From an optimization exercise on the open Yosys and OpenROAD flow, aimed at small area; shortcuts taken in it are not production practice.
Where RTL was checked, it was by simulation tests only, not by an equivalence proof against the original.
The series may have gaps, and a smaller design here may also do less where the tests do not look.
For runs 3 to 5, 7, 8, 11 and 13, only the layout was checked, not whether the RTL still works.
Power is estimated from default activity; no workload was simulated.

==> run_1/congestion.png <==
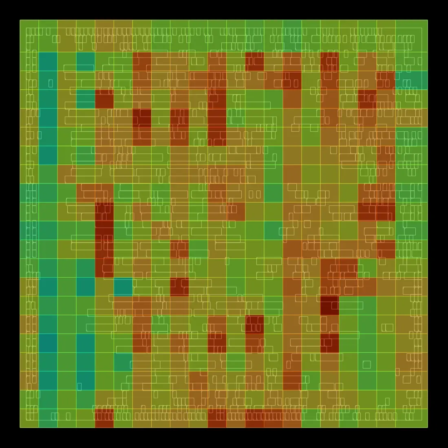
==> run_1/placement.png <==
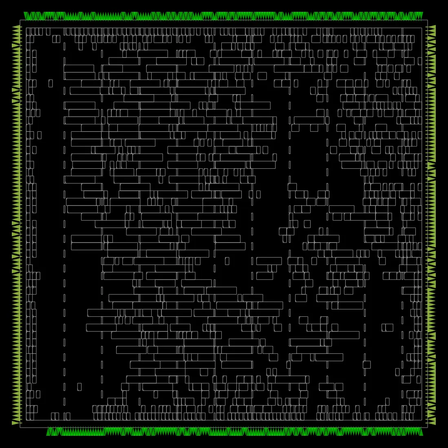
==> run_1/sizes.png <==
Drawn at 4 px/µm.
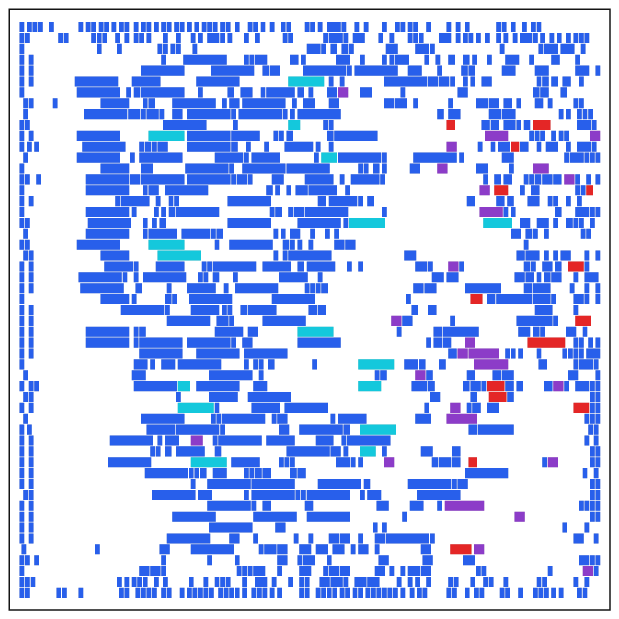
`flow/config.mk`:
```
export PLATFORM = sky130hd
export DESIGN_NAME = api_extension
export DESIGN_NICKNAME = api_extension
export VERILOG_FILES = /design/flow/design.v
export SDC_FILE = /design/flow/constraint.sdc
export NUM_CORES = 4
export LEC_CHECK = 0
export CAP_MARGIN = 20
export CORE_MARGIN = 2
export CORE_UTILIZATION = 40
export SLEW_MARGIN = 20
```
`flow/flow/run.sh`:
```
#!/bin/bash
# Standard layout, with buf_1 as the port buffer cell.
set -euo pipefail
bash standard.sh 'BUFFER_PORTS_ARGS=-buffer_cell sky130_fd_sc_hd__buf_1' finish > standard.log 2>&1
```
`flow/standard.sh`:
```
#!/bin/bash
# synth_recipe.tcl (not shown) runs the flow's synth.tcl, then flattens the netlist and writes it again
# the make line also repeats each setting of config.mk as NAME=value (left out here)
make -C /OpenROAD-flow-scripts/flow DESIGN_CONFIG=/design/flow/config.mk WORK_HOME=/design/flow/orfs CLKGATE_MAP_FILE= SYNTH_SCRIPT=/design/flow/synth_recipe.tcl "${@:-finish}"
```
`flow/design.v`:
```
module api_extension(
                     input wire           clk,
                     input wire           reset,
                     input wire [1 : 0]   command,
                     output wire [1 : 0]  status,
                     input wire [31 : 0]  address,
                     input wire [31 : 0]  write_data,
                     output wire [31 : 0] read_data,
                     output wire          nts_cs,
                     output wire          nts_we,
                     output wire [23 : 0] nts_address,
                     output wire [31 : 0] nts_write_data,
                     input wire  [31 : 0] nts_read_data,
                     input wire           nts_ready,
                     output wire          pp_cs,
                     output wire          pp_we,
                     output wire [23 : 0] pp_address,
                     output wire [31 : 0] pp_write_data,
                     input wire  [31 : 0] pp_read_data,
                     input wire           pp_ready,
                     output wire          dp_cs,
                     output wire          dp_we,
                     output wire [23 : 0] dp_address,
                     output wire [31 : 0] dp_write_data,
                     input wire  [31 : 0] dp_read_data,
                     input wire           dp_ready,
                     output wire          merge_cs,
                     output wire          merge_we,
                     output wire [7 : 0]  merge_address,
                     output wire [31 : 0] merge_write_data,
                     input wire  [31 : 0] merge_read_data,
                     input wire           merge_ready,
                     output wire          rosc_cs,
                     output wire          rosc_we,
                     output wire [7 : 0]  rosc_address,
                     output wire [31 : 0] rosc_write_data,
                     input wire  [31 : 0] rosc_read_data,
                     input wire           rosc_ready
                    );
  localparam CORE_NAME0       = 32'h6170692d;  
  localparam CORE_NAME1       = 32'h65787420;  
  localparam CORE_VERSION     = 32'h302e3232;  
  localparam ERROR_DATA       = 32'hdeaddead;
  reg          status_lo_reg;
  reg          status_hi_reg;
  reg [1 : 0]  phase_reg;
  reg          op_a_set_reg;
  reg          op_b_set_reg;
  reg [31 : 0] op_a_reg;
  reg [31 : 0] op_b_reg;
  reg [2 : 0]  carry_reg;
  reg [31 : 0] read_data_reg;
  wire       busy     = ~status_lo_reg;
  wire       cmd_act  = |command;
  wire       cmd_wr   = &command;
  wire [7:0] prefix   = address[31 : 24];
  wire [7:0] low      = address[7 : 0];
  wire hit_api   = prefix == 8'h00;
  wire hit_pp    = prefix == 8'h10;
  wire hit_nts   = prefix == 8'h20;
  wire hit_dp    = prefix == 8'h40;
  wire hit_merge = prefix == 8'h60;
  wire hit_rosc  = prefix == 8'hfe;
  wire hit_none  = ~(hit_api | hit_pp | hit_nts | hit_dp | hit_merge | hit_rosc);
  wire target_ready = (hit_pp    & pp_ready)    |
                      (hit_nts   & nts_ready)   |
                      (hit_dp    & dp_ready)    |
                      (hit_merge & merge_ready) |
                      (hit_rosc  & rosc_ready)  |
                      hit_api | hit_none;
  wire write_op_a = busy & cmd_wr & hit_api & (low == 8'h10);
  wire write_op_b = busy & cmd_wr & hit_api & (low == 8'h11);
  assign status           = {status_hi_reg, status_lo_reg};
  assign read_data        = read_data_reg;
  assign nts_cs           = busy & hit_nts;
  assign nts_we           = busy & hit_nts & cmd_wr;
  assign nts_address      = address[23 : 0];
  assign nts_write_data   = write_data;
  assign pp_cs            = busy & hit_pp;
  assign pp_we            = busy & hit_pp & cmd_wr;
  assign pp_address       = address[23 : 0];
  assign pp_write_data    = write_data;
  assign dp_cs            = busy & hit_dp;
  assign dp_we            = busy & hit_dp & cmd_wr;
  assign dp_address       = address[23 : 0];
  assign dp_write_data    = write_data;
  assign merge_cs         = busy & hit_merge;
  assign merge_we         = busy & hit_merge & cmd_wr;
  assign merge_address    = address[7 : 0];
  assign merge_write_data = write_data;
  assign rosc_cs          = busy & hit_rosc;
  assign rosc_we          = busy & hit_rosc & cmd_wr;
  assign rosc_address     = address[7 : 0];
  assign rosc_write_data  = write_data;
  wire [31 : 0] carry;
  wire [31 : 0] sum;
  assign carry[0]  = 1'b0;
  assign carry[8]  = carry_reg[0];
  assign carry[16] = carry_reg[1];
  assign carry[24] = carry_reg[2];
  genvar i;
  generate
    for (i = 0 ; i < 32 ; i = i + 1)
      begin : adder
        assign sum[i] = op_a_reg[i] ^ op_b_reg[i] ^ carry[i];
        if ((i % 8) != 7)
          assign carry[i + 1] = (op_a_reg[i] & op_b_reg[i]) |
                                (carry[i] & (op_a_reg[i] ^ op_b_reg[i]));
      end
  endgenerate
  wire cout7  = (op_a_reg[7]  & op_b_reg[7])  | (carry[7]  & (op_a_reg[7]  ^ op_b_reg[7]));
  wire cout15 = (op_a_reg[15] & op_b_reg[15]) | (carry[15] & (op_a_reg[15] ^ op_b_reg[15]));
  wire cout23 = (op_a_reg[23] & op_b_reg[23]) | (carry[23] & (op_a_reg[23] ^ op_b_reg[23]));
  wire use_a   = hit_api & op_a_set_reg & ((low == 8'h10) | ((low == 8'h12) & ~op_b_set_reg));
  wire use_b   = hit_api & op_b_set_reg & ((low == 8'h11) | ((low == 8'h12) & ~op_a_set_reg));
  wire use_sum = hit_api & op_a_set_reg & op_b_set_reg & (low == 8'h12);
  wire [31 : 0] read_data_new =
    ({32{hit_pp}}    & pp_read_data)    |
    ({32{hit_nts}}   & nts_read_data)   |
    ({32{hit_dp}}    & dp_read_data)    |
    ({32{hit_merge}} & merge_read_data) |
    ({32{hit_rosc}}  & rosc_read_data)  |
    ({32{hit_none}}  & ERROR_DATA)      |
    ({32{use_a}}     & op_a_reg)        |
    ({32{use_b}}     & op_b_reg)        |
    ({32{use_sum}}   & sum)             |
    ({32{hit_api & (low == 8'h00)}} & CORE_NAME0)   |
    ({32{hit_api & (low == 8'h01)}} & CORE_NAME1)   |
    ({32{hit_api & (low == 8'h02)}} & CORE_VERSION);
  always @ (posedge clk)
    begin : data_update
      carry_reg <= {cout23, cout15, cout7};
      if (write_op_a)
        op_a_reg <= write_data;
      if (write_op_b)
        op_b_reg <= write_data;
      if (busy)
        read_data_reg <= read_data_new;
    end
  always @ (posedge clk or posedge reset)
    begin : ctrl_update
      if (reset)
        begin
          status_lo_reg <= 1'b1;
          status_hi_reg <= 1'b0;
          phase_reg     <= 2'h0;
          op_a_set_reg  <= 1'b0;
          op_b_set_reg  <= 1'b0;
        end
      else
        begin
          if (write_op_a)
            op_a_set_reg <= 1'b1;
          if (write_op_b)
            op_b_set_reg <= 1'b1;
          if (status_lo_reg)
            begin
              case (phase_reg)
                2'h0:
                  if (cmd_act)
                    phase_reg <= 2'h1;
                2'h1:
                  begin
                    status_lo_reg <= 1'b0;
                    phase_reg     <= 2'h0;
                  end
                2'h2:
                  if (!cmd_act)
                    phase_reg <= 2'h3;
                2'h3:
                  begin
                    status_hi_reg <= 1'b0;
                    phase_reg     <= cmd_act ? 2'h1 : 2'h0;
                  end
              endcase
            end
          else
            begin
              case (phase_reg)
                2'h0:
                  phase_reg <= 2'h1;
                2'h1, 2'h2:
                  phase_reg <= target_ready ? 2'h3 : 2'h2;
                2'h3:
                  begin
                    status_lo_reg <= 1'b1;
                    status_hi_reg <= hit_none;
                    phase_reg     <= 2'h2;
                  end
              endcase
            end
        end
    end
endmodule  
```
`flow/constraint.sdc`:
```
create_clock -name core_clock -period 5.0 [get_ports {clk}]
set_input_delay 1.0000 -clock core_clock [delete_from_list [all_inputs] [get_ports {clk}]]
set_output_delay 1.0000 -clock core_clock [all_outputs]
set_load 0.01 [all_outputs]
```
==> flow_summary.yaml, run 1 <==
run_status:
  status: "complete, no violations"
synth:
  synth_top_family_by_area: "buffers and inverters"
  synth.area.top_cells: "edfxtp_1 34%, buf_4 23%, fa_1 7.1%, inv_1 2.6%, nand2_1 2.6%"
  ys_seq_area_frac: 0.3639
  synth_xor_area_frac: 0.002060
  yosysWarnings: 1
  synth_edf_count: 96
  synthMuxAreaShare: 0.02046
  syn_inst: 856
  syn_area_per_cell_um2: 9.932
  synth_top_area_share: 0.3391
global_route:
  antenna_found_initial: 2
  grt_pass1_wl_um: 42080
  grt_pass1_vias: 6452
placed_design:
  io_buffers: 460
  dp_slack_ps: 915.2
  placed_cell_area_um2: 8658
  dp_cells: 1322
  gp_congestion: 0.8739
floorplanning:
  initial_utilization: 0.4057
  fp.dieH_um: 149.8
  die_area_um2: 22440
worst_setup_path:
  worst_ep_arrival_time_ps: 4180
  setup.reg_to_reg.worst_slack_ps: 900
  slowest_delay_ps: 430
  crit_type: "register to register"
  r2r_end: "read_data_reg[23]$_DFFE_PN_"
  crit_top_cell: "fa_1"
  critPathLaunch: "op_a_reg[16]$_DFFE_PP_"
  crit_chain: "inv_1 -> fa_1 -> fa_1 -> fa_1 -> fa_1 -> fa_1 -> fa_1 -> inv_1 -> fa_1 -> fa_1 -> a22o_1 -> nand2_1 -> nand3_1"
  start_kind: "register"
clocking:
  cts_tree: "done"
  holdBufCountCts: 0
  post_cts_buffers: 0
  clock-root-buffer: "clkbuf_16"
  cts_resized: 0
  cts_buffers: 9
  cts_buffer_depth: 2
cells_and_area:
  nets: 1325
  bufAreaShareNonClock: 0.2074
  synthToLayoutAreaGrowth_pct: 5.636
  nMultiInputCombCells: 404
  multi_input_area_share: 0.3487
  stdcell_count: 1339
  final_common_cell: "buf_1"
  drive_gt1_frac: 0.05268
  utilization: 0.4286
  final_cell_mix: "459 x buf_1, 96 x edfxtp_1, 60 x inv_1, 60 x nand2_1, 39 x nor2_1"
  fin_area_um2: 8981
  largestClassByArea: "multi-input combinational cells"
power_and_ir_drop:
  swShare: 0.3241
  share_comb_of_total_power: 0.230
  power_density_nw_per_um2: 268.1
  power_leader: "sequential cells"
detailed_routing:
  antenna_left: 0
  met1_length_um: 12700
  wirelength_um: 30470
  drt-vias-per-instance: 5.241
run:
  max_cap_viol_count: 0
min_path:
  worst_hold_path.endpoint: "op_a_set_reg$_DFFE_PP0P_"
  hold_path.class: "register to register"
  worstHoldStart: "op_a_set_reg$_DFFE_PP0P_"
timing:
  rsz0062_at_grt: "false"
  finalSetupViolCount: 0
About congestion.png:
gr busiest metal: met2
GR Layer Usage met1: 0.3518
GRT Resource Usage Total: 0.2634
met3 GRT Util: 0.06311

About placement.png:
fill count: 2135
sequential portion of the cell area: 0.3445
flip-flop and latch count: 105
CORE AREA: 20960 µm²

About sizes.png:
Red stands for _2 cells, cells 14, most used mux2_2. Purple stands for _3 and _4 cells, cells 26, most used buf_4. Blue stands for _0 and _1 cells, cells 1007, most used buf_1. Cyan stands for _6 and larger, cells 16, most used clkbuf_16.

==> run_1/layer_met3.png <==
Drawn at 2 px/µm.
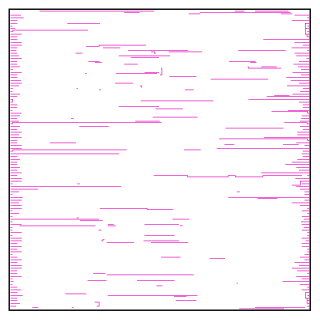

==> run 2, diff against run 1 <==
==> flow/run.sh (new file) <==
#!/bin/bash
# synth_recipe.tcl (not shown) runs the flow's synth.tcl, then flattens the netlist and writes it again
# the make line also repeats each setting of config.mk as NAME=value (left out here)
make -C /OpenROAD-flow-scripts/flow DESIGN_CONFIG=/design/flow/config.mk WORK_HOME=/design/flow/orfs CLKGATE_MAP_FILE= SYNTH_SCRIPT=/design/flow/synth_recipe.tcl finish
removed: flow/flow/run.sh
removed: flow/standard.sh
==> run_2/layer_met3.png <==
Drawn at 2 px/µm.
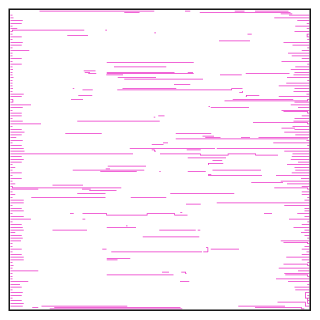
The longest straight run is 66.0 µm. The layer carries 3150 µm of wire.

==> run_2/sizes.png <==
Drawn at 4 px/µm.
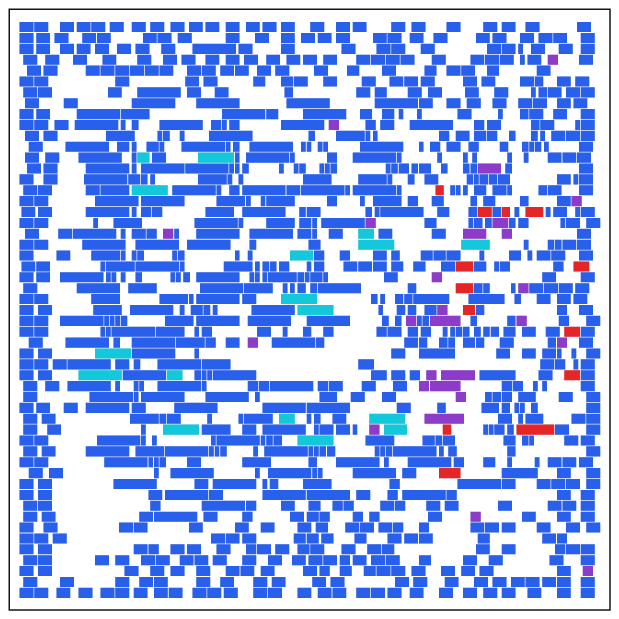
Cyan stands for _6 and larger, cells 17, most used clkbuf_16. Blue stands for _0 and _1 cells, cells 1008, most used clkdlybuf4s50_1. Purple stands for _3 and _4 cells, cells 26, most used buf_4. Red stands for _2 cells, cells 13, most used mux2_2.

==> run 2 against run 1 <==
Critical path depth is 7 lower. Critical path type is now primary input to output port. Area after synthesis stayed put. Critical endpoint is now merge_we. Worst hold slack worse by 6.1 ps.
==> flow_summary.yaml, run 2 <==
worst_setup_path:
  critPathLaunch: "address[31]"
  worst_ep_arrival_time_ps: 3260
  crit_top_cell: "clkdlybuf4s50_1"
  setup.reg_to_reg.worst_slack_ps: 900
  start_kind: "primary input"
  slowest_delay_ps: 630
  crit_chain: "clkdlybuf4s50_1 -> or3_1 -> nor2_8 -> nand3_1 -> nor2_1 -> clkdlybuf4s50_1"
  r2r_end: "read_data_reg[15]$_DFFE_PN_"
  crit_type: "primary input to output port"
synth:
  synth_xor_area_frac: 0.002060
  synthesis.area_um2: 8502
  ys_seq_area_frac: 0.3639
  synth_top_family_by_area: "buffers and inverters"
  yosysWarnings: 1
  synth.distinct_cells: 67
  synth_edf_count: 96
  synthMuxAreaShare: 0.02046
  syn_inst: 856
  synth.area.top_cells: "edfxtp_1 34%, buf_4 23%, fa_1 7.1%, inv_1 2.6%, nand2_1 2.6%"
run_status:
  status: "complete, no violations"
detailed_routing:
  antenna_left: 0
  drt-vias-per-instance: 5.256
  met1_length_um: 12990
  wirelength_um: 32490
timing:
  finalSetupViolCount: 0
  slew_headroom: 0.1701
  rsz0062_at_grt: "false"
floorplanning:
  fp.dieH_um: 149.8
  core_um2: 20960
  die_area_um2: 22440
  rows: 53
clocking:
  post_cts_buffers: 0
  cts_buffer_depth: 2
  holdBufCountCts: 0
  cts_tree: "done"
  clock-root-buffer: "clkbuf_16"
  cts_resized: 0
  cts_buffers: 9
placed_design:
  dp_cells: 1323
  dp_slack_ps: 712.7
  gp_congestion: 0.9015
  placed_cell_area_um2: 11540
min_path:
  hold_path.class: "register to register"
  worstHoldStart: "op_a_set_reg$_DFFE_PP0P_"
  worst_hold_path.endpoint: "op_a_set_reg$_DFFE_PP0P_"
cells_and_area:
  n_sequential_cell: 105
  utilization: 0.5668
  multi_input_area_share: 0.2637
  final_cell_mix: "460 x clkdlybuf4s50_1, 96 x edfxtp_1, 60 x inv_1, 60 x nand2_1, 39 x nor2_1"
  largestClassByArea: "buffers"
  bufAreaShareNonClock: 0.3997
  nets: 1326
  fin_area_um2: 11880
  ff_latch_area_um2: 3094
  drive_gt1_frac: 0.05263
  seq-cell-share: 0.2605
  final_common_cell: "clkdlybuf4s50_1"
power_and_ir_drop:
  power_density_nw_per_um2: 227.3
  swShare: 0.2966
  p_comb_uw: 826
run:
  max_cap_viol_count: 0
global_route:
  grt_pass1_wl_um: 45240
  grt_use_total: 0.2813
  grt.busiest_layer: "met2"
  grt_pass1_vias: 7014
  antenna_found_initial: 5
  use_met1: 0.3698
==> run_2/clk_routes.png <==
Drawn at 3 px/µm.
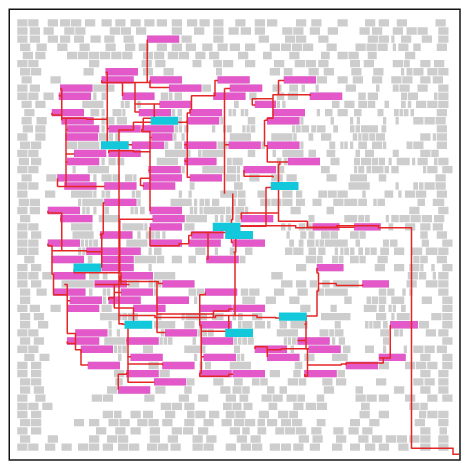
Magenta stands for flip-flops, count 105. Red stands for clock wires, length 1410 µm. Cyan stands for clock drivers, count 9.
There are 10 routed clock nets.
Layout Skew: 12.50 ps
Clock group: 784 µW
Skew-Pair Late Insertion Delay: 360 ps
Clock Power Share: 0.290

==> run 3, diff against run 2 <==
--- a/flow/design.v
+++ b/flow/design.v
@@ -105,6 +105,6 @@
         assign sum[i] = op_a_reg[i] ^ op_b_reg[i] ^ carry[i];
         if ((i % 8) != 7)
-          assign carry[i + 1] = (op_a_reg[i] & op_b_reg[i]) |
-                                (carry[i] & (op_a_reg[i] ^ op_b_reg[i]));
+          assign carry[i + 1] = (op_a_reg[i] & op_b_reg[i]) | (op_a_reg[i] & carry[i]) |
+                                (carry[i] & op_b_reg[i]);
       end
   endgenerate
@@ -115,5 +115,5 @@
   wire use_b   = hit_api & op_b_set_reg & ((low == 8'h11) | ((low == 8'h12) & ~op_a_set_reg));
   wire use_sum = hit_api & op_a_set_reg & op_b_set_reg & (low == 8'h12);
-  wire [31 : 0] read_data_new =
+  wire [31 : 0] read_data_new = {32{busy}} & (
     ({32{hit_pp}}    & pp_read_data)    |
     ({32{hit_nts}}   & nts_read_data)   |
@@ -127,5 +127,5 @@
     ({32{hit_api & (low == 8'h00)}} & CORE_NAME0)   |
     ({32{hit_api & (low == 8'h01)}} & CORE_NAME1)   |
-    ({32{hit_api & (low == 8'h02)}} & CORE_VERSION);
+    ({32{hit_api & (low == 8'h02)}} & CORE_VERSION));
   always @ (posedge clk)
     begin : data_update
@@ -135,6 +135,5 @@
       if (write_op_b)
         op_b_reg <= write_data;
-      if (busy)
-        read_data_reg <= read_data_new;
+      read_data_reg <= read_data_new | ({32{~busy}} & read_data_reg);
     end
   always @ (posedge clk or posedge reset)
==> flow/flow/run.sh (new file) <==
#!/bin/bash
# Standard layout, with buf_1 as the port buffer cell.
set -euo pipefail
bash standard.sh 'BUFFER_PORTS_ARGS=-buffer_cell sky130_fd_sc_hd__buf_1' finish > standard.log 2>&1
==> flow/standard.sh (new file) <==
#!/bin/bash
# synth_recipe.tcl (not shown) runs the flow's synth.tcl, then flattens the netlist and writes it again
# the make line also repeats each setting of config.mk as NAME=value (left out here)
make -C /OpenROAD-flow-scripts/flow DESIGN_CONFIG=/design/flow/config.mk WORK_HOME=/design/flow/orfs CLKGATE_MAP_FILE= SYNTH_SCRIPT=/design/flow/synth_recipe.tcl "${@:-finish}"
--- a/flow/config.mk
+++ b/flow/config.mk
@@ -8,4 +8,5 @@
 export CAP_MARGIN = 20
 export CORE_MARGIN = 2
-export CORE_UTILIZATION = 40
+export CORE_UTILIZATION = 65
+export CTS_BUF_LIST = sky130_fd_sc_hd__clkbuf_4
 export SLEW_MARGIN = 20
removed: flow/run.sh
==> run 3 against run 2 <==
The flow now stops in I/O pin placement. Synthesized cell count is 3.2% lower. Area after synthesis is 2.4% lower.
==> flow_summary.yaml, run 3 <==
synth:
  synthMuxAreaShare: 0.02714
  synth_area_leader_cell: "edfxtp_1"
  synth-compound-area-share: 0.1473
  ys_seq_area_frac: 0.3729
  synthSimpleGateAreaFrac: 0.09710
  async_reset_ff_frac: 0.05714
  synthesis.area_um2: 8298
  yosysWarnings: 1
  synth_edf_count: 96
  synth-seq-cells: 105
  synth_top_area_share: 0.3474
  synth_xor_area_frac: 0.002111
  synth_most_common_cell: "buf_4"
  synth_top_family_by_area: "buffers and inverters"
  synthAdderAreaFrac: 0.07841
  synthTopCellsByCount: "253 x buf_4, 96 x edfxtp_1, 62 x inv_1"
  synth.distinct_cells: 62
  syn_inst: 829
  ys.flop_type: "edfxtp_1"
  synth.area.top_cells: "edfxtp_1 35%, buf_4 23%, fa_1 7.2%, a222oi_1 3.0%, inv_1 2.8%"
  syn_area_per_cell_um2: 10.01
run_status:
  firstError: "[ERROR PPL-0024] Number of IO pins (525) exceeds maximum number of available positions (414). Increase the die perimeter from 467.94um to 714.00um."
  stop_stage: "I/O pin placement"
  status: "did not finish"
floorplanning:
  rows: 41
  fp.dieH_um: 117.0
  initial_utilization: 0.6629
  die_w_um: 117.0
==> run 4, diff against run 3 <==
--- a/flow/design.v
+++ b/flow/design.v
@@ -99,20 +99,22 @@
   assign carry[16] = carry_reg[1];
   assign carry[24] = carry_reg[2];
+  wire gate_a = hit_api & op_a_set_reg & ((low == 8'h10) | (low == 8'h12));
+  wire gate_b = hit_api & op_b_set_reg & ((low == 8'h11) | (low == 8'h12));
+  wire [31 : 0] add_a = op_a_reg & {32{gate_a}};
+  wire [31 : 0] add_b = op_b_reg & {32{gate_b}};
   genvar i;
   generate
     for (i = 0 ; i < 32 ; i = i + 1)
       begin : adder
-        assign sum[i] = op_a_reg[i] ^ op_b_reg[i] ^ carry[i];
+        assign sum[i] = add_a[i] ^ add_b[i] ^ carry[i];
         if ((i % 8) != 7)
-          assign carry[i + 1] = (op_a_reg[i] & op_b_reg[i]) | (op_a_reg[i] & carry[i]) |
-                                (carry[i] & op_b_reg[i]);
+          assign carry[i + 1] = (add_a[i] & add_b[i]) | (add_a[i] & carry[i]) |
+                                (carry[i] & add_b[i]);
       end
   endgenerate
-  wire cout7  = (op_a_reg[7]  & op_b_reg[7])  | (carry[7]  & (op_a_reg[7]  ^ op_b_reg[7]));
-  wire cout15 = (op_a_reg[15] & op_b_reg[15]) | (carry[15] & (op_a_reg[15] ^ op_b_reg[15]));
-  wire cout23 = (op_a_reg[23] & op_b_reg[23]) | (carry[23] & (op_a_reg[23] ^ op_b_reg[23]));
-  wire use_a   = hit_api & op_a_set_reg & ((low == 8'h10) | ((low == 8'h12) & ~op_b_set_reg));
-  wire use_b   = hit_api & op_b_set_reg & ((low == 8'h11) | ((low == 8'h12) & ~op_a_set_reg));
-  wire use_sum = hit_api & op_a_set_reg & op_b_set_reg & (low == 8'h12);
+  wire cout7  = (add_a[7]  & add_b[7])  | (carry[7]  & (add_a[7]  ^ add_b[7]));
+  wire cout15 = (add_a[15] & add_b[15]) | (carry[15] & (add_a[15] ^ add_b[15]));
+  wire cout23 = (add_a[23] & add_b[23]) | (carry[23] & (add_a[23] ^ add_b[23]));
+  wire use_sum = hit_api & ((low == 8'h10) | (low == 8'h11) | (low == 8'h12));
   wire [31 : 0] read_data_new = {32{busy}} & (
     ({32{hit_pp}}    & pp_read_data)    |
@@ -122,6 +124,4 @@
     ({32{hit_rosc}}  & rosc_read_data)  |
     ({32{hit_none}}  & ERROR_DATA)      |
-    ({32{use_a}}     & op_a_reg)        |
-    ({32{use_b}}     & op_b_reg)        |
     ({32{use_sum}}   & sum)             |
     ({32{hit_api & (low == 8'h00)}} & CORE_NAME0)   |
--- a/flow/config.mk
+++ b/flow/config.mk
@@ -8,5 +8,5 @@
 export CAP_MARGIN = 20
 export CORE_MARGIN = 2
-export CORE_UTILIZATION = 65
+export CORE_UTILIZATION = 40
 export CTS_BUF_LIST = sky130_fd_sc_hd__clkbuf_4
 export SLEW_MARGIN = 20
==> run 4 against run 3 <==
The flow again stops in I/O pin placement. Area after synthesis fell by 5.3%. Synthesized cell count fell by 8.3%.
==> flow_summary.yaml, run 4 <==
synth:
  async_reset_ff_frac: 0.05714
  synthSimpleGateAreaFrac: 0.1271
  yosysWarnings: 1
  synth-seq-cells: 105
  ys.flop_type: "edfxtp_1"
  synth_top_area_share: 0.3669
  synth_most_common_cell: "buf_4"
  synth_xor_area_frac: 0.001115
  synth-compound-area-share: 0.1256
  synth_edf_count: 96
  syn_area_per_cell_um2: 10.34
  synthAdderAreaFrac: 0.08280
  synth.distinct_cells: 60
  synthTopCellsByCount: "251 x buf_4, 96 x edfxtp_1, 64 x nand2_1"
  synthMuxAreaShare: 0.003822
  ys_seq_area_frac: 0.3938
  syn_inst: 760
  synth_top_family_by_area: "buffers and inverters"
  synth.area.top_cells: "edfxtp_1 37%, buf_4 24%, fa_1 7.6%, a22oi_1 3.3%, nand2_1 3.1%"
  synthesis.area_um2: 7858
  synth_area_leader_cell: "edfxtp_1"
run_status:
  status: "did not finish"
  stop_stage: "I/O pin placement"
  firstError: "[ERROR PPL-0024] Number of IO pins (525) exceeds maximum number of available positions (514). Increase the die perimeter from 576.62um to 714.00um."
floorplanning:
  initial_utilization: 0.4051
  die_w_um: 144.2
  rows: 51
  fp.dieH_um: 144.2
==> run 5, diff against run 4 <==
==> flow/flow/run.sh (replaced) <==
#!/bin/bash
# Standard layout (standard.sh) with three changes to how it is made:
# buf_1 as the port buffer cell, pins allowed on neighbouring tracks so a
# smaller die still holds all the ports, and a clock tree of small clock
# buffers without dummy loads.
set -euo pipefail
bash standard.sh \
  'BUFFER_PORTS_ARGS=-buffer_cell sky130_fd_sc_hd__buf_1' \
  'PLACE_PINS_ARGS=-min_distance 1 -min_distance_in_tracks' \
  'CTS_ARGS=-sink_clustering_enable -repair_clock_nets -dont_use_dummy_load -buf_list {sky130_fd_sc_hd__clkbuf_4 sky130_fd_sc_hd__clkbuf_8}' \
  finish > standard.log 2>&1
--- a/flow/config.mk
+++ b/flow/config.mk
@@ -8,5 +8,4 @@
 export CAP_MARGIN = 20
 export CORE_MARGIN = 2
-export CORE_UTILIZATION = 40
-export CTS_BUF_LIST = sky130_fd_sc_hd__clkbuf_4
+export CORE_UTILIZATION = 65
 export SLEW_MARGIN = 20
==> run_5/layer_met3.png <==
Drawn at 3 px/µm.
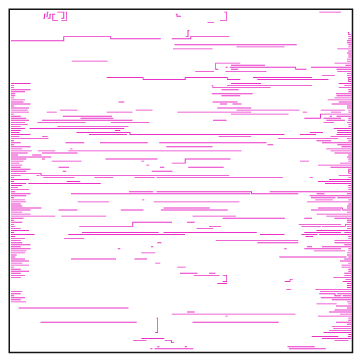
The longest straight run is 62.6 µm. The wires run mostly horizontal.
routed vias: 6799
met3 GRT Util: 0.09033
WL final: 24750 µm

==> run_5/congestion.png <==
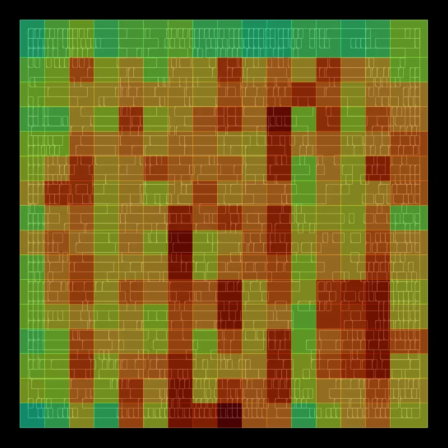
GRT Resource Usage Total: 0.3556
wire per inst: 21.54 µm
utilization after layout: 0.7145
met2 Use GR: 0.5913
GR Layer Usage met1: 0.4488

==> run 5 against run 4 <==
Now clean on timing, DRC and antenna. Area after synthesis unchanged. Synthesized cell count unchanged.
==> flow_summary.yaml, run 5 <==
run_status:
  status: "complete, no violations"
clocking:
  cts_tree: "done"
  cts_buffers: 9
  clock_latency_ps: 380
  clock-root-buffer: "clkbuf_8"
  holdBufCountCts: 0
  cts_buffer_depth: 2
  cts_resized: 9
timing:
  rsz0062_at_grt: "true"
  slew_headroom: 0.2565
  finalSetupViolCount: 0
  skew_ps: 30.56
worst_setup_path:
  crit_top_cell: "fa_2"
  crit_type: "primary input to register"
  critPathLaunch: "address[30]"
  worst_ep_arrival_time_ps: 5030
  slowest_delay_ps: 410
  start_kind: "primary input"
power_and_ir_drop:
  clk-power_uw: 423
  power_density_nw_per_um2: 237.7
  swShare: 0.3184
  clockPowerShare: 0.209
  p_comb_uw: 520
synth:
  synth_top_area_share: 0.3669
  synth.distinct_cells: 60
  syn_inst: 760
  synth_edf_count: 96
  synth-compound-area-share: 0.1256
  synth_xor_area_frac: 0.001115
  async_reset_ff_frac: 0.05714
  synth_area_leader_cell: "edfxtp_1"
  syn_area_per_cell_um2: 10.34
  ys_seq_area_frac: 0.3938
  synthSimpleGateAreaFrac: 0.1271
  synth-seq-cells: 105
  synth.area.top_cells: "edfxtp_1 37%, buf_4 24%, fa_1 7.6%, a22oi_1 3.3%, nand2_1 3.1%"
  ys.flop_type: "edfxtp_1"
  synthMuxAreaShare: 0.003822
  synthAdderAreaFrac: 0.08280
  synthesis.area_um2: 7858
  yosysWarnings: 1
floorplanning:
  core_um2: 11910
  die_w_um: 113.9
  initial_utilization: 0.6597
  fp.dieH_um: 113.9
  rows: 40
min_path:
  hold_path.class: "primary input to async pin"
cells_and_area:
  bufAreaShareNonClock: 0.2571
  stdcell_count: 1149
  n_sequential_cell: 105
  fillers: 903
  final_cell_mix: "456 x buf_1, 96 x edfxtp_1, 64 x nand2_1, 45 x buf_4, 36 x nor2_1"
  seq-cell-share: 0.3636
  drive_gt1_frac: 0.1319
  multi_input_area_share: 0.3345
  nets: 1270
  largestClassByArea: "flip-flops and latches"
placed_design:
  gp_congestion: 0.8988
  dp_cells: 1126
  placed_cell_area_um2: 8185
global_route:
  grt_pass1_wl_um: 34380
  grt_pass1_vias: 6296
run:
  max_cap_viol_count: 0
detailed_routing:
  drt-vias-per-instance: 5.917
  met1_length_um: 9127
  antenna_left: 0
==> run_5/io_placement.png <==
Drawn at 4 px/µm. Pins as bars across the die edge, other pins in grey.
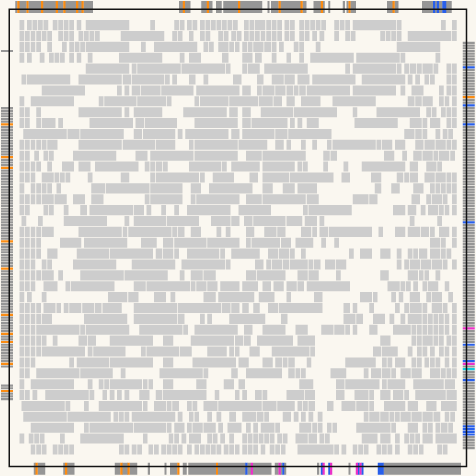
Magenta stands for `rosc_address`, pins 8, direction output, edge 6 bottom, 2 right. Cyan stands for `nts_cs`, pins 1, direction output, edge right. Blue stands for `pp_address`, pins 24, direction output, edge 11 right, 9 bottom, 4 top. Orange stands for `nts_write_data`, pins 32, direction output, edge 15 top, 10 left, 6 bottom, 1 right.
All pins by edge: 150 right, 139 bottom, 133 top, 103 left.

==> run_5/clk_routes.png <==
Drawn at 4 px/µm.
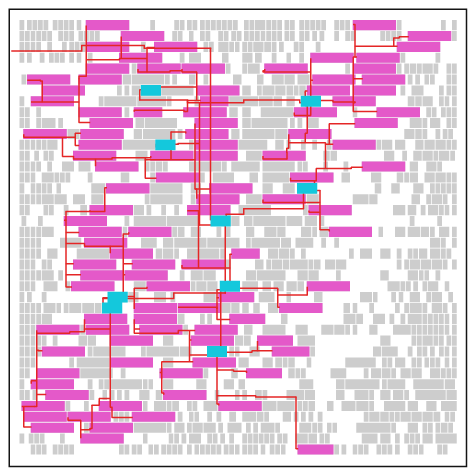

==> run 6, diff against run 5 <==
--- a/flow/design.v
+++ b/flow/design.v
@@ -50,4 +50,6 @@
   reg [31 : 0] op_b_reg;
   reg [2 : 0]  carry_reg;
+  reg          gate_a_reg;
+  reg          gate_b_reg;
   reg [31 : 0] read_data_reg;
   wire       busy     = ~status_lo_reg;
@@ -99,8 +101,6 @@
   assign carry[16] = carry_reg[1];
   assign carry[24] = carry_reg[2];
-  wire gate_a = hit_api & op_a_set_reg & ((low == 8'h10) | (low == 8'h12));
-  wire gate_b = hit_api & op_b_set_reg & ((low == 8'h11) | (low == 8'h12));
-  wire [31 : 0] add_a = op_a_reg & {32{gate_a}};
-  wire [31 : 0] add_b = op_b_reg & {32{gate_b}};
+  wire [31 : 0] add_a = op_a_reg & {32{gate_a_reg}};
+  wire [31 : 0] add_b = op_b_reg & {32{gate_b_reg}};
   genvar i;
   generate
@@ -130,5 +130,7 @@
   always @ (posedge clk)
     begin : data_update
-      carry_reg <= {cout23, cout15, cout7};
+      carry_reg  <= {cout23, cout15, cout7};
+      gate_a_reg <= hit_api & op_a_set_reg & ((low == 8'h10) | (low == 8'h12));
+      gate_b_reg <= hit_api & op_b_set_reg & ((low == 8'h11) | (low == 8'h12));
       if (write_op_a)
         op_a_reg <= write_data;
==> run_6/clk_routes.png <==
Drawn at 4 px/µm.
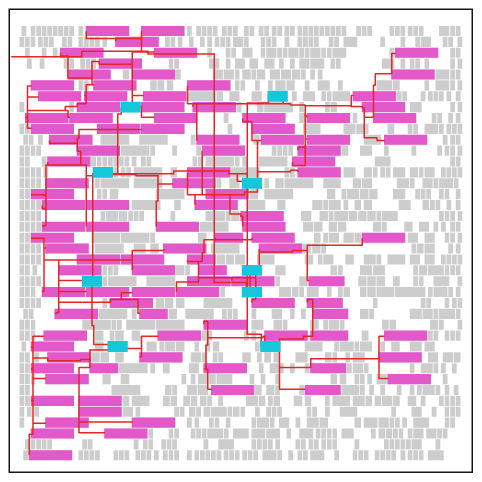
Red stands for clock wires, length 1220 µm. Cyan stands for clock drivers, count 9. Magenta stands for flip-flops, count 107.
There are 10 routed clock nets.
Layout Skew: 29.07 ps
Skew-Pair Late Insertion Delay: 370 ps

==> run_6/layer_met3.png <==
Drawn at 3 px/µm.
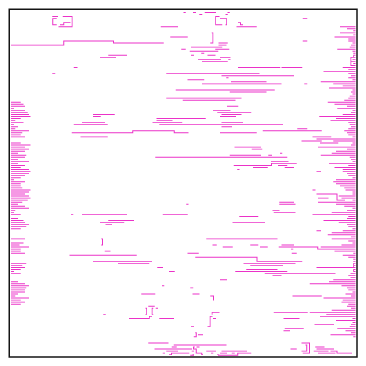
The wires run mostly horizontal. The longest straight run is 43.7 µm. The layer holds 9.7% of the routed length. 346 nets have wire on it. The layer carries 2210 µm of wire.
WL final: 22740 µm
routed vias: 6694
met3 GRT Util: 0.06484

==> run_6/congestion.png <==
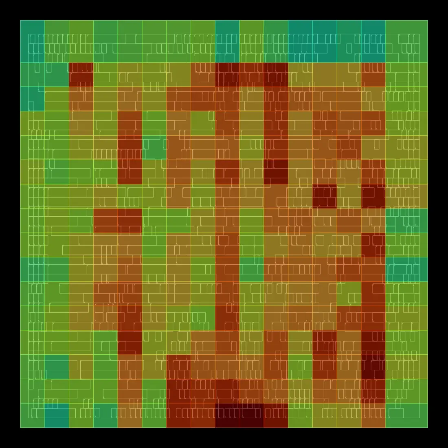
wire per inst: 19.57 µm
GRT Resource Usage Total: 0.3196
utilization after layout: 0.6815
GR Layer Usage met1: 0.4014

==> run 6 against run 5 <==
Critical path depth decreased by 6. Largest power group unchanged. Sequential power about the same. Die area grew 2.6%. Clock power about the same. Sequential cell count increased by 2. Highest routed layer unchanged. Worst setup slack better by 570 ps.
==> flow_summary.yaml, run 6 <==
power_and_ir_drop:
  clk-power_uw: 426
  share_comb_of_total_power: 0.248
  power_leader: "sequential cells"
cells_and_area:
  final_common_cell: "buf_1"
  nets: 1263
  multi_input_area_share: 0.3458
  seq-cell-share: 0.3813
  bufAreaShareNonClock: 0.2240
  n_sequential_cell: 107
  final_cell_mix: "458 x buf_1, 96 x edfxtp_1, 80 x nand2_1, 31 x nor2_1, 31 x a22oi_1"
  ff_latch_area_um2: 3134
  fin_area_um2: 8220
  nMultiInputCombCells: 385
synth:
  synthSimpleGateAreaFrac: 0.1190
  synth.distinct_cells: 63
  yosysWarnings: 1
  synthesis.area_um2: 8066
  async_reset_ff_frac: 0.05607
  ys_seq_area_frac: 0.3886
  synthMuxAreaShare: 0.03009
  synth_edf_count: 96
  synth.area.top_cells: "edfxtp_1 36%, buf_4 23%, fa_1 7.4%, nand2_1 3.7%, a22oi_1 2.9%"
  synth-compound-area-share: 0.1188
  synth_area_leader_cell: "edfxtp_1"
  synth-seq-cells: 107
  syn_inst: 794
  ys.flop_type: "edfxtp_1"
  synth_top_family_by_area: "buffers and inverters"
floorplanning:
  core_um2: 12060
  die_w_um: 115.4
  fp.dieH_um: 115.4
worst_setup_path:
  start_kind: "register"
  crit_top_cell: "fa_1"
  crit_type: "register to register"
  critPathLaunch: "gate_a_reg$_DFF_P_"
  setup.reg_to_reg.worst_slack_ps: 640
  slowest_delay_ps: 480
  crit_chain: "buf_4 -> and2_1 -> fa_1 -> inv_1 -> fa_1 -> fa_1 -> fa_1 -> fa_1 -> fa_1 -> inv_1 -> fa_1 -> a22oi_1 -> nand2_1"
clocking:
  cts_tree: "done"
  cts_buffer_depth: 2
  cts_resized: 0
  clock-root-buffer: "clkbuf_8"
timing:
  slew_headroom: 0.3523
  rsz0062_at_grt: "false"
min_path:
  worst_hold_path.endpoint: "op_b_set_reg$_DFFE_PP0P_"
  worstHoldStart: "op_b_set_reg$_DFFE_PP0P_"
placed_design:
  placed_cell_area_um2: 8097
  gp_congestion: 0.9415
  dp_slack_ps: 603.4
  io_buffers: 460
  dp_cells: 1153
global_route:
  antenna_found_initial: 0
  met2_usage: 0.5404
  grt_pass1_vias: 6013
detailed_routing:
  antenna_left: 0
  met1_length_um: 8561
run:
  max_cap_viol_count: 0
run_status:
  status: "complete, no violations"
==> run_6/sizes.png <==
Drawn at 4 px/µm.
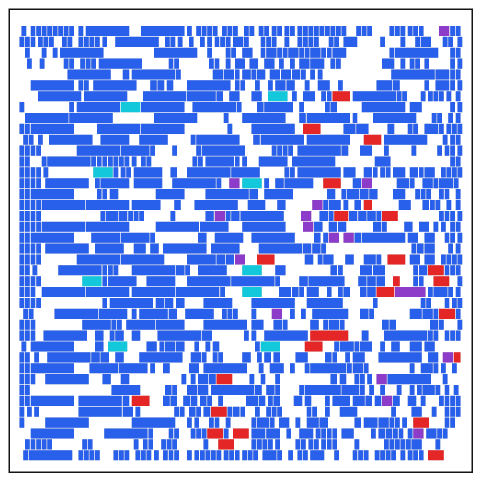

==> run 7, diff against run 6 <==
--- a/flow/design.v
+++ b/flow/design.v
@@ -52,4 +52,9 @@
   reg          gate_a_reg;
   reg          gate_b_reg;
+  reg [31 : 0] const_data;
+  reg          k_none_reg;
+  reg          k_name0_reg;
+  reg          k_name1_reg;
+  reg          k_ver_reg;
   reg [31 : 0] read_data_reg;
   wire       busy     = ~status_lo_reg;
@@ -101,6 +106,13 @@
   assign carry[16] = carry_reg[1];
   assign carry[24] = carry_reg[2];
+  always @*
+    begin : const_mux
+      const_data = ({32{k_none_reg}}  & ERROR_DATA)  |
+                   ({32{k_name0_reg}} & CORE_NAME0)  |
+                   ({32{k_name1_reg}} & CORE_NAME1)  |
+                   ({32{k_ver_reg}}   & CORE_VERSION);
+    end
   wire [31 : 0] add_a = op_a_reg & {32{gate_a_reg}};
-  wire [31 : 0] add_b = op_b_reg & {32{gate_b_reg}};
+  wire [31 : 0] add_b = (op_b_reg & {32{gate_b_reg}}) | const_data;
   genvar i;
   generate
@@ -116,16 +128,22 @@
   wire cout15 = (add_a[15] & add_b[15]) | (carry[15] & (add_a[15] ^ add_b[15]));
   wire cout23 = (add_a[23] & add_b[23]) | (carry[23] & (add_a[23] ^ add_b[23]));
-  wire use_sum = hit_api & ((low == 8'h10) | (low == 8'h11) | (low == 8'h12));
-  wire [31 : 0] read_data_new = {32{busy}} & (
-    ({32{hit_pp}}    & pp_read_data)    |
-    ({32{hit_nts}}   & nts_read_data)   |
-    ({32{hit_dp}}    & dp_read_data)    |
-    ({32{hit_merge}} & merge_read_data) |
-    ({32{hit_rosc}}  & rosc_read_data)  |
-    ({32{hit_none}}  & ERROR_DATA)      |
-    ({32{use_sum}}   & sum)             |
-    ({32{hit_api & (low == 8'h00)}} & CORE_NAME0)   |
-    ({32{hit_api & (low == 8'h01)}} & CORE_NAME1)   |
-    ({32{hit_api & (low == 8'h02)}} & CORE_VERSION));
+  wire ld_pp    = busy & hit_pp;
+  wire ld_nts   = busy & hit_nts;
+  wire ld_dp    = busy & hit_dp;
+  wire ld_merge = busy & hit_merge;
+  wire ld_rosc  = busy & hit_rosc;
+  wire ld_none  = busy & hit_none;
+  wire ld_sum   = busy & (hit_api | hit_none);
+  wire ld_name0 = busy & hit_api & (low == 8'h00);
+  wire ld_name1 = busy & hit_api & (low == 8'h01);
+  wire ld_ver   = busy & hit_api & (low == 8'h02);
+  wire [31 : 0] read_data_new =
+    ({32{ld_pp}}    & pp_read_data)    |
+    ({32{ld_nts}}   & nts_read_data)   |
+    ({32{ld_dp}}    & dp_read_data)    |
+    ({32{ld_merge}} & merge_read_data) |
+    ({32{ld_rosc}}  & rosc_read_data)  |
+    ({32{ld_sum}}   & sum)             |
+    ({32{status_lo_reg}} & read_data_reg);
   always @ (posedge clk)
     begin : data_update
@@ -133,9 +151,13 @@
       gate_a_reg <= hit_api & op_a_set_reg & ((low == 8'h10) | (low == 8'h12));
       gate_b_reg <= hit_api & op_b_set_reg & ((low == 8'h11) | (low == 8'h12));
+      k_none_reg  <= hit_none;
+      k_name0_reg <= hit_api & (low == 8'h00);
+      k_name1_reg <= hit_api & (low == 8'h01);
+      k_ver_reg   <= hit_api & (low == 8'h02);
       if (write_op_a)
         op_a_reg <= write_data;
       if (write_op_b)
         op_b_reg <= write_data;
-      read_data_reg <= read_data_new | ({32{~busy}} & read_data_reg);
+      read_data_reg <= read_data_new;
     end
   always @ (posedge clk or posedge reset)
==> run_7/sizes.png <==
Drawn at 4 px/µm.
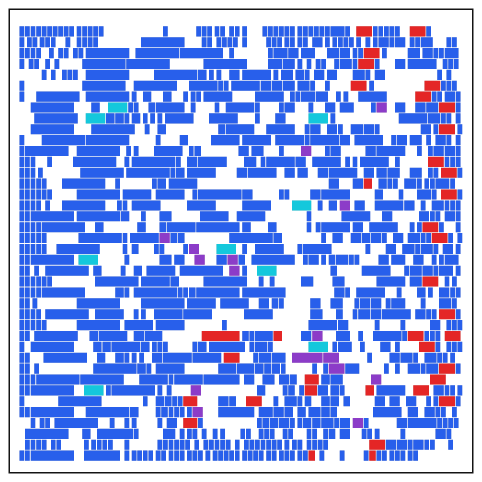
Purple stands for _3 and _4 cells, cells 16, most used buf_4. Blue stands for _0 and _1 cells, cells 937, most used buf_1. Cyan stands for _6 and larger, cells 9, most used clkbuf_8. Red stands for _2 cells, cells 36, most used mux2_2.

==> run_7/layer_met3.png <==
Drawn at 3 px/µm.
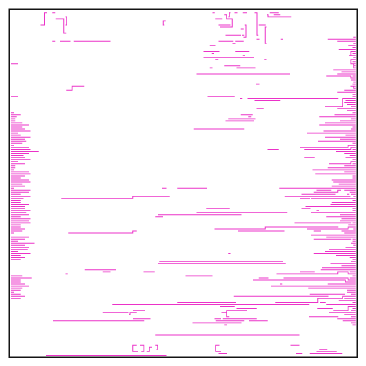
The longest straight run is 65.3 µm. The layer holds 11% of the routed length. The layer carries 2260 µm of wire. The wires run mostly horizontal. 301 nets have wire on it.

==> run 7 against run 6 <==
Still clean on timing, DRC and antenna. Worst hold slack about the same. Worst setup slack got worse by 240 ps. Maximum frequency decreased by 5.2%. Core utilization about the same. Global-route usage decreased by 2.7 points. Via count decreased by 3.2%. Critical path depth decreased by 2. Critical path type unchanged. Largest cell class is now multi-input combinational cells.
==> flow_summary.yaml, run 7 <==
detailed_routing:
  vias: 6477
  drt-vias-per-instance: 5.555
  wirelength_um: 21470
min_path:
  worstHoldStart: "op_b_set_reg$_DFFE_PP0P_"
  hold_path.class: "register to register"
worst_setup_path:
  r2r_end: "read_data_reg[23]$_DFF_P_"
  start_kind: "register"
  crit_top_cell: "fa_1"
  worst_ep_arrival_time_ps: 4890
  crit_type: "register to register"
  setup.reg_to_reg.worst_slack_ps: 400
synth:
  synth_area_leader_cell: "edfxtp_1"
  synth_top_family_by_area: "buffers and inverters"
  async_reset_ff_frac: 0.05405
  synth-seq-cells: 111
  ys_seq_area_frac: 0.3582
  ys.flop_type: "edfxtp_1"
  synth-compound-area-share: 0.1414
  synth_xor_area_frac: 0.003252
  synthMuxAreaShare: 0.04614
  syn_area_per_cell_um2: 10.05
  syn_inst: 804
global_route:
  antenna_found_initial: 0
  use_met1: 0.3910
  met2_usage: 0.4659
  grt.busiest_layer: "met2"
  grt_use_total: 0.2921
run_status:
  status: "complete, no violations"
power_and_ir_drop:
  swShare: 0.3474
  clk-power_uw: 428
  power_leader: "sequential cells"
  share_comb_of_total_power: 0.317
  power_density_nw_per_um2: 292.8
placed_design:
  dp_slack_ps: 393.2
floorplanning:
  die_w_um: 115.5
  rows: 40
  initial_utilization: 0.6699
  core_um2: 12060
cells_and_area:
  nets: 1267
  fin_area_um2: 8219
  final_common_cell: "buf_1"
  utilization: 0.6814
  fillers: 964
  final_cell_mix: "458 x buf_1, 64 x edfxtp_1, 48 x a22oi_1, 45 x nand2_1, 41 x dfxtp_1"
  nMultiInputCombCells: 367
  largestClassByArea: "multi-input combinational cells"
clocking:
  cts_tree: "done"
  holdBufCountCts: 0
==> run_7/io_placement.png <==
Drawn at 4 px/µm. Pins as bars across the die edge, other pins in grey.
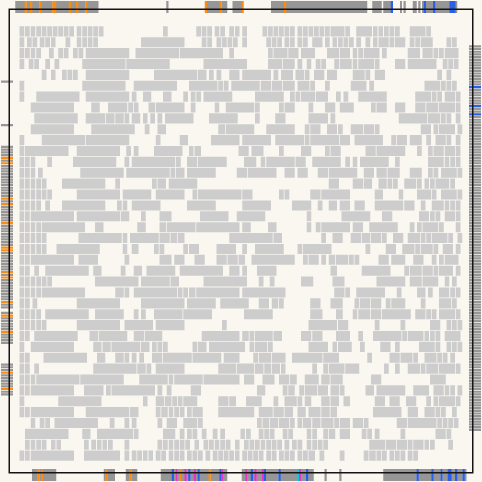
Blue stands for `pp_address`, pins 24, direction output, edge 15 bottom, 6 top, 3 right. Magenta stands for `rosc_address`, pins 8, direction output, edge bottom. Cyan stands for `nts_cs`, pins 1, direction output, edge bottom. Orange stands for `nts_write_data`, pins 32, direction output, edge 14 left, 12 top, 6 bottom.
All pins by edge: 150 top, 147 bottom, 142 right, 86 left.

==> run 8, diff against run 7 <==
--- a/flow/config.mk
+++ b/flow/config.mk
@@ -6,6 +6,6 @@
 export NUM_CORES = 4
 export LEC_CHECK = 0
-export CAP_MARGIN = 20
+export CAP_MARGIN = 0
 export CORE_MARGIN = 2
 export CORE_UTILIZATION = 65
-export SLEW_MARGIN = 20
+export SLEW_MARGIN = 0
==> run_8/congestion.png <==
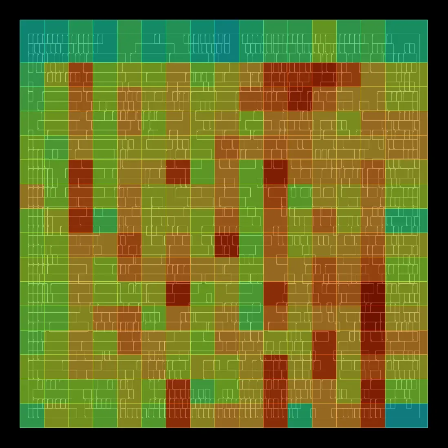
GR Layer Usage met1: 0.3910
wire per inst: 18.41 µm
met3 GRT Util: 0.06747
GRT Resource Usage Total: 0.2921

==> run_8/placement.png <==
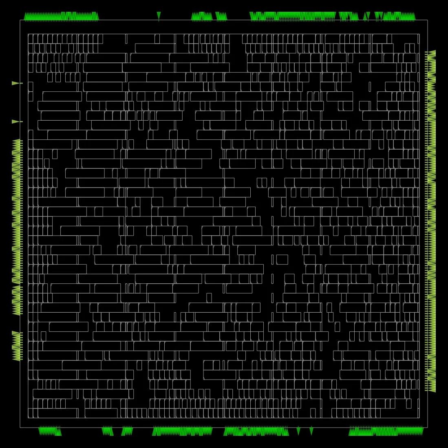
sequential portion of the cell area: 0.3521
num rows: 40
tapcell count: 168
Non-Filler Instances: 1166
utilization after layout: 0.6814

==> run 8 against run 7 <==
Core utilization unchanged. Wire length unchanged. Sequential cell count unchanged. Largest power group unchanged. First-iteration DRC count unchanged. Design area unchanged. Final cell count unchanged. Highest routed layer unchanged. Combinational power about the same. Global-route usage unchanged. Via count unchanged. Sequential share of layout area unchanged. Critical path depth unchanged.
==> flow_summary.yaml, run 8 <==
worst_setup_path:
  critPathLaunch: "gate_b_reg$_DFF_P_"
  start_kind: "register"
  crit_top_cell: "fa_1"
  setup.reg_to_reg.worst_slack_ps: 400
  crit_type: "register to register"
  crit_chain: "a21o_1 -> fa_1 -> fa_1 -> fa_1 -> fa_1 -> fa_1 -> fa_1 -> fa_1 -> inv_1 -> fa_1 -> o211ai_1"
  slowest_delay_ps: 470
clocking:
  clock_latency_ps: 370
  cts_buffer_depth: 2
  holdBufCountCts: 0
  clock-root-buffer: "clkbuf_8"
  cts_tree: "done"
  cts_resized: 0
placed_design:
  gp_congestion: 0.9461
  dp_cells: 1157
  dp_slack_ps: 393.2
  placed_cell_area_um2: 8095
cells_and_area:
  bufAreaShareNonClock: 0.2223
  multi_input_area_share: 0.3676
  n_sequential_cell: 111
  final_cell_mix: "458 x buf_1, 64 x edfxtp_1, 48 x a22oi_1, 45 x nand2_1, 41 x dfxtp_1"
  ff_latch_area_um2: 2894
  nMultiInputCombCells: 367
  drive_gt1_frac: 0.06112
  largestClassByArea: "multi-input combinational cells"
timing:
  finalSetupViolCount: 0
  rsz0062_at_grt: "false"
  slew_headroom: 0.3331
run_status:
  status: "complete, no violations"
floorplanning:
  initial_utilization: 0.6699
  die_w_um: 115.5
  fp.dieH_um: 115.5
  die_area_um2: 13340
global_route:
  grt.busiest_layer: "met2"
  antenna_found_initial: 0
  grt_pass1_wl_um: 29620
  grt_pass1_vias: 5561
min_path:
  hold_path.class: "register to register"
power_and_ir_drop:
  swShare: 0.3474
detailed_routing:
  met1_length_um: 8895
  wirelength_um: 21470
  vias: 6477
synth:
  synth.distinct_cells: 56
  synth-compound-area-share: 0.1414
  synth_edf_count: 64
  synth_xor_area_frac: 0.003252
  synth-seq-cells: 111
  synth_top_area_share: 0.2378
  synthTopCellsByCount: "250 x buf_4, 64 x edfxtp_1, 48 x a22oi_1"
  synth_most_common_cell: "buf_4"
  synth.area.top_cells: "edfxtp_1 24%, buf_4 23%, dfxtp_1 10%, fa_1 7.4%, a22oi_1 4.5%"
  syn_area_per_cell_um2: 10.05
  ys_seq_area_frac: 0.3582
  synth_top_family_by_area: "buffers and inverters"
  synth_area_leader_cell: "edfxtp_1"
  synthSimpleGateAreaFrac: 0.09972
  synthAdderAreaFrac: 0.08052
run:
  max_cap_viol_count: 0
==> run_8/clk_routes.png <==
Drawn at 4 px/µm.
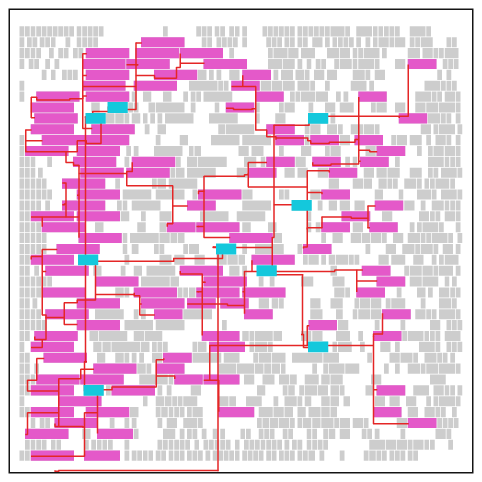
Cyan stands for clock drivers, count 9. Red stands for clock wires, length 1220 µm. Magenta stands for flip-flops, count 111.
Position of the flops: spread over the die. There are 10 routed clock nets.
Layout Skew: 21.62 ps
Clock group: 428 µW
Clock Power Share: 0.178

==> run 9, diff against run 8 <==
--- a/flow/design.v
+++ b/flow/design.v
@@ -52,9 +52,4 @@
   reg          gate_a_reg;
   reg          gate_b_reg;
-  reg [31 : 0] const_data;
-  reg          k_none_reg;
-  reg          k_name0_reg;
-  reg          k_name1_reg;
-  reg          k_ver_reg;
   reg [31 : 0] read_data_reg;
   wire       busy     = ~status_lo_reg;
@@ -106,13 +101,6 @@
   assign carry[16] = carry_reg[1];
   assign carry[24] = carry_reg[2];
-  always @*
-    begin : const_mux
-      const_data = ({32{k_none_reg}}  & ERROR_DATA)  |
-                   ({32{k_name0_reg}} & CORE_NAME0)  |
-                   ({32{k_name1_reg}} & CORE_NAME1)  |
-                   ({32{k_ver_reg}}   & CORE_VERSION);
-    end
   wire [31 : 0] add_a = op_a_reg & {32{gate_a_reg}};
-  wire [31 : 0] add_b = (op_b_reg & {32{gate_b_reg}}) | const_data;
+  wire [31 : 0] add_b = op_b_reg & {32{gate_b_reg}};
   genvar i;
   generate
@@ -134,5 +122,5 @@
   wire ld_rosc  = busy & hit_rosc;
   wire ld_none  = busy & hit_none;
-  wire ld_sum   = busy & (hit_api | hit_none);
+  wire ld_sum   = busy & hit_api & ((low == 8'h10) | (low == 8'h11) | (low == 8'h12));
   wire ld_name0 = busy & hit_api & (low == 8'h00);
   wire ld_name1 = busy & hit_api & (low == 8'h01);
@@ -144,5 +132,9 @@
     ({32{ld_merge}} & merge_read_data) |
     ({32{ld_rosc}}  & rosc_read_data)  |
+    ({32{ld_none}}  & ERROR_DATA)      |
     ({32{ld_sum}}   & sum)             |
+    ({32{ld_name0}} & CORE_NAME0)      |
+    ({32{ld_name1}} & CORE_NAME1)      |
+    ({32{ld_ver}}   & CORE_VERSION)    |
     ({32{status_lo_reg}} & read_data_reg);
   always @ (posedge clk)
@@ -151,8 +143,4 @@
       gate_a_reg <= hit_api & op_a_set_reg & ((low == 8'h10) | (low == 8'h12));
       gate_b_reg <= hit_api & op_b_set_reg & ((low == 8'h11) | (low == 8'h12));
-      k_none_reg  <= hit_none;
-      k_name0_reg <= hit_api & (low == 8'h00);
-      k_name1_reg <= hit_api & (low == 8'h01);
-      k_ver_reg   <= hit_api & (low == 8'h02);
       if (write_op_a)
         op_a_reg <= write_data;
--- a/flow/config.mk
+++ b/flow/config.mk
@@ -6,6 +6,6 @@
 export NUM_CORES = 4
 export LEC_CHECK = 0
-export CAP_MARGIN = 0
+export CAP_MARGIN = 20
 export CORE_MARGIN = 2
 export CORE_UTILIZATION = 65
-export SLEW_MARGIN = 0
+export SLEW_MARGIN = 20
==> run_9/clk_routes.png <==
Drawn at 4 px/µm.
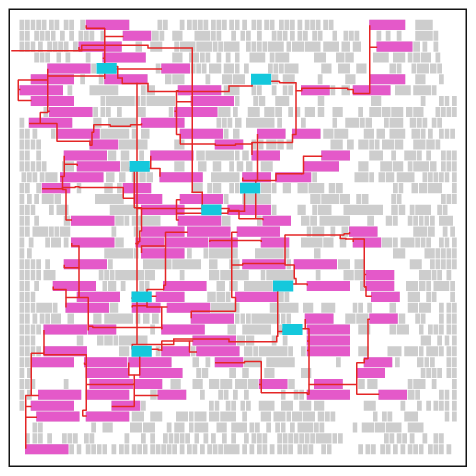
Magenta stands for flip-flops, count 107. Cyan stands for clock drivers, count 9. Red stands for clock wires, length 1170 µm.
There are 10 routed clock nets. Position of the flops: spread over the die.

==> run_9/io_placement.png <==
Drawn at 4 px/µm. Pins as bars across the die edge, other pins in grey.
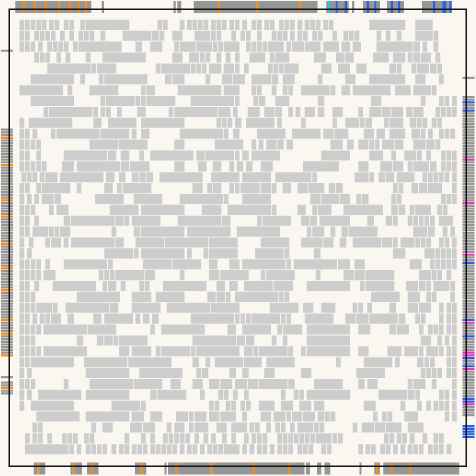
Cyan stands for `nts_cs`, pins 1, direction output, edge top. Blue stands for `pp_address`, pins 24, direction output, edge 14 right, 10 top. Orange stands for `nts_write_data`, pins 32, direction output, edge 11 bottom, 11 left, 10 top. Magenta stands for `rosc_address`, pins 8, direction output, edge right.
All pins by edge: 159 top, 151 bottom, 124 right, 91 left.

==> run_9/layer_met3.png <==
Drawn at 3 px/µm.
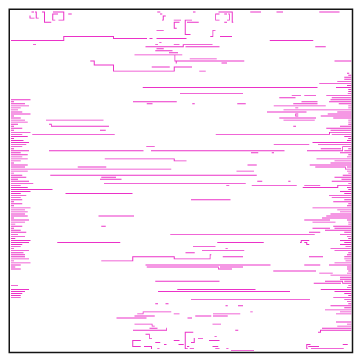
The longest straight run is 68.5 µm. The layer holds 11% of the routed length. The wires run mostly horizontal. 320 nets have wire on it. The layer carries 2430 µm of wire.
WL final: 22120 µm
routed vias: 6554

==> run 9 against run 8 <==
Sequential power down 9%. Core utilization down 1.2 points. Area after synthesis down 2.9%. Clock skew up 14 ps. Still clean on timing, DRC and antenna. Via count up 1.2%. Worst setup slack better by 360 ps. Count of clock-buffer cells in the layout unchanged. Largest cell class unchanged.
==> flow_summary.yaml, run 9 <==
global_route:
  grt_use_total: 0.3213
  antenna_found_initial: 3
  use_met1: 0.4089
synth:
  synthAdderAreaFrac: 0.08289
  synth.area.top_cells: "edfxtp_1 24%, buf_4 24%, dfxtp_1 9.4%, fa_1 7.7%, mux2_2 3.6%"
  synth_top_family_by_area: "buffers and inverters"
  synth_edf_count: 64
  synth-compound-area-share: 0.1282
  syn_area_per_cell_um2: 9.848
  ys_seq_area_frac: 0.3585
  async_reset_ff_frac: 0.05607
  synthSimpleGateAreaFrac: 0.1199
  synthesis.area_um2: 7849
  yosysWarnings: 1
cells_and_area:
  nets: 1257
  final_common_cell: "buf_1"
  drive_gt1_frac: 0.06680
  fillers: 1013
  stdcell_count: 1136
  n_sequential_cell: 107
worst_setup_path:
  start_kind: "register"
  crit_top_cell: "fa_1"
  setup.reg_to_reg.worst_slack_ps: 760
  r2r_end: "read_data_reg[23]$_DFF_P_"
  slowest_delay_ps: 570
clocking:
  cts_buffer_depth: 2
  post_cts_buffers: 0
  holdBufCountCts: 0
  cts_tree: "done"
floorplanning:
  rows: 40
  n_tap_cell: 147
  core_um2: 11910
power_and_ir_drop:
  power_density_nw_per_um2: 297.2
  clk-power_uw: 424
  clockPowerShare: 0.179
min_path:
  hold_path.class: "register to register"
placed_design:
  io_buffers: 460
  dp_cells: 1126
  dp_slack_ps: 776.3
timing:
  slew_headroom: 0.2860
  rsz0062_at_grt: "false"
run_status:
  status: "complete, no violations"
detailed_routing:
  antenna_left: 0
  drt-vias-per-instance: 5.769
run:
  max_cap_viol_count: 0
==> run_9/sizes.png <==
Drawn at 4 px/µm.
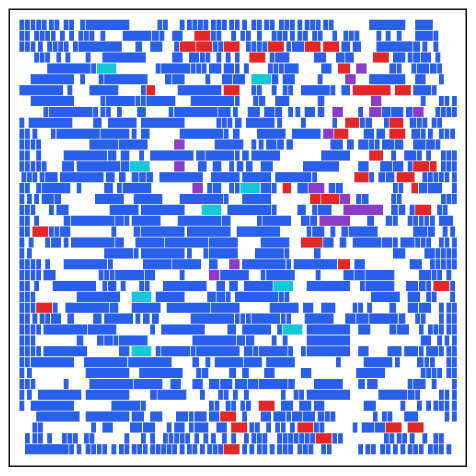

==> run 10, diff against run 9 <==
==> flow/flow/run.sh (replaced) <==
#!/bin/bash
# Standard layout (standard.sh) with these changes to how it is made:
# buf_1 as the port buffer cell, pins allowed on neighbouring tracks so a
# smaller die still holds all the ports, a clock tree of small clock buffers
# without dummy loads, and synthesis buffers removed at floorplan (global
# placement is not timing driven, so it does not remove them itself).
set -euo pipefail
bash standard.sh \
  'BUFFER_PORTS_ARGS=-buffer_cell sky130_fd_sc_hd__buf_1' \
  'PLACE_PINS_ARGS=-min_distance 1 -min_distance_in_tracks' \
  'CTS_ARGS=-sink_clustering_enable -repair_clock_nets -dont_use_dummy_load -buf_list {sky130_fd_sc_hd__clkbuf_4 sky130_fd_sc_hd__clkbuf_8}' \
  'REMOVE_ABC_BUFFERS=1' \
  finish > standard.log 2>&1
--- a/flow/config.mk
+++ b/flow/config.mk
@@ -9,3 +9,4 @@
 export CORE_MARGIN = 2
 export CORE_UTILIZATION = 65
+export GPL_TIMING_DRIVEN = 0
 export SLEW_MARGIN = 20
==> run_10/sizes.png <==
Drawn at 4 px/µm.
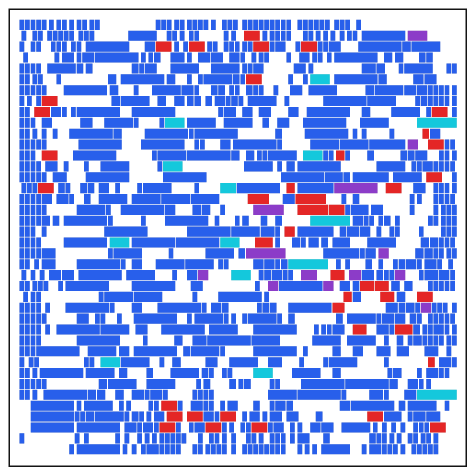
Purple stands for _3 and _4 cells, cells 13, most used buf_4. Blue stands for _0 and _1 cells, cells 919, most used buf_1. Red stands for _2 cells, cells 42, most used mux2_2. Cyan stands for _6 and larger, cells 14, most used clkbuf_8.

==> run_10/io_placement.png <==
Drawn at 4 px/µm. Pins as bars across the die edge, other pins in grey.
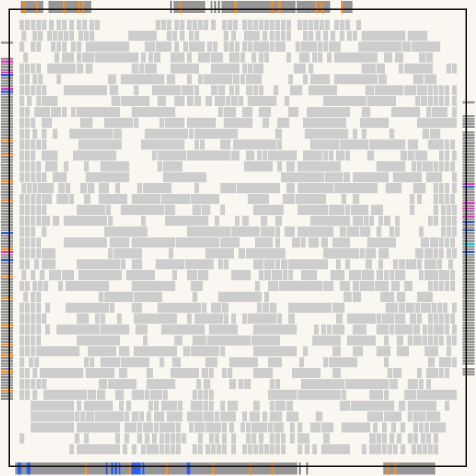
Magenta stands for `rosc_address`, pins 8, direction output, edge 4 right, 4 left. Cyan stands for `nts_cs`, pins 1, direction output, edge right. Orange stands for `nts_write_data`, pins 32, direction output, edge 12 left, 12 top, 8 bottom. Blue stands for `pp_address`, pins 24, direction output, edge 16 bottom, 4 right, 4 left.
All pins by edge: 183 bottom, 127 left, 120 top, 95 right.

==> run 10 against run 9 <==
Still clean on timing, DRC and antenna. Register-to-register slack got worse by 320 ps. Combinational power decreased by 8.0%. Sequential cell count unchanged. Non-clock buffer count unchanged. Area after synthesis unchanged. Wire length decreased by 1.6%. Clock skew decreased by 12 ps. Critical path type unchanged. Critical endpoint unchanged.
==> flow_summary.yaml, run 10 <==
placed_design:
  io_buffers: 460
  dp_slack_ps: 13.97
  dp_cells: 1126
synth:
  synth_edf_count: 64
  synth-seq-cells: 107
  ys_seq_area_frac: 0.3585
  synth_area_leader_cell: "edfxtp_1"
  synthSimpleGateAreaFrac: 0.1199
  synth.area.top_cells: "edfxtp_1 24%, buf_4 24%, dfxtp_1 9.4%, fa_1 7.7%, mux2_2 3.6%"
  ys.flop_type: "edfxtp_1"
  synth_top_family_by_area: "buffers and inverters"
  synth_xor_area_frac: 0.003348
  synthesis.area_um2: 7849
  synth_top_area_share: 0.2449
  synthAdderAreaFrac: 0.08289
  synthTopCellsByCount: "251 x buf_4, 75 x nand2_1, 64 x edfxtp_1"
detailed_routing:
  drt-vias-per-instance: 5.983
  antenna_left: 0
  met1_length_um: 8353
  wirelength_um: 21770
  vias: 6791
min_path:
  worst_hold_path.endpoint: "read_data_reg[25]$_DFF_P_"
  hold_path.class: "register to register"
worst_setup_path:
  r2r_end: "read_data_reg[23]$_DFF_P_"
  crit_chain: "and2_1 -> fa_1 -> inv_1 -> fa_1 -> fa_1 -> fa_1 -> fa_1 -> fa_1 -> inv_1 -> fa_1 -> fa_1 -> nand2_1 -> nand3_1"
  critPathLaunch: "gate_a_reg$_DFF_P_"
  start_kind: "register"
  crit_type: "register to register"
  worst_ep_arrival_time_ps: 4800
global_route:
  grt_pass1_wl_um: 31110
  grt.busiest_layer: "met2"
  met2_usage: 0.5289
  use_met1: 0.3957
  grt_util_met3: 0.08130
floorplanning:
  die_w_um: 113.9
  n_tap_cell: 147
  fp.dieH_um: 113.9
  rows: 40
  die_area_um2: 12970
  initial_utilization: 0.6589
power_and_ir_drop:
  power_density_nw_per_um2: 295.7
  power_leader: "sequential cells"
  clockPowerShare: 0.177
  clk-power_uw: 424
  p_comb_uw: 766
cells_and_area:
  final_cell_mix: "458 x buf_1, 75 x nand2_1, 64 x edfxtp_1, 35 x dfxtp_1"
  nets: 1257
  final_common_cell: "buf_1"
  stdcell_count: 1135
  n_sequential_cell: 107
  largestClassByArea: "multi-input combinational cells"
  synthToLayoutAreaGrowth_pct: 2.853
  fin_area_um2: 8073
  multi_input_area_share: 0.3693
  drive_gt1_frac: 0.06984
clocking:
  clock-root-buffer: "clkbuf_8"
  holdBufCountCts: 0
  cts_buffers: 9
  cts_buffer_depth: 2
  clock_latency_ps: 370
  cts_tree: "done"
timing:
  skew_ps: 23.58
run:
  max_cap_viol_count: 0
run_status:
  status: "complete, no violations"
==> run_10/congestion.png <==
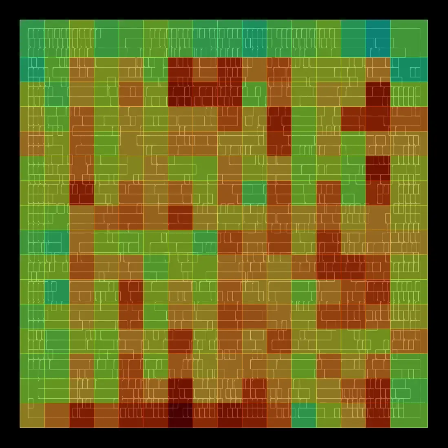
GRT Resource Usage Total: 0.3150
wire per inst: 19.18 µm
utilization after layout: 0.6777

==> run_10/clk_routes.png <==
Drawn at 4 px/µm.
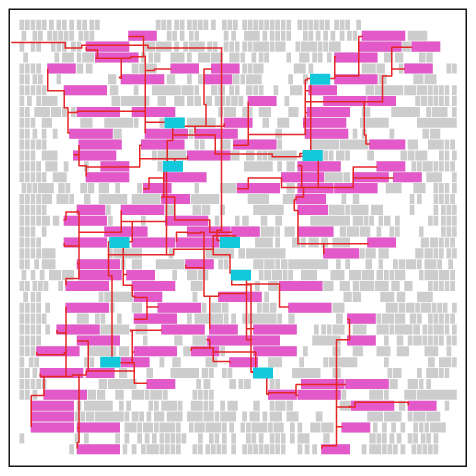

--- run 11 (changed files replaced; the others as in run 10) ---
==> flow/design.v <==
module api_extension(
                     input wire           clk,
                     input wire           reset,
                     input wire [1 : 0]   command,
                     output wire [1 : 0]  status,
                     input wire [31 : 0]  address,
                     input wire [31 : 0]  write_data,
                     output wire [31 : 0] read_data,
                     output wire          nts_cs,
                     output wire          nts_we,
                     output wire [23 : 0] nts_address,
                     output wire [31 : 0] nts_write_data,
                     input wire  [31 : 0] nts_read_data,
                     input wire           nts_ready,
                     output wire          pp_cs,
                     output wire          pp_we,
                     output wire [23 : 0] pp_address,
                     output wire [31 : 0] pp_write_data,
                     input wire  [31 : 0] pp_read_data,
                     input wire           pp_ready,
                     output wire          dp_cs,
                     output wire          dp_we,
                     output wire [23 : 0] dp_address,
                     output wire [31 : 0] dp_write_data,
                     input wire  [31 : 0] dp_read_data,
                     input wire           dp_ready,
                     output wire          merge_cs,
                     output wire          merge_we,
                     output wire [7 : 0]  merge_address,
                     output wire [31 : 0] merge_write_data,
                     input wire  [31 : 0] merge_read_data,
                     input wire           merge_ready,
                     output wire          rosc_cs,
                     output wire          rosc_we,
                     output wire [7 : 0]  rosc_address,
                     output wire [31 : 0] rosc_write_data,
                     input wire  [31 : 0] rosc_read_data,
                     input wire           rosc_ready
                    );
  localparam CORE_NAME0       = 32'h6170692d;  
  localparam CORE_NAME1       = 32'h65787420;  
  localparam CORE_VERSION     = 32'h302e3232;  
  localparam ERROR_DATA       = 32'hdeaddead;
  reg          status_lo_reg;
  reg          status_hi_reg;
  reg [1 : 0]  phase_reg;
  reg          op_a_set_reg;
  reg          op_b_set_reg;
  reg [31 : 0] op_a_reg;
  reg [31 : 0] op_b_reg;
  reg          carry_reg;
  reg [1 : 0]  rot_reg;
  reg          gate_a_reg;
  reg          gate_b_reg;
  reg [31 : 0] read_data_reg;
  wire       busy     = ~status_lo_reg;
  wire       cmd_act  = |command;
  wire       cmd_wr   = &command;
  wire [7:0] prefix   = address[31 : 24];
  wire [7:0] low      = address[7 : 0];
  wire hit_api   = prefix == 8'h00;
  wire hit_pp    = prefix == 8'h10;
  wire hit_nts   = prefix == 8'h20;
  wire hit_dp    = prefix == 8'h40;
  wire hit_merge = prefix == 8'h60;
  wire hit_rosc  = prefix == 8'hfe;
  wire hit_none  = ~(hit_api | hit_pp | hit_nts | hit_dp | hit_merge | hit_rosc);
  wire target_ready = (hit_pp    & pp_ready)    |
                      (hit_nts   & nts_ready)   |
                      (hit_dp    & dp_ready)    |
                      (hit_merge & merge_ready) |
                      (hit_rosc  & rosc_ready)  |
                      hit_api | hit_none;
  wire write_op_a = cmd_wr & hit_api & (low == 8'h10) & (rot_reg == 2'h3);
  wire write_op_b = cmd_wr & hit_api & (low == 8'h11) & (rot_reg == 2'h3);
  assign status           = {status_hi_reg, status_lo_reg};
  assign read_data        = read_data_reg;
  assign nts_cs           = busy & hit_nts;
  assign nts_we           = busy & hit_nts & cmd_wr;
  assign nts_address      = address[23 : 0];
  assign nts_write_data   = write_data;
  assign pp_cs            = busy & hit_pp;
  assign pp_we            = busy & hit_pp & cmd_wr;
  assign pp_address       = address[23 : 0];
  assign pp_write_data    = write_data;
  assign dp_cs            = busy & hit_dp;
  assign dp_we            = busy & hit_dp & cmd_wr;
  assign dp_address       = address[23 : 0];
  assign dp_write_data    = write_data;
  assign merge_cs         = busy & hit_merge;
  assign merge_we         = busy & hit_merge & cmd_wr;
  assign merge_address    = address[7 : 0];
  assign merge_write_data = write_data;
  assign rosc_cs          = busy & hit_rosc;
  assign rosc_we          = busy & hit_rosc & cmd_wr;
  assign rosc_address     = address[7 : 0];
  assign rosc_write_data  = write_data;
  wire [7 : 0] add_a = op_a_reg[7 : 0] & {8{gate_a_reg}};
  wire [7 : 0] add_b = op_b_reg[7 : 0] & {8{gate_b_reg}};
  wire [8 : 0] carry;
  wire [7 : 0] sum;
  assign carry[0] = carry_reg & gate_a_reg & gate_b_reg & (rot_reg != 2'h0);
  genvar i;
  generate
    for (i = 0 ; i < 8 ; i = i + 1)
      begin : adder
        assign sum[i]       = add_a[i] ^ add_b[i] ^ carry[i];
        assign carry[i + 1] = (add_a[i] & add_b[i]) | (add_a[i] & carry[i]) |
                              (carry[i] & add_b[i]);
      end
  endgenerate
  wire in_ctrl_wr   = ~status_lo_reg & (phase_reg == 2'h3);
  wire in_ctrl_done = status_lo_reg & (phase_reg == 2'h2);
  wire drop_early   = cmd_act & hit_api & ~in_ctrl_wr & ~in_ctrl_done;
  wire gate_a_new   = (op_a_set_reg | write_op_a) & ~(drop_early & (low == 8'h11));
  wire gate_b_new   = (op_b_set_reg | write_op_b) & ~(drop_early & (low == 8'h10));
  wire int_sum  = hit_api & ((low == 8'h10) | (low == 8'h11) | (low == 8'h12));
  wire ld_pp    = busy & hit_pp;
  wire ld_nts   = busy & hit_nts;
  wire ld_dp    = busy & hit_dp;
  wire ld_merge = busy & hit_merge;
  wire ld_rosc  = busy & hit_rosc;
  wire ld_none  = busy & hit_none;
  wire ld_name0 = busy & hit_api & (low == 8'h00);
  wire ld_name1 = busy & hit_api & (low == 8'h01);
  wire ld_ver   = busy & hit_api & (low == 8'h02);
  wire in_ctrl_s1 = status_lo_reg & (phase_reg == 2'h1);
  wire [3 : 0] ld_sum = {4{int_sum & (busy | in_ctrl_s1)}} &
                        {rot_reg == 2'h3, rot_reg == 2'h2, rot_reg == 2'h1, rot_reg == 2'h0};
  wire [3 : 0] hold   = {4{~busy | int_sum}} & ~ld_sum;
  wire [31 : 0] read_data_new =
    ({32{ld_pp}}    & pp_read_data)    |
    ({32{ld_nts}}   & nts_read_data)   |
    ({32{ld_dp}}    & dp_read_data)    |
    ({32{ld_merge}} & merge_read_data) |
    ({32{ld_rosc}}  & rosc_read_data)  |
    ({32{ld_none}}  & ERROR_DATA)      |
    ({32{ld_name0}} & CORE_NAME0)      |
    ({32{ld_name1}} & CORE_NAME1)      |
    ({32{ld_ver}}   & CORE_VERSION)    |
    ({{8{ld_sum[3]}}, {8{ld_sum[2]}}, {8{ld_sum[1]}}, {8{ld_sum[0]}}} & {4{sum}}) |
    ({{8{hold[3]}}, {8{hold[2]}}, {8{hold[1]}}, {8{hold[0]}}} & read_data_reg);
  always @ (posedge clk)
    begin : data_update
      carry_reg  <= carry[8];
      gate_a_reg <= gate_a_new;
      gate_b_reg <= gate_b_new;
      if (write_op_a)
        op_a_reg <= write_data;
      else
        op_a_reg <= {op_a_reg[7 : 0], op_a_reg[31 : 8]};
      if (write_op_b)
        op_b_reg <= write_data;
      else
        op_b_reg <= {op_b_reg[7 : 0], op_b_reg[31 : 8]};
      read_data_reg <= read_data_new;
    end
  always @ (posedge clk or posedge reset)
    begin : ctrl_update
      if (reset)
        begin
          status_lo_reg <= 1'b1;
          status_hi_reg <= 1'b0;
          phase_reg     <= 2'h0;
          op_a_set_reg  <= 1'b0;
          op_b_set_reg  <= 1'b0;
          rot_reg       <= 2'h0;
        end
      else
        begin
          rot_reg <= rot_reg + 2'h1;
          if (write_op_a)
            op_a_set_reg <= 1'b1;
          if (write_op_b)
            op_b_set_reg <= 1'b1;
          if (status_lo_reg)
            begin
              case (phase_reg)
                2'h0:
                  if (cmd_act)
                    phase_reg <= 2'h1;
                2'h1:
                  begin
                    status_lo_reg <= 1'b0;
                    phase_reg     <= 2'h0;
                  end
                2'h2:
                  if (!cmd_act)
                    phase_reg <= 2'h3;
                2'h3:
                  begin
                    status_hi_reg <= 1'b0;
                    phase_reg     <= cmd_act ? 2'h1 : 2'h0;
                  end
              endcase
            end
          else
            begin
              case (phase_reg)
                2'h0:
                  phase_reg <= 2'h1;
                2'h1, 2'h2:
                  phase_reg <= target_ready ? 2'h3 : 2'h2;
                2'h3:
                  begin
                    status_lo_reg <= 1'b1;
                    status_hi_reg <= hit_none;
                    phase_reg     <= 2'h2;
                  end
              endcase
            end
        end
    end
endmodule  
==> flow/flow/run.sh <==
#!/bin/bash
# Standard layout (standard.sh) with three changes to how it is made:
# buf_1 as the port buffer cell, pins allowed on neighbouring tracks so a
# smaller die still holds all the ports, and a clock tree of small clock
# buffers without dummy loads.
set -euo pipefail
bash standard.sh \
  'BUFFER_PORTS_ARGS=-buffer_cell sky130_fd_sc_hd__buf_1' \
  'PLACE_PINS_ARGS=-min_distance 1 -min_distance_in_tracks' \
  'CTS_ARGS=-sink_clustering_enable -repair_clock_nets -dont_use_dummy_load -buf_list {sky130_fd_sc_hd__clkbuf_4 sky130_fd_sc_hd__clkbuf_8}' \
  finish > standard.log 2>&1
==> flow/config.mk <==
export PLATFORM = sky130hd
export DESIGN_NAME = api_extension
export DESIGN_NICKNAME = api_extension
export VERILOG_FILES = /design/flow/design.v
export SDC_FILE = /design/flow/constraint.sdc
export NUM_CORES = 4
export LEC_CHECK = 0
export CAP_MARGIN = 20
export CORE_MARGIN = 2
export CORE_UTILIZATION = 65
export SLEW_MARGIN = 20
==> run_11/clk_routes.png <==
Drawn at 4 px/µm.
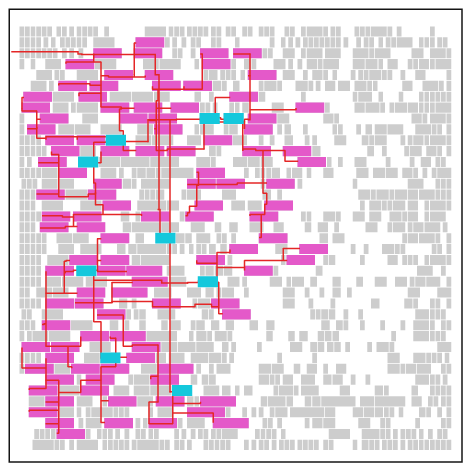
Cyan stands for clock drivers, count 9. Red stands for clock wires, length 1060 µm. Magenta stands for flip-flops, count 107.
There are 10 routed clock nets.
Clock group: 408 µW
Clock Power Share: 0.181
Layout Skew: 27.34 ps

==> run_11/placement.png <==
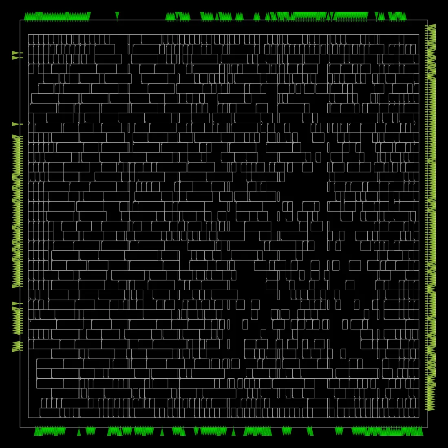
utilization after layout: 0.6739
Non-Filler Instances: 1143
CORE AREA: 11470 µm²
sequential portion of the cell area: 0.2825

==> run 11 against run 10 <==
Still clean on timing, DRC and antenna. Area after synthesis fell by 2.0%. Die area decreased by 1.9%. Sequential power fell by 12%. Total power fell by 5.3%. Combinational power increased by 4.6%. Worst setup slack lost 190 ps. Maximum frequency shrank 3.9%. Non-clock buffer count fell by 4. Sequential cell count unchanged. Design area shrank 4.3%. Final cell count rose by 0.70%. Critical path type unchanged. Largest cell class unchanged.
==> flow_summary.yaml, run 11 <==
power_and_ir_drop:
  p_seq_mw: 1.05
  swShare: 0.3719
  share_comb_of_total_power: 0.354
  power_leader: "sequential cells"
  p_comb_uw: 801
  power_density_nw_per_um2: 292.7
detailed_routing:
  wirelength_um: 21630
  met1_length_um: 8778
  vias: 6461
  drt-vias-per-instance: 5.653
  antenna_left: 0
placed_design:
  placed_cell_area_um2: 7601
  io_buffers: 460
  dp_cells: 1134
  dp_slack_ps: 108.5
  gp_congestion: 0.9117
global_route:
  grt_pass1_vias: 5754
  grt.busiest_layer: "met2"
  grt_pass1_wl_um: 30910
  antenna_found_initial: 0
synth:
  synth-seq-cells: 107
  synth-compound-area-share: 0.1244
  synth_area_leader_cell: "dfxtp_1"
  synthAdderAreaFrac: 0.03382
  synth.distinct_cells: 63
  synth_xor_area_frac: 0
  synth_top_family_by_area: "buffers and inverters"
  syn_area_per_cell_um2: 9.512
  synth_top_area_share: 0.2576
  synth_most_common_cell: "buf_4"
  yosysWarnings: 1
  synthTopCellsByCount: "251 x buf_4, 99 x dfxtp_1, 64 x mux2_2"
  async_reset_ff_frac: 0.07477
  synthSimpleGateAreaFrac: 0.1203
  synthMuxAreaShare: 0.1607
  synth.area.top_cells: "dfxtp_1 26%, buf_4 24%, mux2_2 9.4%, mux2_4 5.7%, a22oi_1 2.3%"
  ys.flop_type: "dfxtp_1"
  synth_edf_count: 0
timing:
  rsz0062_at_grt: "false"
  hold_viol_final: 0
  fin_crit_sh: 0.9489
  slew_headroom: 0.2857
  finalSetupViolCount: 0
clocking:
  cts_buffer_depth: 2
  cts_buffers: 9
  clock-root-buffer: "clkbuf_8"
  cts_tree: "done"
  clock_latency_ps: 370
  cts_resized: 0
  htree_levels: 3
  post_cts_buffers: 0
  holdBufCountCts: 0
floorplanning:
  fp.dieH_um: 112.8
  initial_utilization: 0.6710
  die_w_um: 112.8
  rows: 39
  n_tap_cell: 143
  die_area_um2: 12730
run_status:
  status: "complete, no violations"
worst_setup_path:
  slowest_delay_ps: 470
  critPathLaunch: "rot_reg[0]$_DFF_PP0_"
  cp.depth: 17
  start_kind: "register"
  setup.reg_to_reg.worst_slack_ps: 260
  worst_ep_arrival_time_ps: 4980
  crit-reg2reg-launch: "rot_reg[0]$_DFF_PP0_"
  crit_chain: "inv_1 -> ha_1 -> inv_1 -> and4_1 -> fa_1 -> inv_1 -> fa_1 -> inv_1 -> fa_1 -> fa_1 -> fa_1 -> inv_1 -> fa_1 -> inv_1 -> fa_1 -> fa_2 -> a221o_1"
  r2r_end: "read_data_reg[31]$_DFF_P_"
  crit_buf_inv: 6
  crit_top_cell: "fa_1"
  crit_type: "register to register"
min_path:
  hold_path.class: "register to register"
  worstHoldStart: "op_a_reg[25]$_DFF_P_"
  worst_hold_path.endpoint: "op_a_reg[17]$_DFF_P_"
cells_and_area:
  ff_latch_area_um2: 2183
  largestClassByArea: "multi-input combinational cells"
  fillers: 970
  nets: 1251
  synthToLayoutAreaGrowth_pct: 0.4227
  n_sequential_cell: 107
  final_cell_mix: "459 x buf_1, 99 x dfxtp_1, 64 x mux2_2, 47 x nand2_1, 29 x mux2_4"
  bufAreaShareNonClock: 0.2314
  multi_input_area_share: 0.4406
  drive_gt1_frac: 0.1260
  fin_area_um2: 7727
  final_common_cell: "buf_1"
run:
  max_cap_viol_count: 0
==> run_11/congestion.png <==
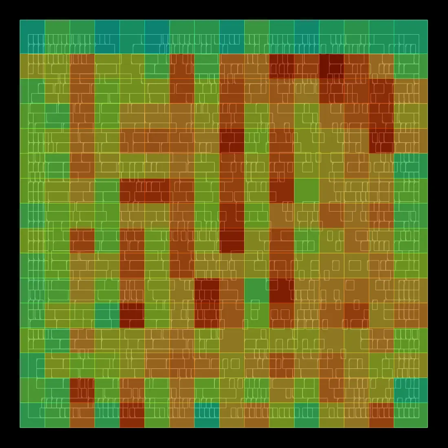
met3 GRT Util: 0.05785
GRT Resource Usage Total: 0.3061
met2 Use GR: 0.5134
wire per inst: 18.92 µm
GR Layer Usage met1: 0.4025

==> run_11/io_placement.png <==
Drawn at 4 px/µm. Pins as bars across the die edge, other pins in grey.
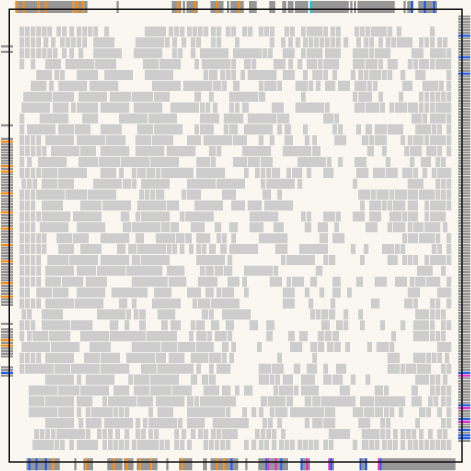

==> run 12, diff against run 11 <==
--- a/flow/design.v
+++ b/flow/design.v
@@ -113,6 +113,6 @@
   wire in_ctrl_done = status_lo_reg & (phase_reg == 2'h2);
   wire drop_early   = cmd_act & hit_api & ~in_ctrl_wr & ~in_ctrl_done;
-  wire gate_a_new   = (op_a_set_reg | write_op_a) & ~(drop_early & (low == 8'h11));
-  wire gate_b_new   = (op_b_set_reg | write_op_b) & ~(drop_early & (low == 8'h10));
+  wire gate_a_new   = op_a_set_reg & ~(drop_early & (low == 8'h11));
+  wire gate_b_new   = op_b_set_reg & ~(drop_early & (low == 8'h10));
   wire int_sum  = hit_api & ((low == 8'h10) | (low == 8'h11) | (low == 8'h12));
   wire ld_pp    = busy & hit_pp;
==> run_12/io_placement.png <==
Drawn at 4 px/µm. Pins as bars across the die edge, other pins in grey.
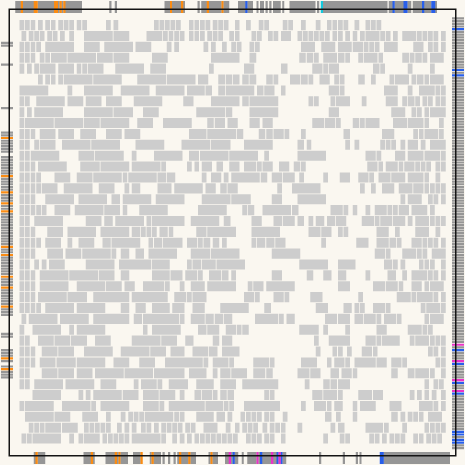
Magenta stands for `rosc_address`, pins 8, direction output, edge 4 bottom, 4 right. Blue stands for `pp_address`, pins 24, direction output, edge 11 right, 7 top, 6 bottom. Cyan stands for `nts_cs`, pins 1, direction output, edge top. Orange stands for `nts_write_data`, pins 32, direction output, edge 12 left, 11 top, 9 bottom.
All pins by edge: 159 top, 159 right, 124 bottom, 83 left.
Die W: 111.2 µm
I/O Buffers: 460
Die Y: 111.2 µm

==> run_12/placement.png <==
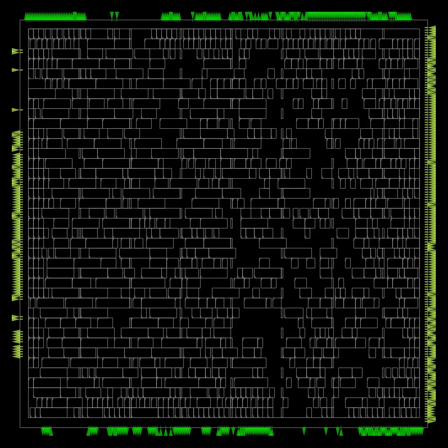
CORE AREA: 11320 µm²
fill count: 971
flip-flop and latch count: 107
utilization after layout: 0.6679
Non-Filler Instances: 1128

==> run_12/congestion.png <==
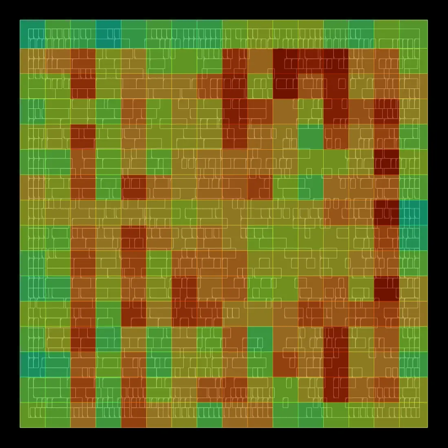
wire per inst: 19.00 µm
met2 Use GR: 0.5297
met3 GRT Util: 0.07600

==> run 12 against run 11 <==
Maximum frequency is 0.57% higher. Final cell count shrank 1.3%. Clock skew up 2.3 ps. Clock power about the same. Still clean on timing, DRC and antenna. Synthesized cell count fell by 2.3%. Die area fell by 2.8%. Total power up 2.2%. Worst hold slack lost 8.3 ps.
==> flow_summary.yaml, run 12 <==
global_route:
  use_met1: 0.4145
  grt_use_total: 0.3233
  grt_pass1_wl_um: 31850
cells_and_area:
  nMultiInputCombCells: 387
  final_common_cell: "buf_1"
  ff_latch_area_um2: 2183
  multi_input_area_share: 0.4274
  bufAreaShareNonClock: 0.2375
  synthToLayoutAreaGrowth_pct: 1.172
  drive_gt1_frac: 0.09553
power_and_ir_drop:
  clockPowerShare: 0.177
  clk-power_uw: 408
  share_comb_of_total_power: 0.355
  p_comb_uw: 820
  power_leader: "sequential cells"
synth:
  synth_top_family_by_area: "buffers and inverters"
  async_reset_ff_frac: 0.07477
  synthSimpleGateAreaFrac: 0.1140
  synth.area.top_cells: "dfxtp_1 27%, buf_4 25%, mux2_2 6.9%, mux2_1 4.8%, a22oi_1 4.7%"
  synth_top_area_share: 0.2652
  synth_xor_area_frac: 0
  ys_seq_area_frac: 0.2921
  syn_area_per_cell_um2: 9.460
  synthAdderAreaFrac: 0.03482
  synthesis.area_um2: 7473
  synth_area_leader_cell: "dfxtp_1"
  syn_inst: 790
  synthTopCellsByCount: "250 x buf_4, 99 x dfxtp_1, 47 x a22oi_1"
clocking:
  cts_buffers: 9
  holdBufCountCts: 0
  post_cts_buffers: 0
  clock_latency_ps: 370
min_path:
  worstHoldStart: "op_a_reg[31]$_DFF_P_"
  hold_path.class: "register to register"
timing:
  hold_viol_final: 0
  slew_headroom: 0.2816
  finalSetupViolCount: 0
  fin_crit_sh: 0.9434
  skew_ps: 29.60
floorplanning:
  n_tap_cell: 143
worst_setup_path:
  worst_ep_arrival_time_ps: 4950
  slowest_delay_ps: 520
  crit_buf_inv: 5
  setup.reg_to_reg.worst_slack_ps: 280
run_status:
  status: "complete, no violations"
detailed_routing:
  antenna_left: 0
  met1_length_um: 8674
  wirelength_um: 21440
placed_design:
  dp_cells: 1118
==> run_12/clk_routes.png <==
Drawn at 4 px/µm.
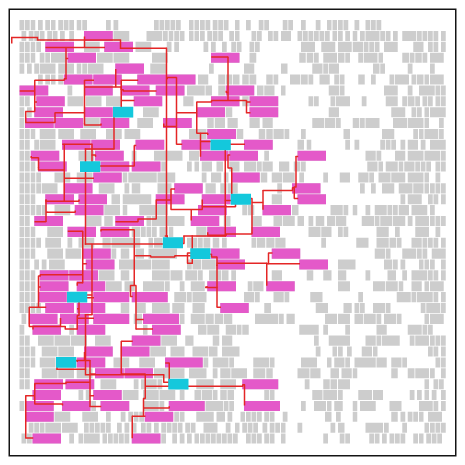

==> run 13, diff against run 12 <==
--- a/flow/design.v
+++ b/flow/design.v
@@ -66,32 +66,46 @@
   wire hit_rosc  = prefix == 8'hfe;
   wire hit_none  = ~(hit_api | hit_pp | hit_nts | hit_dp | hit_merge | hit_rosc);
-  wire target_ready = (hit_pp    & pp_ready)    |
-                      (hit_nts   & nts_ready)   |
-                      (hit_dp    & dp_ready)    |
-                      (hit_merge & merge_ready) |
-                      (hit_rosc  & rosc_ready)  |
-                      hit_api | hit_none;
+  reg sel_pp_reg, sel_nts_reg, sel_dp_reg, sel_merge_reg, sel_rosc_reg;
+  reg sel_none_reg, sel_name0_reg, sel_name1_reg, sel_ver_reg, sel_sum_reg;
+  always @ (posedge clk)
+    begin : decode_update
+      sel_pp_reg    <= hit_pp;
+      sel_nts_reg   <= hit_nts;
+      sel_dp_reg    <= hit_dp;
+      sel_merge_reg <= hit_merge;
+      sel_rosc_reg  <= hit_rosc;
+      sel_none_reg  <= hit_none;
+      sel_name0_reg <= hit_api & (low == 8'h00);
+      sel_name1_reg <= hit_api & (low == 8'h01);
+      sel_ver_reg   <= hit_api & (low == 8'h02);
+      sel_sum_reg   <= hit_api & ((low == 8'h10) | (low == 8'h11) | (low == 8'h12));
+    end
+  wire target_ready = ~((sel_pp_reg    & ~pp_ready)    |
+                        (sel_nts_reg   & ~nts_ready)   |
+                        (sel_dp_reg    & ~dp_ready)    |
+                        (sel_merge_reg & ~merge_ready) |
+                        (sel_rosc_reg  & ~rosc_ready));
   wire write_op_a = cmd_wr & hit_api & (low == 8'h10) & (rot_reg == 2'h3);
   wire write_op_b = cmd_wr & hit_api & (low == 8'h11) & (rot_reg == 2'h3);
   assign status           = {status_hi_reg, status_lo_reg};
   assign read_data        = read_data_reg;
-  assign nts_cs           = busy & hit_nts;
-  assign nts_we           = busy & hit_nts & cmd_wr;
+  assign nts_cs           = busy & sel_nts_reg;
+  assign nts_we           = busy & sel_nts_reg & cmd_wr;
   assign nts_address      = address[23 : 0];
   assign nts_write_data   = write_data;
-  assign pp_cs            = busy & hit_pp;
-  assign pp_we            = busy & hit_pp & cmd_wr;
+  assign pp_cs            = busy & sel_pp_reg;
+  assign pp_we            = busy & sel_pp_reg & cmd_wr;
   assign pp_address       = address[23 : 0];
   assign pp_write_data    = write_data;
-  assign dp_cs            = busy & hit_dp;
-  assign dp_we            = busy & hit_dp & cmd_wr;
+  assign dp_cs            = busy & sel_dp_reg;
+  assign dp_we            = busy & sel_dp_reg & cmd_wr;
   assign dp_address       = address[23 : 0];
   assign dp_write_data    = write_data;
-  assign merge_cs         = busy & hit_merge;
-  assign merge_we         = busy & hit_merge & cmd_wr;
+  assign merge_cs         = busy & sel_merge_reg;
+  assign merge_we         = busy & sel_merge_reg & cmd_wr;
   assign merge_address    = address[7 : 0];
   assign merge_write_data = write_data;
-  assign rosc_cs          = busy & hit_rosc;
-  assign rosc_we          = busy & hit_rosc & cmd_wr;
+  assign rosc_cs          = busy & sel_rosc_reg;
+  assign rosc_we          = busy & sel_rosc_reg & cmd_wr;
   assign rosc_address     = address[7 : 0];
   assign rosc_write_data  = write_data;
@@ -113,16 +127,16 @@
   wire in_ctrl_done = status_lo_reg & (phase_reg == 2'h2);
   wire drop_early   = cmd_act & hit_api & ~in_ctrl_wr & ~in_ctrl_done;
-  wire gate_a_new   = op_a_set_reg & ~(drop_early & (low == 8'h11));
-  wire gate_b_new   = op_b_set_reg & ~(drop_early & (low == 8'h10));
-  wire int_sum  = hit_api & ((low == 8'h10) | (low == 8'h11) | (low == 8'h12));
-  wire ld_pp    = busy & hit_pp;
-  wire ld_nts   = busy & hit_nts;
-  wire ld_dp    = busy & hit_dp;
-  wire ld_merge = busy & hit_merge;
-  wire ld_rosc  = busy & hit_rosc;
-  wire ld_none  = busy & hit_none;
-  wire ld_name0 = busy & hit_api & (low == 8'h00);
-  wire ld_name1 = busy & hit_api & (low == 8'h01);
-  wire ld_ver   = busy & hit_api & (low == 8'h02);
+  wire gate_a_new   = (op_a_set_reg | write_op_a) & ~(drop_early & (low == 8'h11));
+  wire gate_b_new   = (op_b_set_reg | write_op_b) & ~(drop_early & (low == 8'h10));
+  wire int_sum  = sel_sum_reg;
+  wire ld_pp    = busy & sel_pp_reg;
+  wire ld_nts   = busy & sel_nts_reg;
+  wire ld_dp    = busy & sel_dp_reg;
+  wire ld_merge = busy & sel_merge_reg;
+  wire ld_rosc  = busy & sel_rosc_reg;
+  wire ld_none  = busy & sel_none_reg;
+  wire ld_name0 = busy & sel_name0_reg;
+  wire ld_name1 = busy & sel_name1_reg;
+  wire ld_ver   = busy & sel_ver_reg;
   wire in_ctrl_s1 = status_lo_reg & (phase_reg == 2'h1);
   wire [3 : 0] ld_sum = {4{int_sum & (busy | in_ctrl_s1)}} &
@@ -205,5 +219,5 @@
                   begin
                     status_lo_reg <= 1'b1;
-                    status_hi_reg <= hit_none;
+                    status_hi_reg <= sel_none_reg;
                     phase_reg     <= 2'h2;
                   end
==> run_13/clk_routes.png <==
Drawn at 4 px/µm.
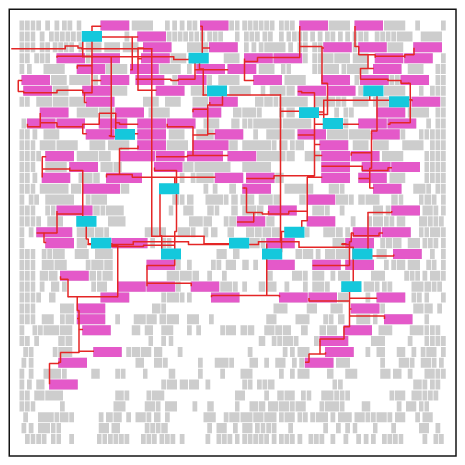
Magenta stands for flip-flops, count 117. Cyan stands for clock drivers, count 17. Red stands for clock wires, length 1310 µm.
There are 18 routed clock nets.
Skew-Pair Late Insertion Delay: 430 ps
Layout Skew: 28.01 ps
Clock group: 608 µW
Clock Power Share: 0.239

==> run_13/congestion.png <==
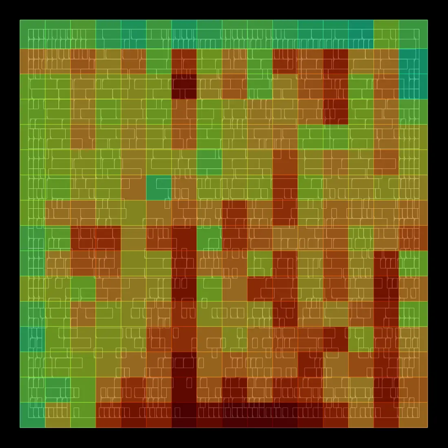
utilization after layout: 0.6704
wire per inst: 19.99 µm
met3 GRT Util: 0.09404
met2 Use GR: 0.5585

==> run_13/io_placement.png <==
Drawn at 4 px/µm. Pins as bars across the die edge, other pins in grey.
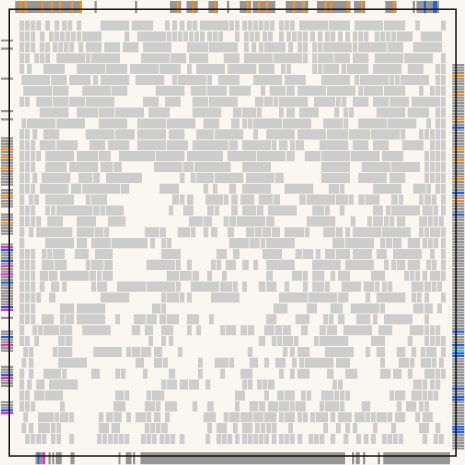
Magenta stands for `rosc_address`, pins 8, direction output, edge 7 left, 1 bottom. Cyan stands for `nts_cs`, pins 1, direction output, edge right. Blue stands for `pp_address`, pins 24, direction output, edge 13 right, 7 left, 3 top, 1 bottom. Orange stands for `nts_write_data`, pins 32, direction output, edge 20 top, 7 right, 5 left.
All pins by edge: 169 bottom, 142 right, 129 top, 85 left.

==> run 13 against run 12 <==
Worst hold slack worse by 7.6 ps. Maximum frequency is 0.61% lower. Area after synthesis is 0.18% higher. Wire length is 4.1% higher. Critical endpoint is now read_data_reg[23]$_DFF_P_. Final cell count is 1.1% lower. Highest routed layer unchanged. Clock power is 49% higher. Clock skew is 1.6 ps lower. Total power is 10% higher. Non-clock buffer count is 4 lower.
==> flow_summary.yaml, run 13 <==
synth:
  synthMuxAreaShare: 0.1160
  ys_seq_area_frac: 0.3183
  syn_area_per_cell_um2: 9.736
  synthesis.area_um2: 7487
  ys.flop_type: "dfxtp_1"
  synth_top_family_by_area: "buffers and inverters"
  synth_edf_count: 0
  synthTopCellsByCount: "251 x buf_4, 109 x dfxtp_1, 49 x a22oi_1"
  synth_top_area_share: 0.2914
  synth-compound-area-share: 0.1395
  synth_xor_area_frac: 0
  synth.area.top_cells: "dfxtp_1 29%, buf_4 25%, mux2_4 5.6%, mux2_2 5.1%, a22oi_1 4.9%"
clocking:
  cts_buffer_depth: 2
  cts_buffers: 17
global_route:
  grt.busiest_layer: "met2"
  use_met1: 0.4009
placed_design:
  placed_cell_area_um2: 7331
  io_buffers: 460
timing:
  hold_viol_final: 0
  rsz0062_at_grt: "false"
worst_setup_path:
  setup.reg_to_reg.worst_slack_ps: 250
  crit-reg2reg-launch: "rot_reg[0]$_DFF_PP0_"
  crit_type: "register to register"
  critPathLaunch: "rot_reg[0]$_DFF_PP0_"
  start_kind: "register"
  slowest_delay_ps: 520
  crit_chain: "inv_1 -> ha_4 -> and4b_1 -> fa_1 -> inv_1 -> fa_1 -> fa_1 -> inv_1 -> fa_1 -> fa_1 -> inv_1 -> fa_1 -> inv_1 -> fa_1 -> fa_1 -> and3_1 -> a221o_1"
run_status:
  status: "complete, no violations"
floorplanning:
  rows: 39
  die_w_um: 111.3
  core_um2: 11320
  n_tap_cell: 143
  fp.dieH_um: 111.3
  initial_utilization: 0.6614
min_path:
  worst_hold_path.endpoint: "op_b_reg[4]$_DFF_P_"
  worstHoldStart: "op_b_reg[12]$_DFF_P_"
  hold_path.class: "register to register"
detailed_routing:
  antenna_left: 0
  drt-vias-per-instance: 5.836
  met1_length_um: 8228
power_and_ir_drop:
  power_leader: "sequential cells"
  share_comb_of_total_power: 0.305
cells_and_area:
  n_sequential_cell: 117
  final_cell_mix: "460 x buf_1, 109 x dfxtp_1, 49 x a22oi_1, 34 x mux2_2, 32 x nand2_1"
==> run_13/layer_met3.png <==
Drawn at 3 px/µm.
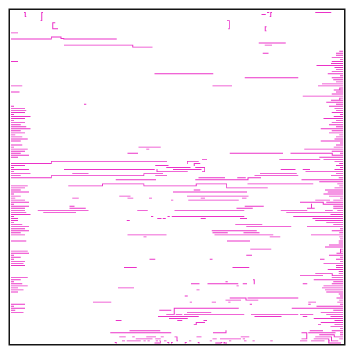

==> run 14, diff against run 13 <==
--- a/flow/design.v
+++ b/flow/design.v
@@ -86,6 +86,6 @@
                         (sel_merge_reg & ~merge_ready) |
                         (sel_rosc_reg  & ~rosc_ready));
-  wire write_op_a = cmd_wr & hit_api & (low == 8'h10) & (rot_reg == 2'h3);
-  wire write_op_b = cmd_wr & hit_api & (low == 8'h11) & (rot_reg == 2'h3);
+  wire write_op_a = cmd_wr & hit_api & (low == 8'h10);
+  wire write_op_b = cmd_wr & hit_api & (low == 8'h11);
   assign status           = {status_hi_reg, status_lo_reg};
   assign read_data        = read_data_reg;
@@ -110,4 +110,8 @@
   assign rosc_address     = address[7 : 0];
   assign rosc_write_data  = write_data;
+  wire [7 : 0] write_byte = ({8{rot_reg == 2'h0}} & write_data[7 : 0])   |
+                            ({8{rot_reg == 2'h1}} & write_data[15 : 8])  |
+                            ({8{rot_reg == 2'h2}} & write_data[23 : 16]) |
+                            ({8{rot_reg == 2'h3}} & write_data[31 : 24]);
   wire [7 : 0] add_a = op_a_reg[7 : 0] & {8{gate_a_reg}};
   wire [7 : 0] add_b = op_b_reg[7 : 0] & {8{gate_b_reg}};
@@ -160,12 +164,6 @@
       gate_a_reg <= gate_a_new;
       gate_b_reg <= gate_b_new;
-      if (write_op_a)
-        op_a_reg <= write_data;
-      else
-        op_a_reg <= {op_a_reg[7 : 0], op_a_reg[31 : 8]};
-      if (write_op_b)
-        op_b_reg <= write_data;
-      else
-        op_b_reg <= {op_b_reg[7 : 0], op_b_reg[31 : 8]};
+      op_a_reg <= {write_op_a ? write_byte : op_a_reg[7 : 0], op_a_reg[31 : 8]};
+      op_b_reg <= {write_op_b ? write_byte : op_b_reg[7 : 0], op_b_reg[31 : 8]};
       read_data_reg <= read_data_new;
     end
==> flow/flow/run.sh (replaced) <==
#!/bin/bash
set -euo pipefail
bash standard.sh \
  'BUFFER_PORTS_ARGS=-buffer_cell sky130_fd_sc_hd__buf_1' \
  'CTS_ARGS=-sink_clustering_enable -repair_clock_nets -dont_use_dummy_load -buf_list {sky130_fd_sc_hd__clkbuf_4 sky130_fd_sc_hd__clkbuf_8}' \
  finish > standard.log 2>&1
--- a/flow/config.mk
+++ b/flow/config.mk
@@ -7,5 +7,6 @@
 export LEC_CHECK = 0
 export CAP_MARGIN = 20
+export CORE_ASPECT_RATIO = 0.25
 export CORE_MARGIN = 2
-export CORE_UTILIZATION = 65
+export CORE_UTILIZATION = 60
 export SLEW_MARGIN = 20
==> run_14/layer_met3.png <==
Drawn at 2 px/µm.
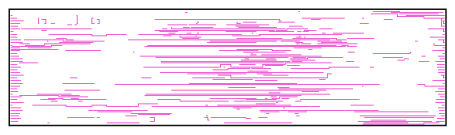
The layer carries 4220 µm of wire. The longest straight run is 132 µm. The layer holds 16% of the routed length.

==> run_14/sizes.png <==
Drawn at 3 px/µm.
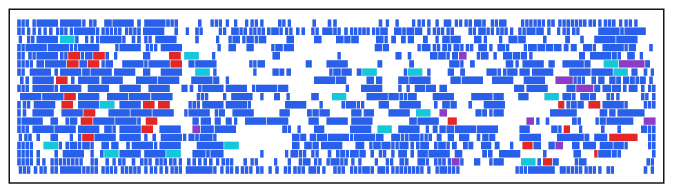
Red stands for _2 cells, cells 24, most used mux2_2. Cyan stands for _6 and larger, cells 17, most used clkbuf_8. Purple stands for _3 and _4 cells, cells 10, most used buf_4. Blue stands for _0 and _1 cells, cells 885, most used buf_1.

==> run 14 against run 13 <==
Count of clock-buffer cells in the layout stayed put. Critical endpoint is now read_data_reg[31]$_DFF_P_. Register-to-register slack better by 280 ps. Die area is 0.86% higher. Still clean on timing, DRC and antenna.
==> flow_summary.yaml, run 14 <==
run_status:
  status: "complete, no violations"
power_and_ir_drop:
  clk-power_uw: 630
  power_leader: "sequential cells"
  p_seq_mw: 1.17
  share_comb_of_total_power: 0.295
  power_density_nw_per_um2: 362.6
  p_comb_uw: 755
  clockPowerShare: 0.246
  power_frac_seq: 0.459
  swShare: 0.3623
  power.total_mw: 2.560
synth:
  synthTopCellsByCount: "250 x buf_4, 109 x dfxtp_1, 70 x a22oi_1"
  async_reset_ff_frac: 0.06838
  synth_most_common_cell: "buf_4"
  syn_area_per_cell_um2: 9.331
  synth_edf_count: 0
  synthSimpleGateAreaFrac: 0.09372
  synthMuxAreaShare: 0.02777
  synth_top_area_share: 0.3186
  synth_xor_area_frac: 0
  yosysWarnings: 1
  synth.area.top_cells: "dfxtp_1 32%, buf_4 27%, a22oi_1 7.7%, a221o_1 4.2%, mux2_2 2.6%"
  synth_area_leader_cell: "dfxtp_1"
  synthesis.area_um2: 6849
  synth-seq-cells: 117
  synth.distinct_cells: 51
  syn_inst: 734
  ys_seq_area_frac: 0.3480
  synthAdderAreaFrac: 0.03800
  ys.flop_type: "dfxtp_1"
  synth-compound-area-share: 0.1911
timing:
  hold_viol_final: 0
  fin_crit_sh: 0.8939
  skew_ps: 33.15
  fin_ws_ps: 530.3
cells_and_area:
  fin_area_um2: 7061
  n_sequential_cell: 117
  nMultiInputCombCells: 317
  seq-cell-share: 0.3376
  drive_gt1_frac: 0.05449
  fillers: 965
  stdcell_count: 1093
  nNonClkInverters: 19
  antenna_cells: 0
  ff_latch_area_um2: 2384
  largestClassByArea: "multi-input combinational cells"
  bufAreaShareNonClock: 0.2509
  utilization: 0.6415
  nets: 1187
detailed_routing:
  antenna_left: 0
  drt-vias-per-instance: 5.891
  routedWlPerCell_um: 24.56
  met1_length_um: 11110
  wirelength_um: 26850
placed_design:
  placed_cell_area_um2: 6827
  gp_congestion: 0.9999
  dp_slack_ps: 522.3
  io_buffers: 460
global_route:
  grt_util_met3: 0.2192
  grt_pass1_vias: 5808
  antenna_found_initial: 1
  grt_use_total: 0.4200
  grt.busiest_layer: "met2"
  grt_pass1_wl_um: 37060
  met2_usage: 0.5810
  use_met1: 0.5766
min_path:
  worstHoldStart: "op_b_reg[14]$_DFF_P_"
  worst_hold_path.endpoint: "op_b_reg[6]$_DFF_P_"
  hold_path.class: "register to register"
worst_setup_path:
  slowest_delay_ps: 460
  crit-reg2reg-launch: "rot_reg[0]$_DFF_PP0_"
  crit_buf_inv: 5
  r2r_end: "read_data_reg[31]$_DFF_P_"
  start_kind: "register"
  crit_top_cell: "fa_1"
  cp.depth: 16
  crit_chain: "inv_1 -> ha_1 -> and4b_1 -> fa_1 -> inv_1 -> fa_1 -> inv_1 -> fa_1 -> inv_1 -> fa_1 -> fa_1 -> fa_1 -> inv_1 -> fa_1 -> fa_1 -> a221o_1"
clocking:
  cts_buffer_depth: 2
  clock_latency_ps: 470
  cts_buffers: 17
  cts_resized: 0
  clock-root-buffer: "clkbuf_8"
  holdBufCountCts: 0
  post_cts_buffers: 0
  cts_tree: "done"
floorplanning:
  core_um2: 11010
  die_area_um2: 12500
  rows: 19
  initial_utilization: 0.6223
run:
  max_cap_viol_count: 0
==> run_14/io_placement.png <==
Drawn at 3 px/µm. Pins as bars across the die edge, other pins in grey.
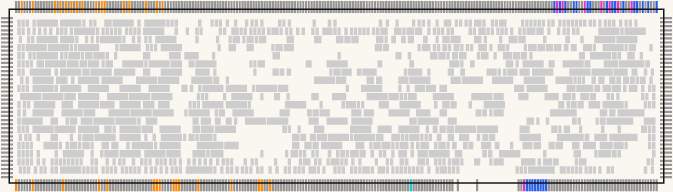
Orange stands for `nts_write_data`, pins 32, direction output, edge 16 top, 16 bottom. Magenta stands for `rosc_address`, pins 8, direction output, edge 7 top, 1 bottom. Blue stands for `pp_address`, pins 24, direction output, edge 16 top, 8 bottom. Cyan stands for `nts_cs`, pins 1, direction output, edge bottom.
Die Y: 57.42 µm
Die W: 217.7 µm

==> run_14/clk_routes.png <==
Drawn at 3 px/µm.
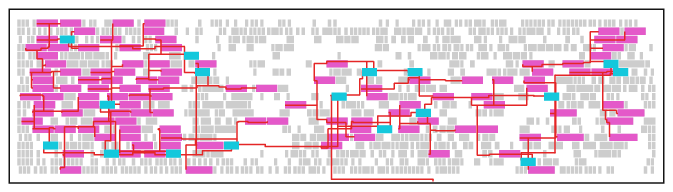

==> run 15, diff against run 14 <==
--- a/flow/config.mk
+++ b/flow/config.mk
@@ -9,4 +9,4 @@
 export CORE_ASPECT_RATIO = 0.25
 export CORE_MARGIN = 2
-export CORE_UTILIZATION = 60
+export CORE_UTILIZATION = 55
 export SLEW_MARGIN = 20
==> run_15/clk_routes.png <==
Drawn at 3 px/µm.
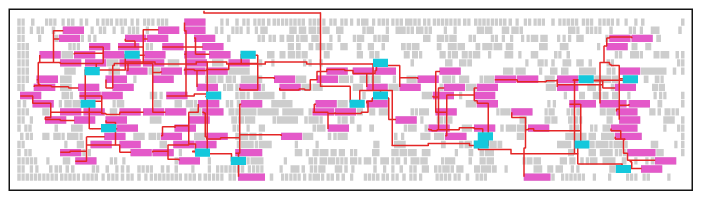
Magenta stands for flip-flops, count 117. Cyan stands for clock drivers, count 17. Red stands for clock wires, length 1460 µm.
There are 18 routed clock nets.

==> run_15/sizes.png <==
Drawn at 3 px/µm.
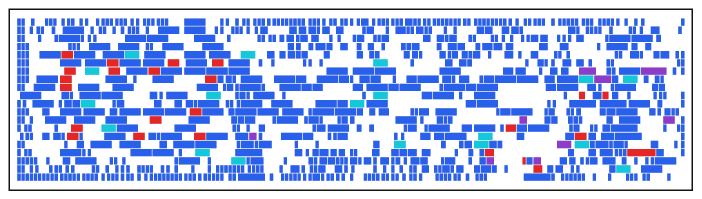
Purple stands for _3 and _4 cells, cells 9, most used buf_4. Red stands for _2 cells, cells 24, most used mux2_2. Blue stands for _0 and _1 cells, cells 884, most used buf_1. Cyan stands for _6 and larger, cells 18, most used clkbuf_8.

==> run 15 against run 14 <==
Clock skew down 2.0 ps. Via count down 1.8%. Still clean. First-iteration DRC count is 19% lower.
==> flow_summary.yaml, run 15 <==
cells_and_area:
  synthToLayoutAreaGrowth_pct: 3.489
  fin_area_um2: 7088
  final_common_cell: "buf_1"
  nets: 1186
  nNonClkInverters: 19
  multi_input_area_share: 0.3402
  nMultiInputCombCells: 317
  largestClassByArea: "multi-input combinational cells"
  n_sequential_cell: 117
  utilization: 0.5852
  ff_latch_area_um2: 2384
  bufAreaShareNonClock: 0.2494
  antenna_cells: 0
timing:
  slew_headroom: 0.3764
  skew_ps: 31.11
  hold_viol_final: 0
  finalSetupViolCount: 0
  fin_ws_ps: 515.6
  fin_crit_sh: 0.8969
  rsz0062_at_grt: "false"
clocking:
  clock_latency_ps: 460
  post_cts_buffers: 0
  holdBufCountCts: 0
  cts_resized: 0
  cts_buffer_depth: 2
  cts_buffers: 17
  htree_levels: 4
  clock-root-buffer: "clkbuf_8"
detailed_routing:
  antenna_left: 0
  vias: 6322
  drt-vias-per-instance: 5.690
  met1_length_um: 10780
  routedWlPerCell_um: 22.43
  wirelength_um: 24920
power_and_ir_drop:
  power.total_mw: 2.553
  power_leader: "sequential cells"
  p_comb_uw: 749
  clk-power_uw: 625
  swShare: 0.3607
  clockPowerShare: 0.245
  power_density_nw_per_um2: 360.1
  share_comb_of_total_power: 0.293
  p_seq_mw: 1.18
synth:
  synth_most_common_cell: "buf_4"
  syn_area_per_cell_um2: 9.331
  synth_area_leader_cell: "dfxtp_1"
  synth_xor_area_frac: 0
  synthTopCellsByCount: "250 x buf_4, 109 x dfxtp_1, 70 x a22oi_1"
  yosysWarnings: 1
  synth-seq-cells: 117
  synth_top_area_share: 0.3186
  synthAdderAreaFrac: 0.03800
  synth-compound-area-share: 0.1911
  synthMuxAreaShare: 0.02777
  synth.area.top_cells: "dfxtp_1 32%, buf_4 27%, a22oi_1 7.7%, a221o_1 4.2%, mux2_2 2.6%"
  synthSimpleGateAreaFrac: 0.09372
  ys_seq_area_frac: 0.3480
  synthesis.area_um2: 6849
  synth.distinct_cells: 51
floorplanning:
  die_area_um2: 13580
  core_um2: 12110
  n_tap_cell: 176
  initial_utilization: 0.5655
  die_w_um: 227.2
run_status:
  status: "complete, no violations"
global_route:
  grt.busiest_layer: "met2"
  grt_pass1_wl_um: 34800
  antenna_found_initial: 1
  grt_util_met3: 0.1396
  met2_usage: 0.5209
worst_setup_path:
  setup.reg_to_reg.worst_slack_ps: 520
  start_kind: "register"
  r2r_end: "read_data_reg[7]$_DFF_P_"
  crit_top_cell: "fa_1"
  crit_chain: "inv_1 -> ha_1 -> and4b_1 -> fa_1 -> inv_1 -> fa_1 -> inv_1 -> fa_1 -> inv_1 -> fa_1 -> fa_1 -> fa_1 -> inv_1 -> fa_1 -> fa_1 -> a221o_1"
  cp.depth: 16
  critPathLaunch: "rot_reg[0]$_DFF_PP0_"
  crit_type: "register to register"
  crit-reg2reg-launch: "rot_reg[0]$_DFF_PP0_"
  worst_ep_arrival_time_ps: 4820
placed_design:
  placed_cell_area_um2: 6838
  dp_cells: 1093
  dp_slack_ps: 510.2
==> run_15/io_placement.png <==
Drawn at 3 px/µm. Pins as bars across the die edge, other pins in grey.
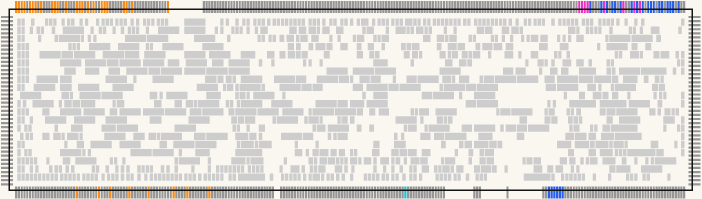
Cyan stands for `nts_cs`, pins 1, direction output, edge bottom. Blue stands for `pp_address`, pins 24, direction output, edge 18 top, 6 bottom. Magenta stands for `rosc_address`, pins 8, direction output, edge top. Orange stands for `nts_write_data`, pins 32, direction output, edge 24 top, 8 bottom.
All pins by edge: 231 top, 210 bottom, 42 right, 42 left.


==> layout pictures side by side <==
Pin map.
image #1
Drawn at 3 px/µm. Pins as bars across the die edge, other pins in grey.
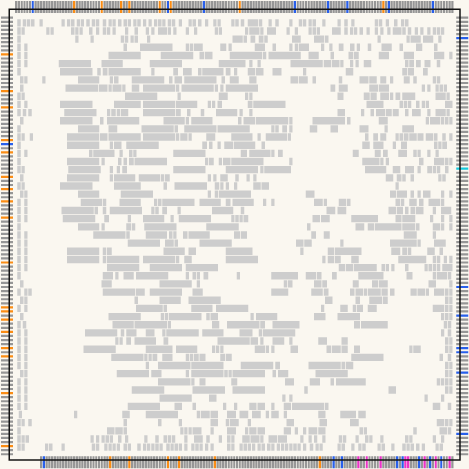
image #2
Drawn at 4 px/µm. Pins as bars across the die edge, other pins in grey.
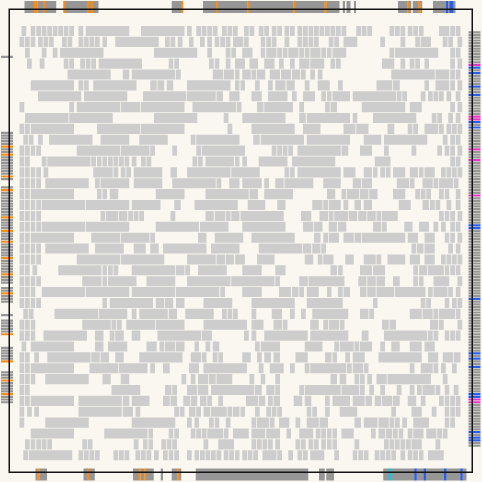
Image #2 is run 6.
Image #1 is run 1.


==> notes/layouts.md <==
Pictures saved along the way, in no particular order.

The metal 3 layer.
(a)
Drawn at 2 px/µm.
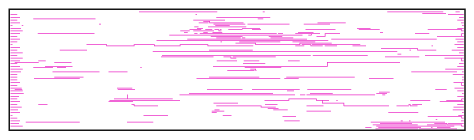
(b)
Drawn at 3 px/µm.
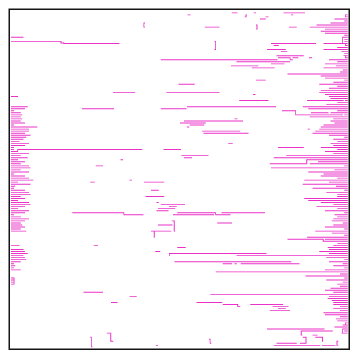
(c)
Drawn at 3 px/µm.
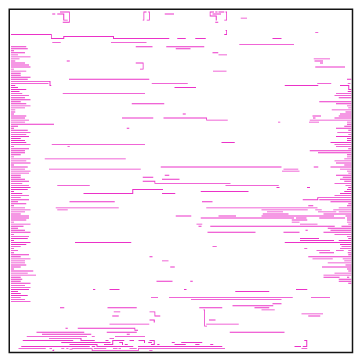
(c) -> run 10
(b) -> run 11
(a) -> run 15

Key to (b):
298 nets have wire on it. The layer carries 2150 µm of wire. The longest straight run is 45.5 µm.

[re-timing with driven ports]
Ports are ideal in the flow. The routed layouts listed here were re-timed in OpenROAD.
Step 1 (the two cells are an assumption about what drives the block):
set clk [get_ports {clk}]
set_driving_cell -lib_cell sky130_fd_sc_hd__clkbuf_16 $clk
set_driving_cell -lib_cell sky130_fd_sc_hd__buf_2 [delete_from_list [all_inputs] $clk]
Step 2, shift: input delay + t, output delay - t, t = (earliest + latest rising clock arrival at the registers) / 2. This alone moves slack from input paths to output paths.
Slacks: ideal ports / drivers / drivers and shift; pairs: ideal ports / drivers.
run	shift t [ns]	slack for setup (ns)	slew at the worst register clock pin (ns)	cell pins on the clock port's net
run 1	0.407	0.902 / 0.902 / 0.902	0.08 / 0.08	1
run 2	0.403	0.736 / 0.704 / 0.491	0.08 / 0.08	1
run 5	0.395	0.071 / 0.062 / -0.333	0.10 / 0.10	1
run 6	0.399	0.638 / 0.638 / 0.638	0.10 / 0.10	1
run 7	0.396	0.401 / 0.401 / 0.401	0.10 / 0.10	1
run 8	0.396	0.401 / 0.401 / 0.401	0.10 / 0.10	1
run 9	0.404	0.758 / 0.758 / 0.758	0.11 / 0.11	1
run 10	0.393	0.441 / 0.441 / 0.441	0.10 / 0.10	1
run 11	0.383	0.256 / 0.256 / 0.256	0.10 / 0.10	1
run 12	0.390	0.283 / 0.283 / 0.283	0.11 / 0.11	1
run 13	0.451	0.254 / 0.254 / 0.254	0.07 / 0.07	1
run 14	0.486	0.530 / 0.530 / 0.530	0.08 / 0.08	1
run 15	0.475	0.516 / 0.516 / 0.516	0.08 / 0.08	1
Met with ideal ports but missed after step 2: setup timing in run 5. The setup slack of run 5, which loses most, moves by -0.009 ns with the drivers and by -0.404 ns with both steps.
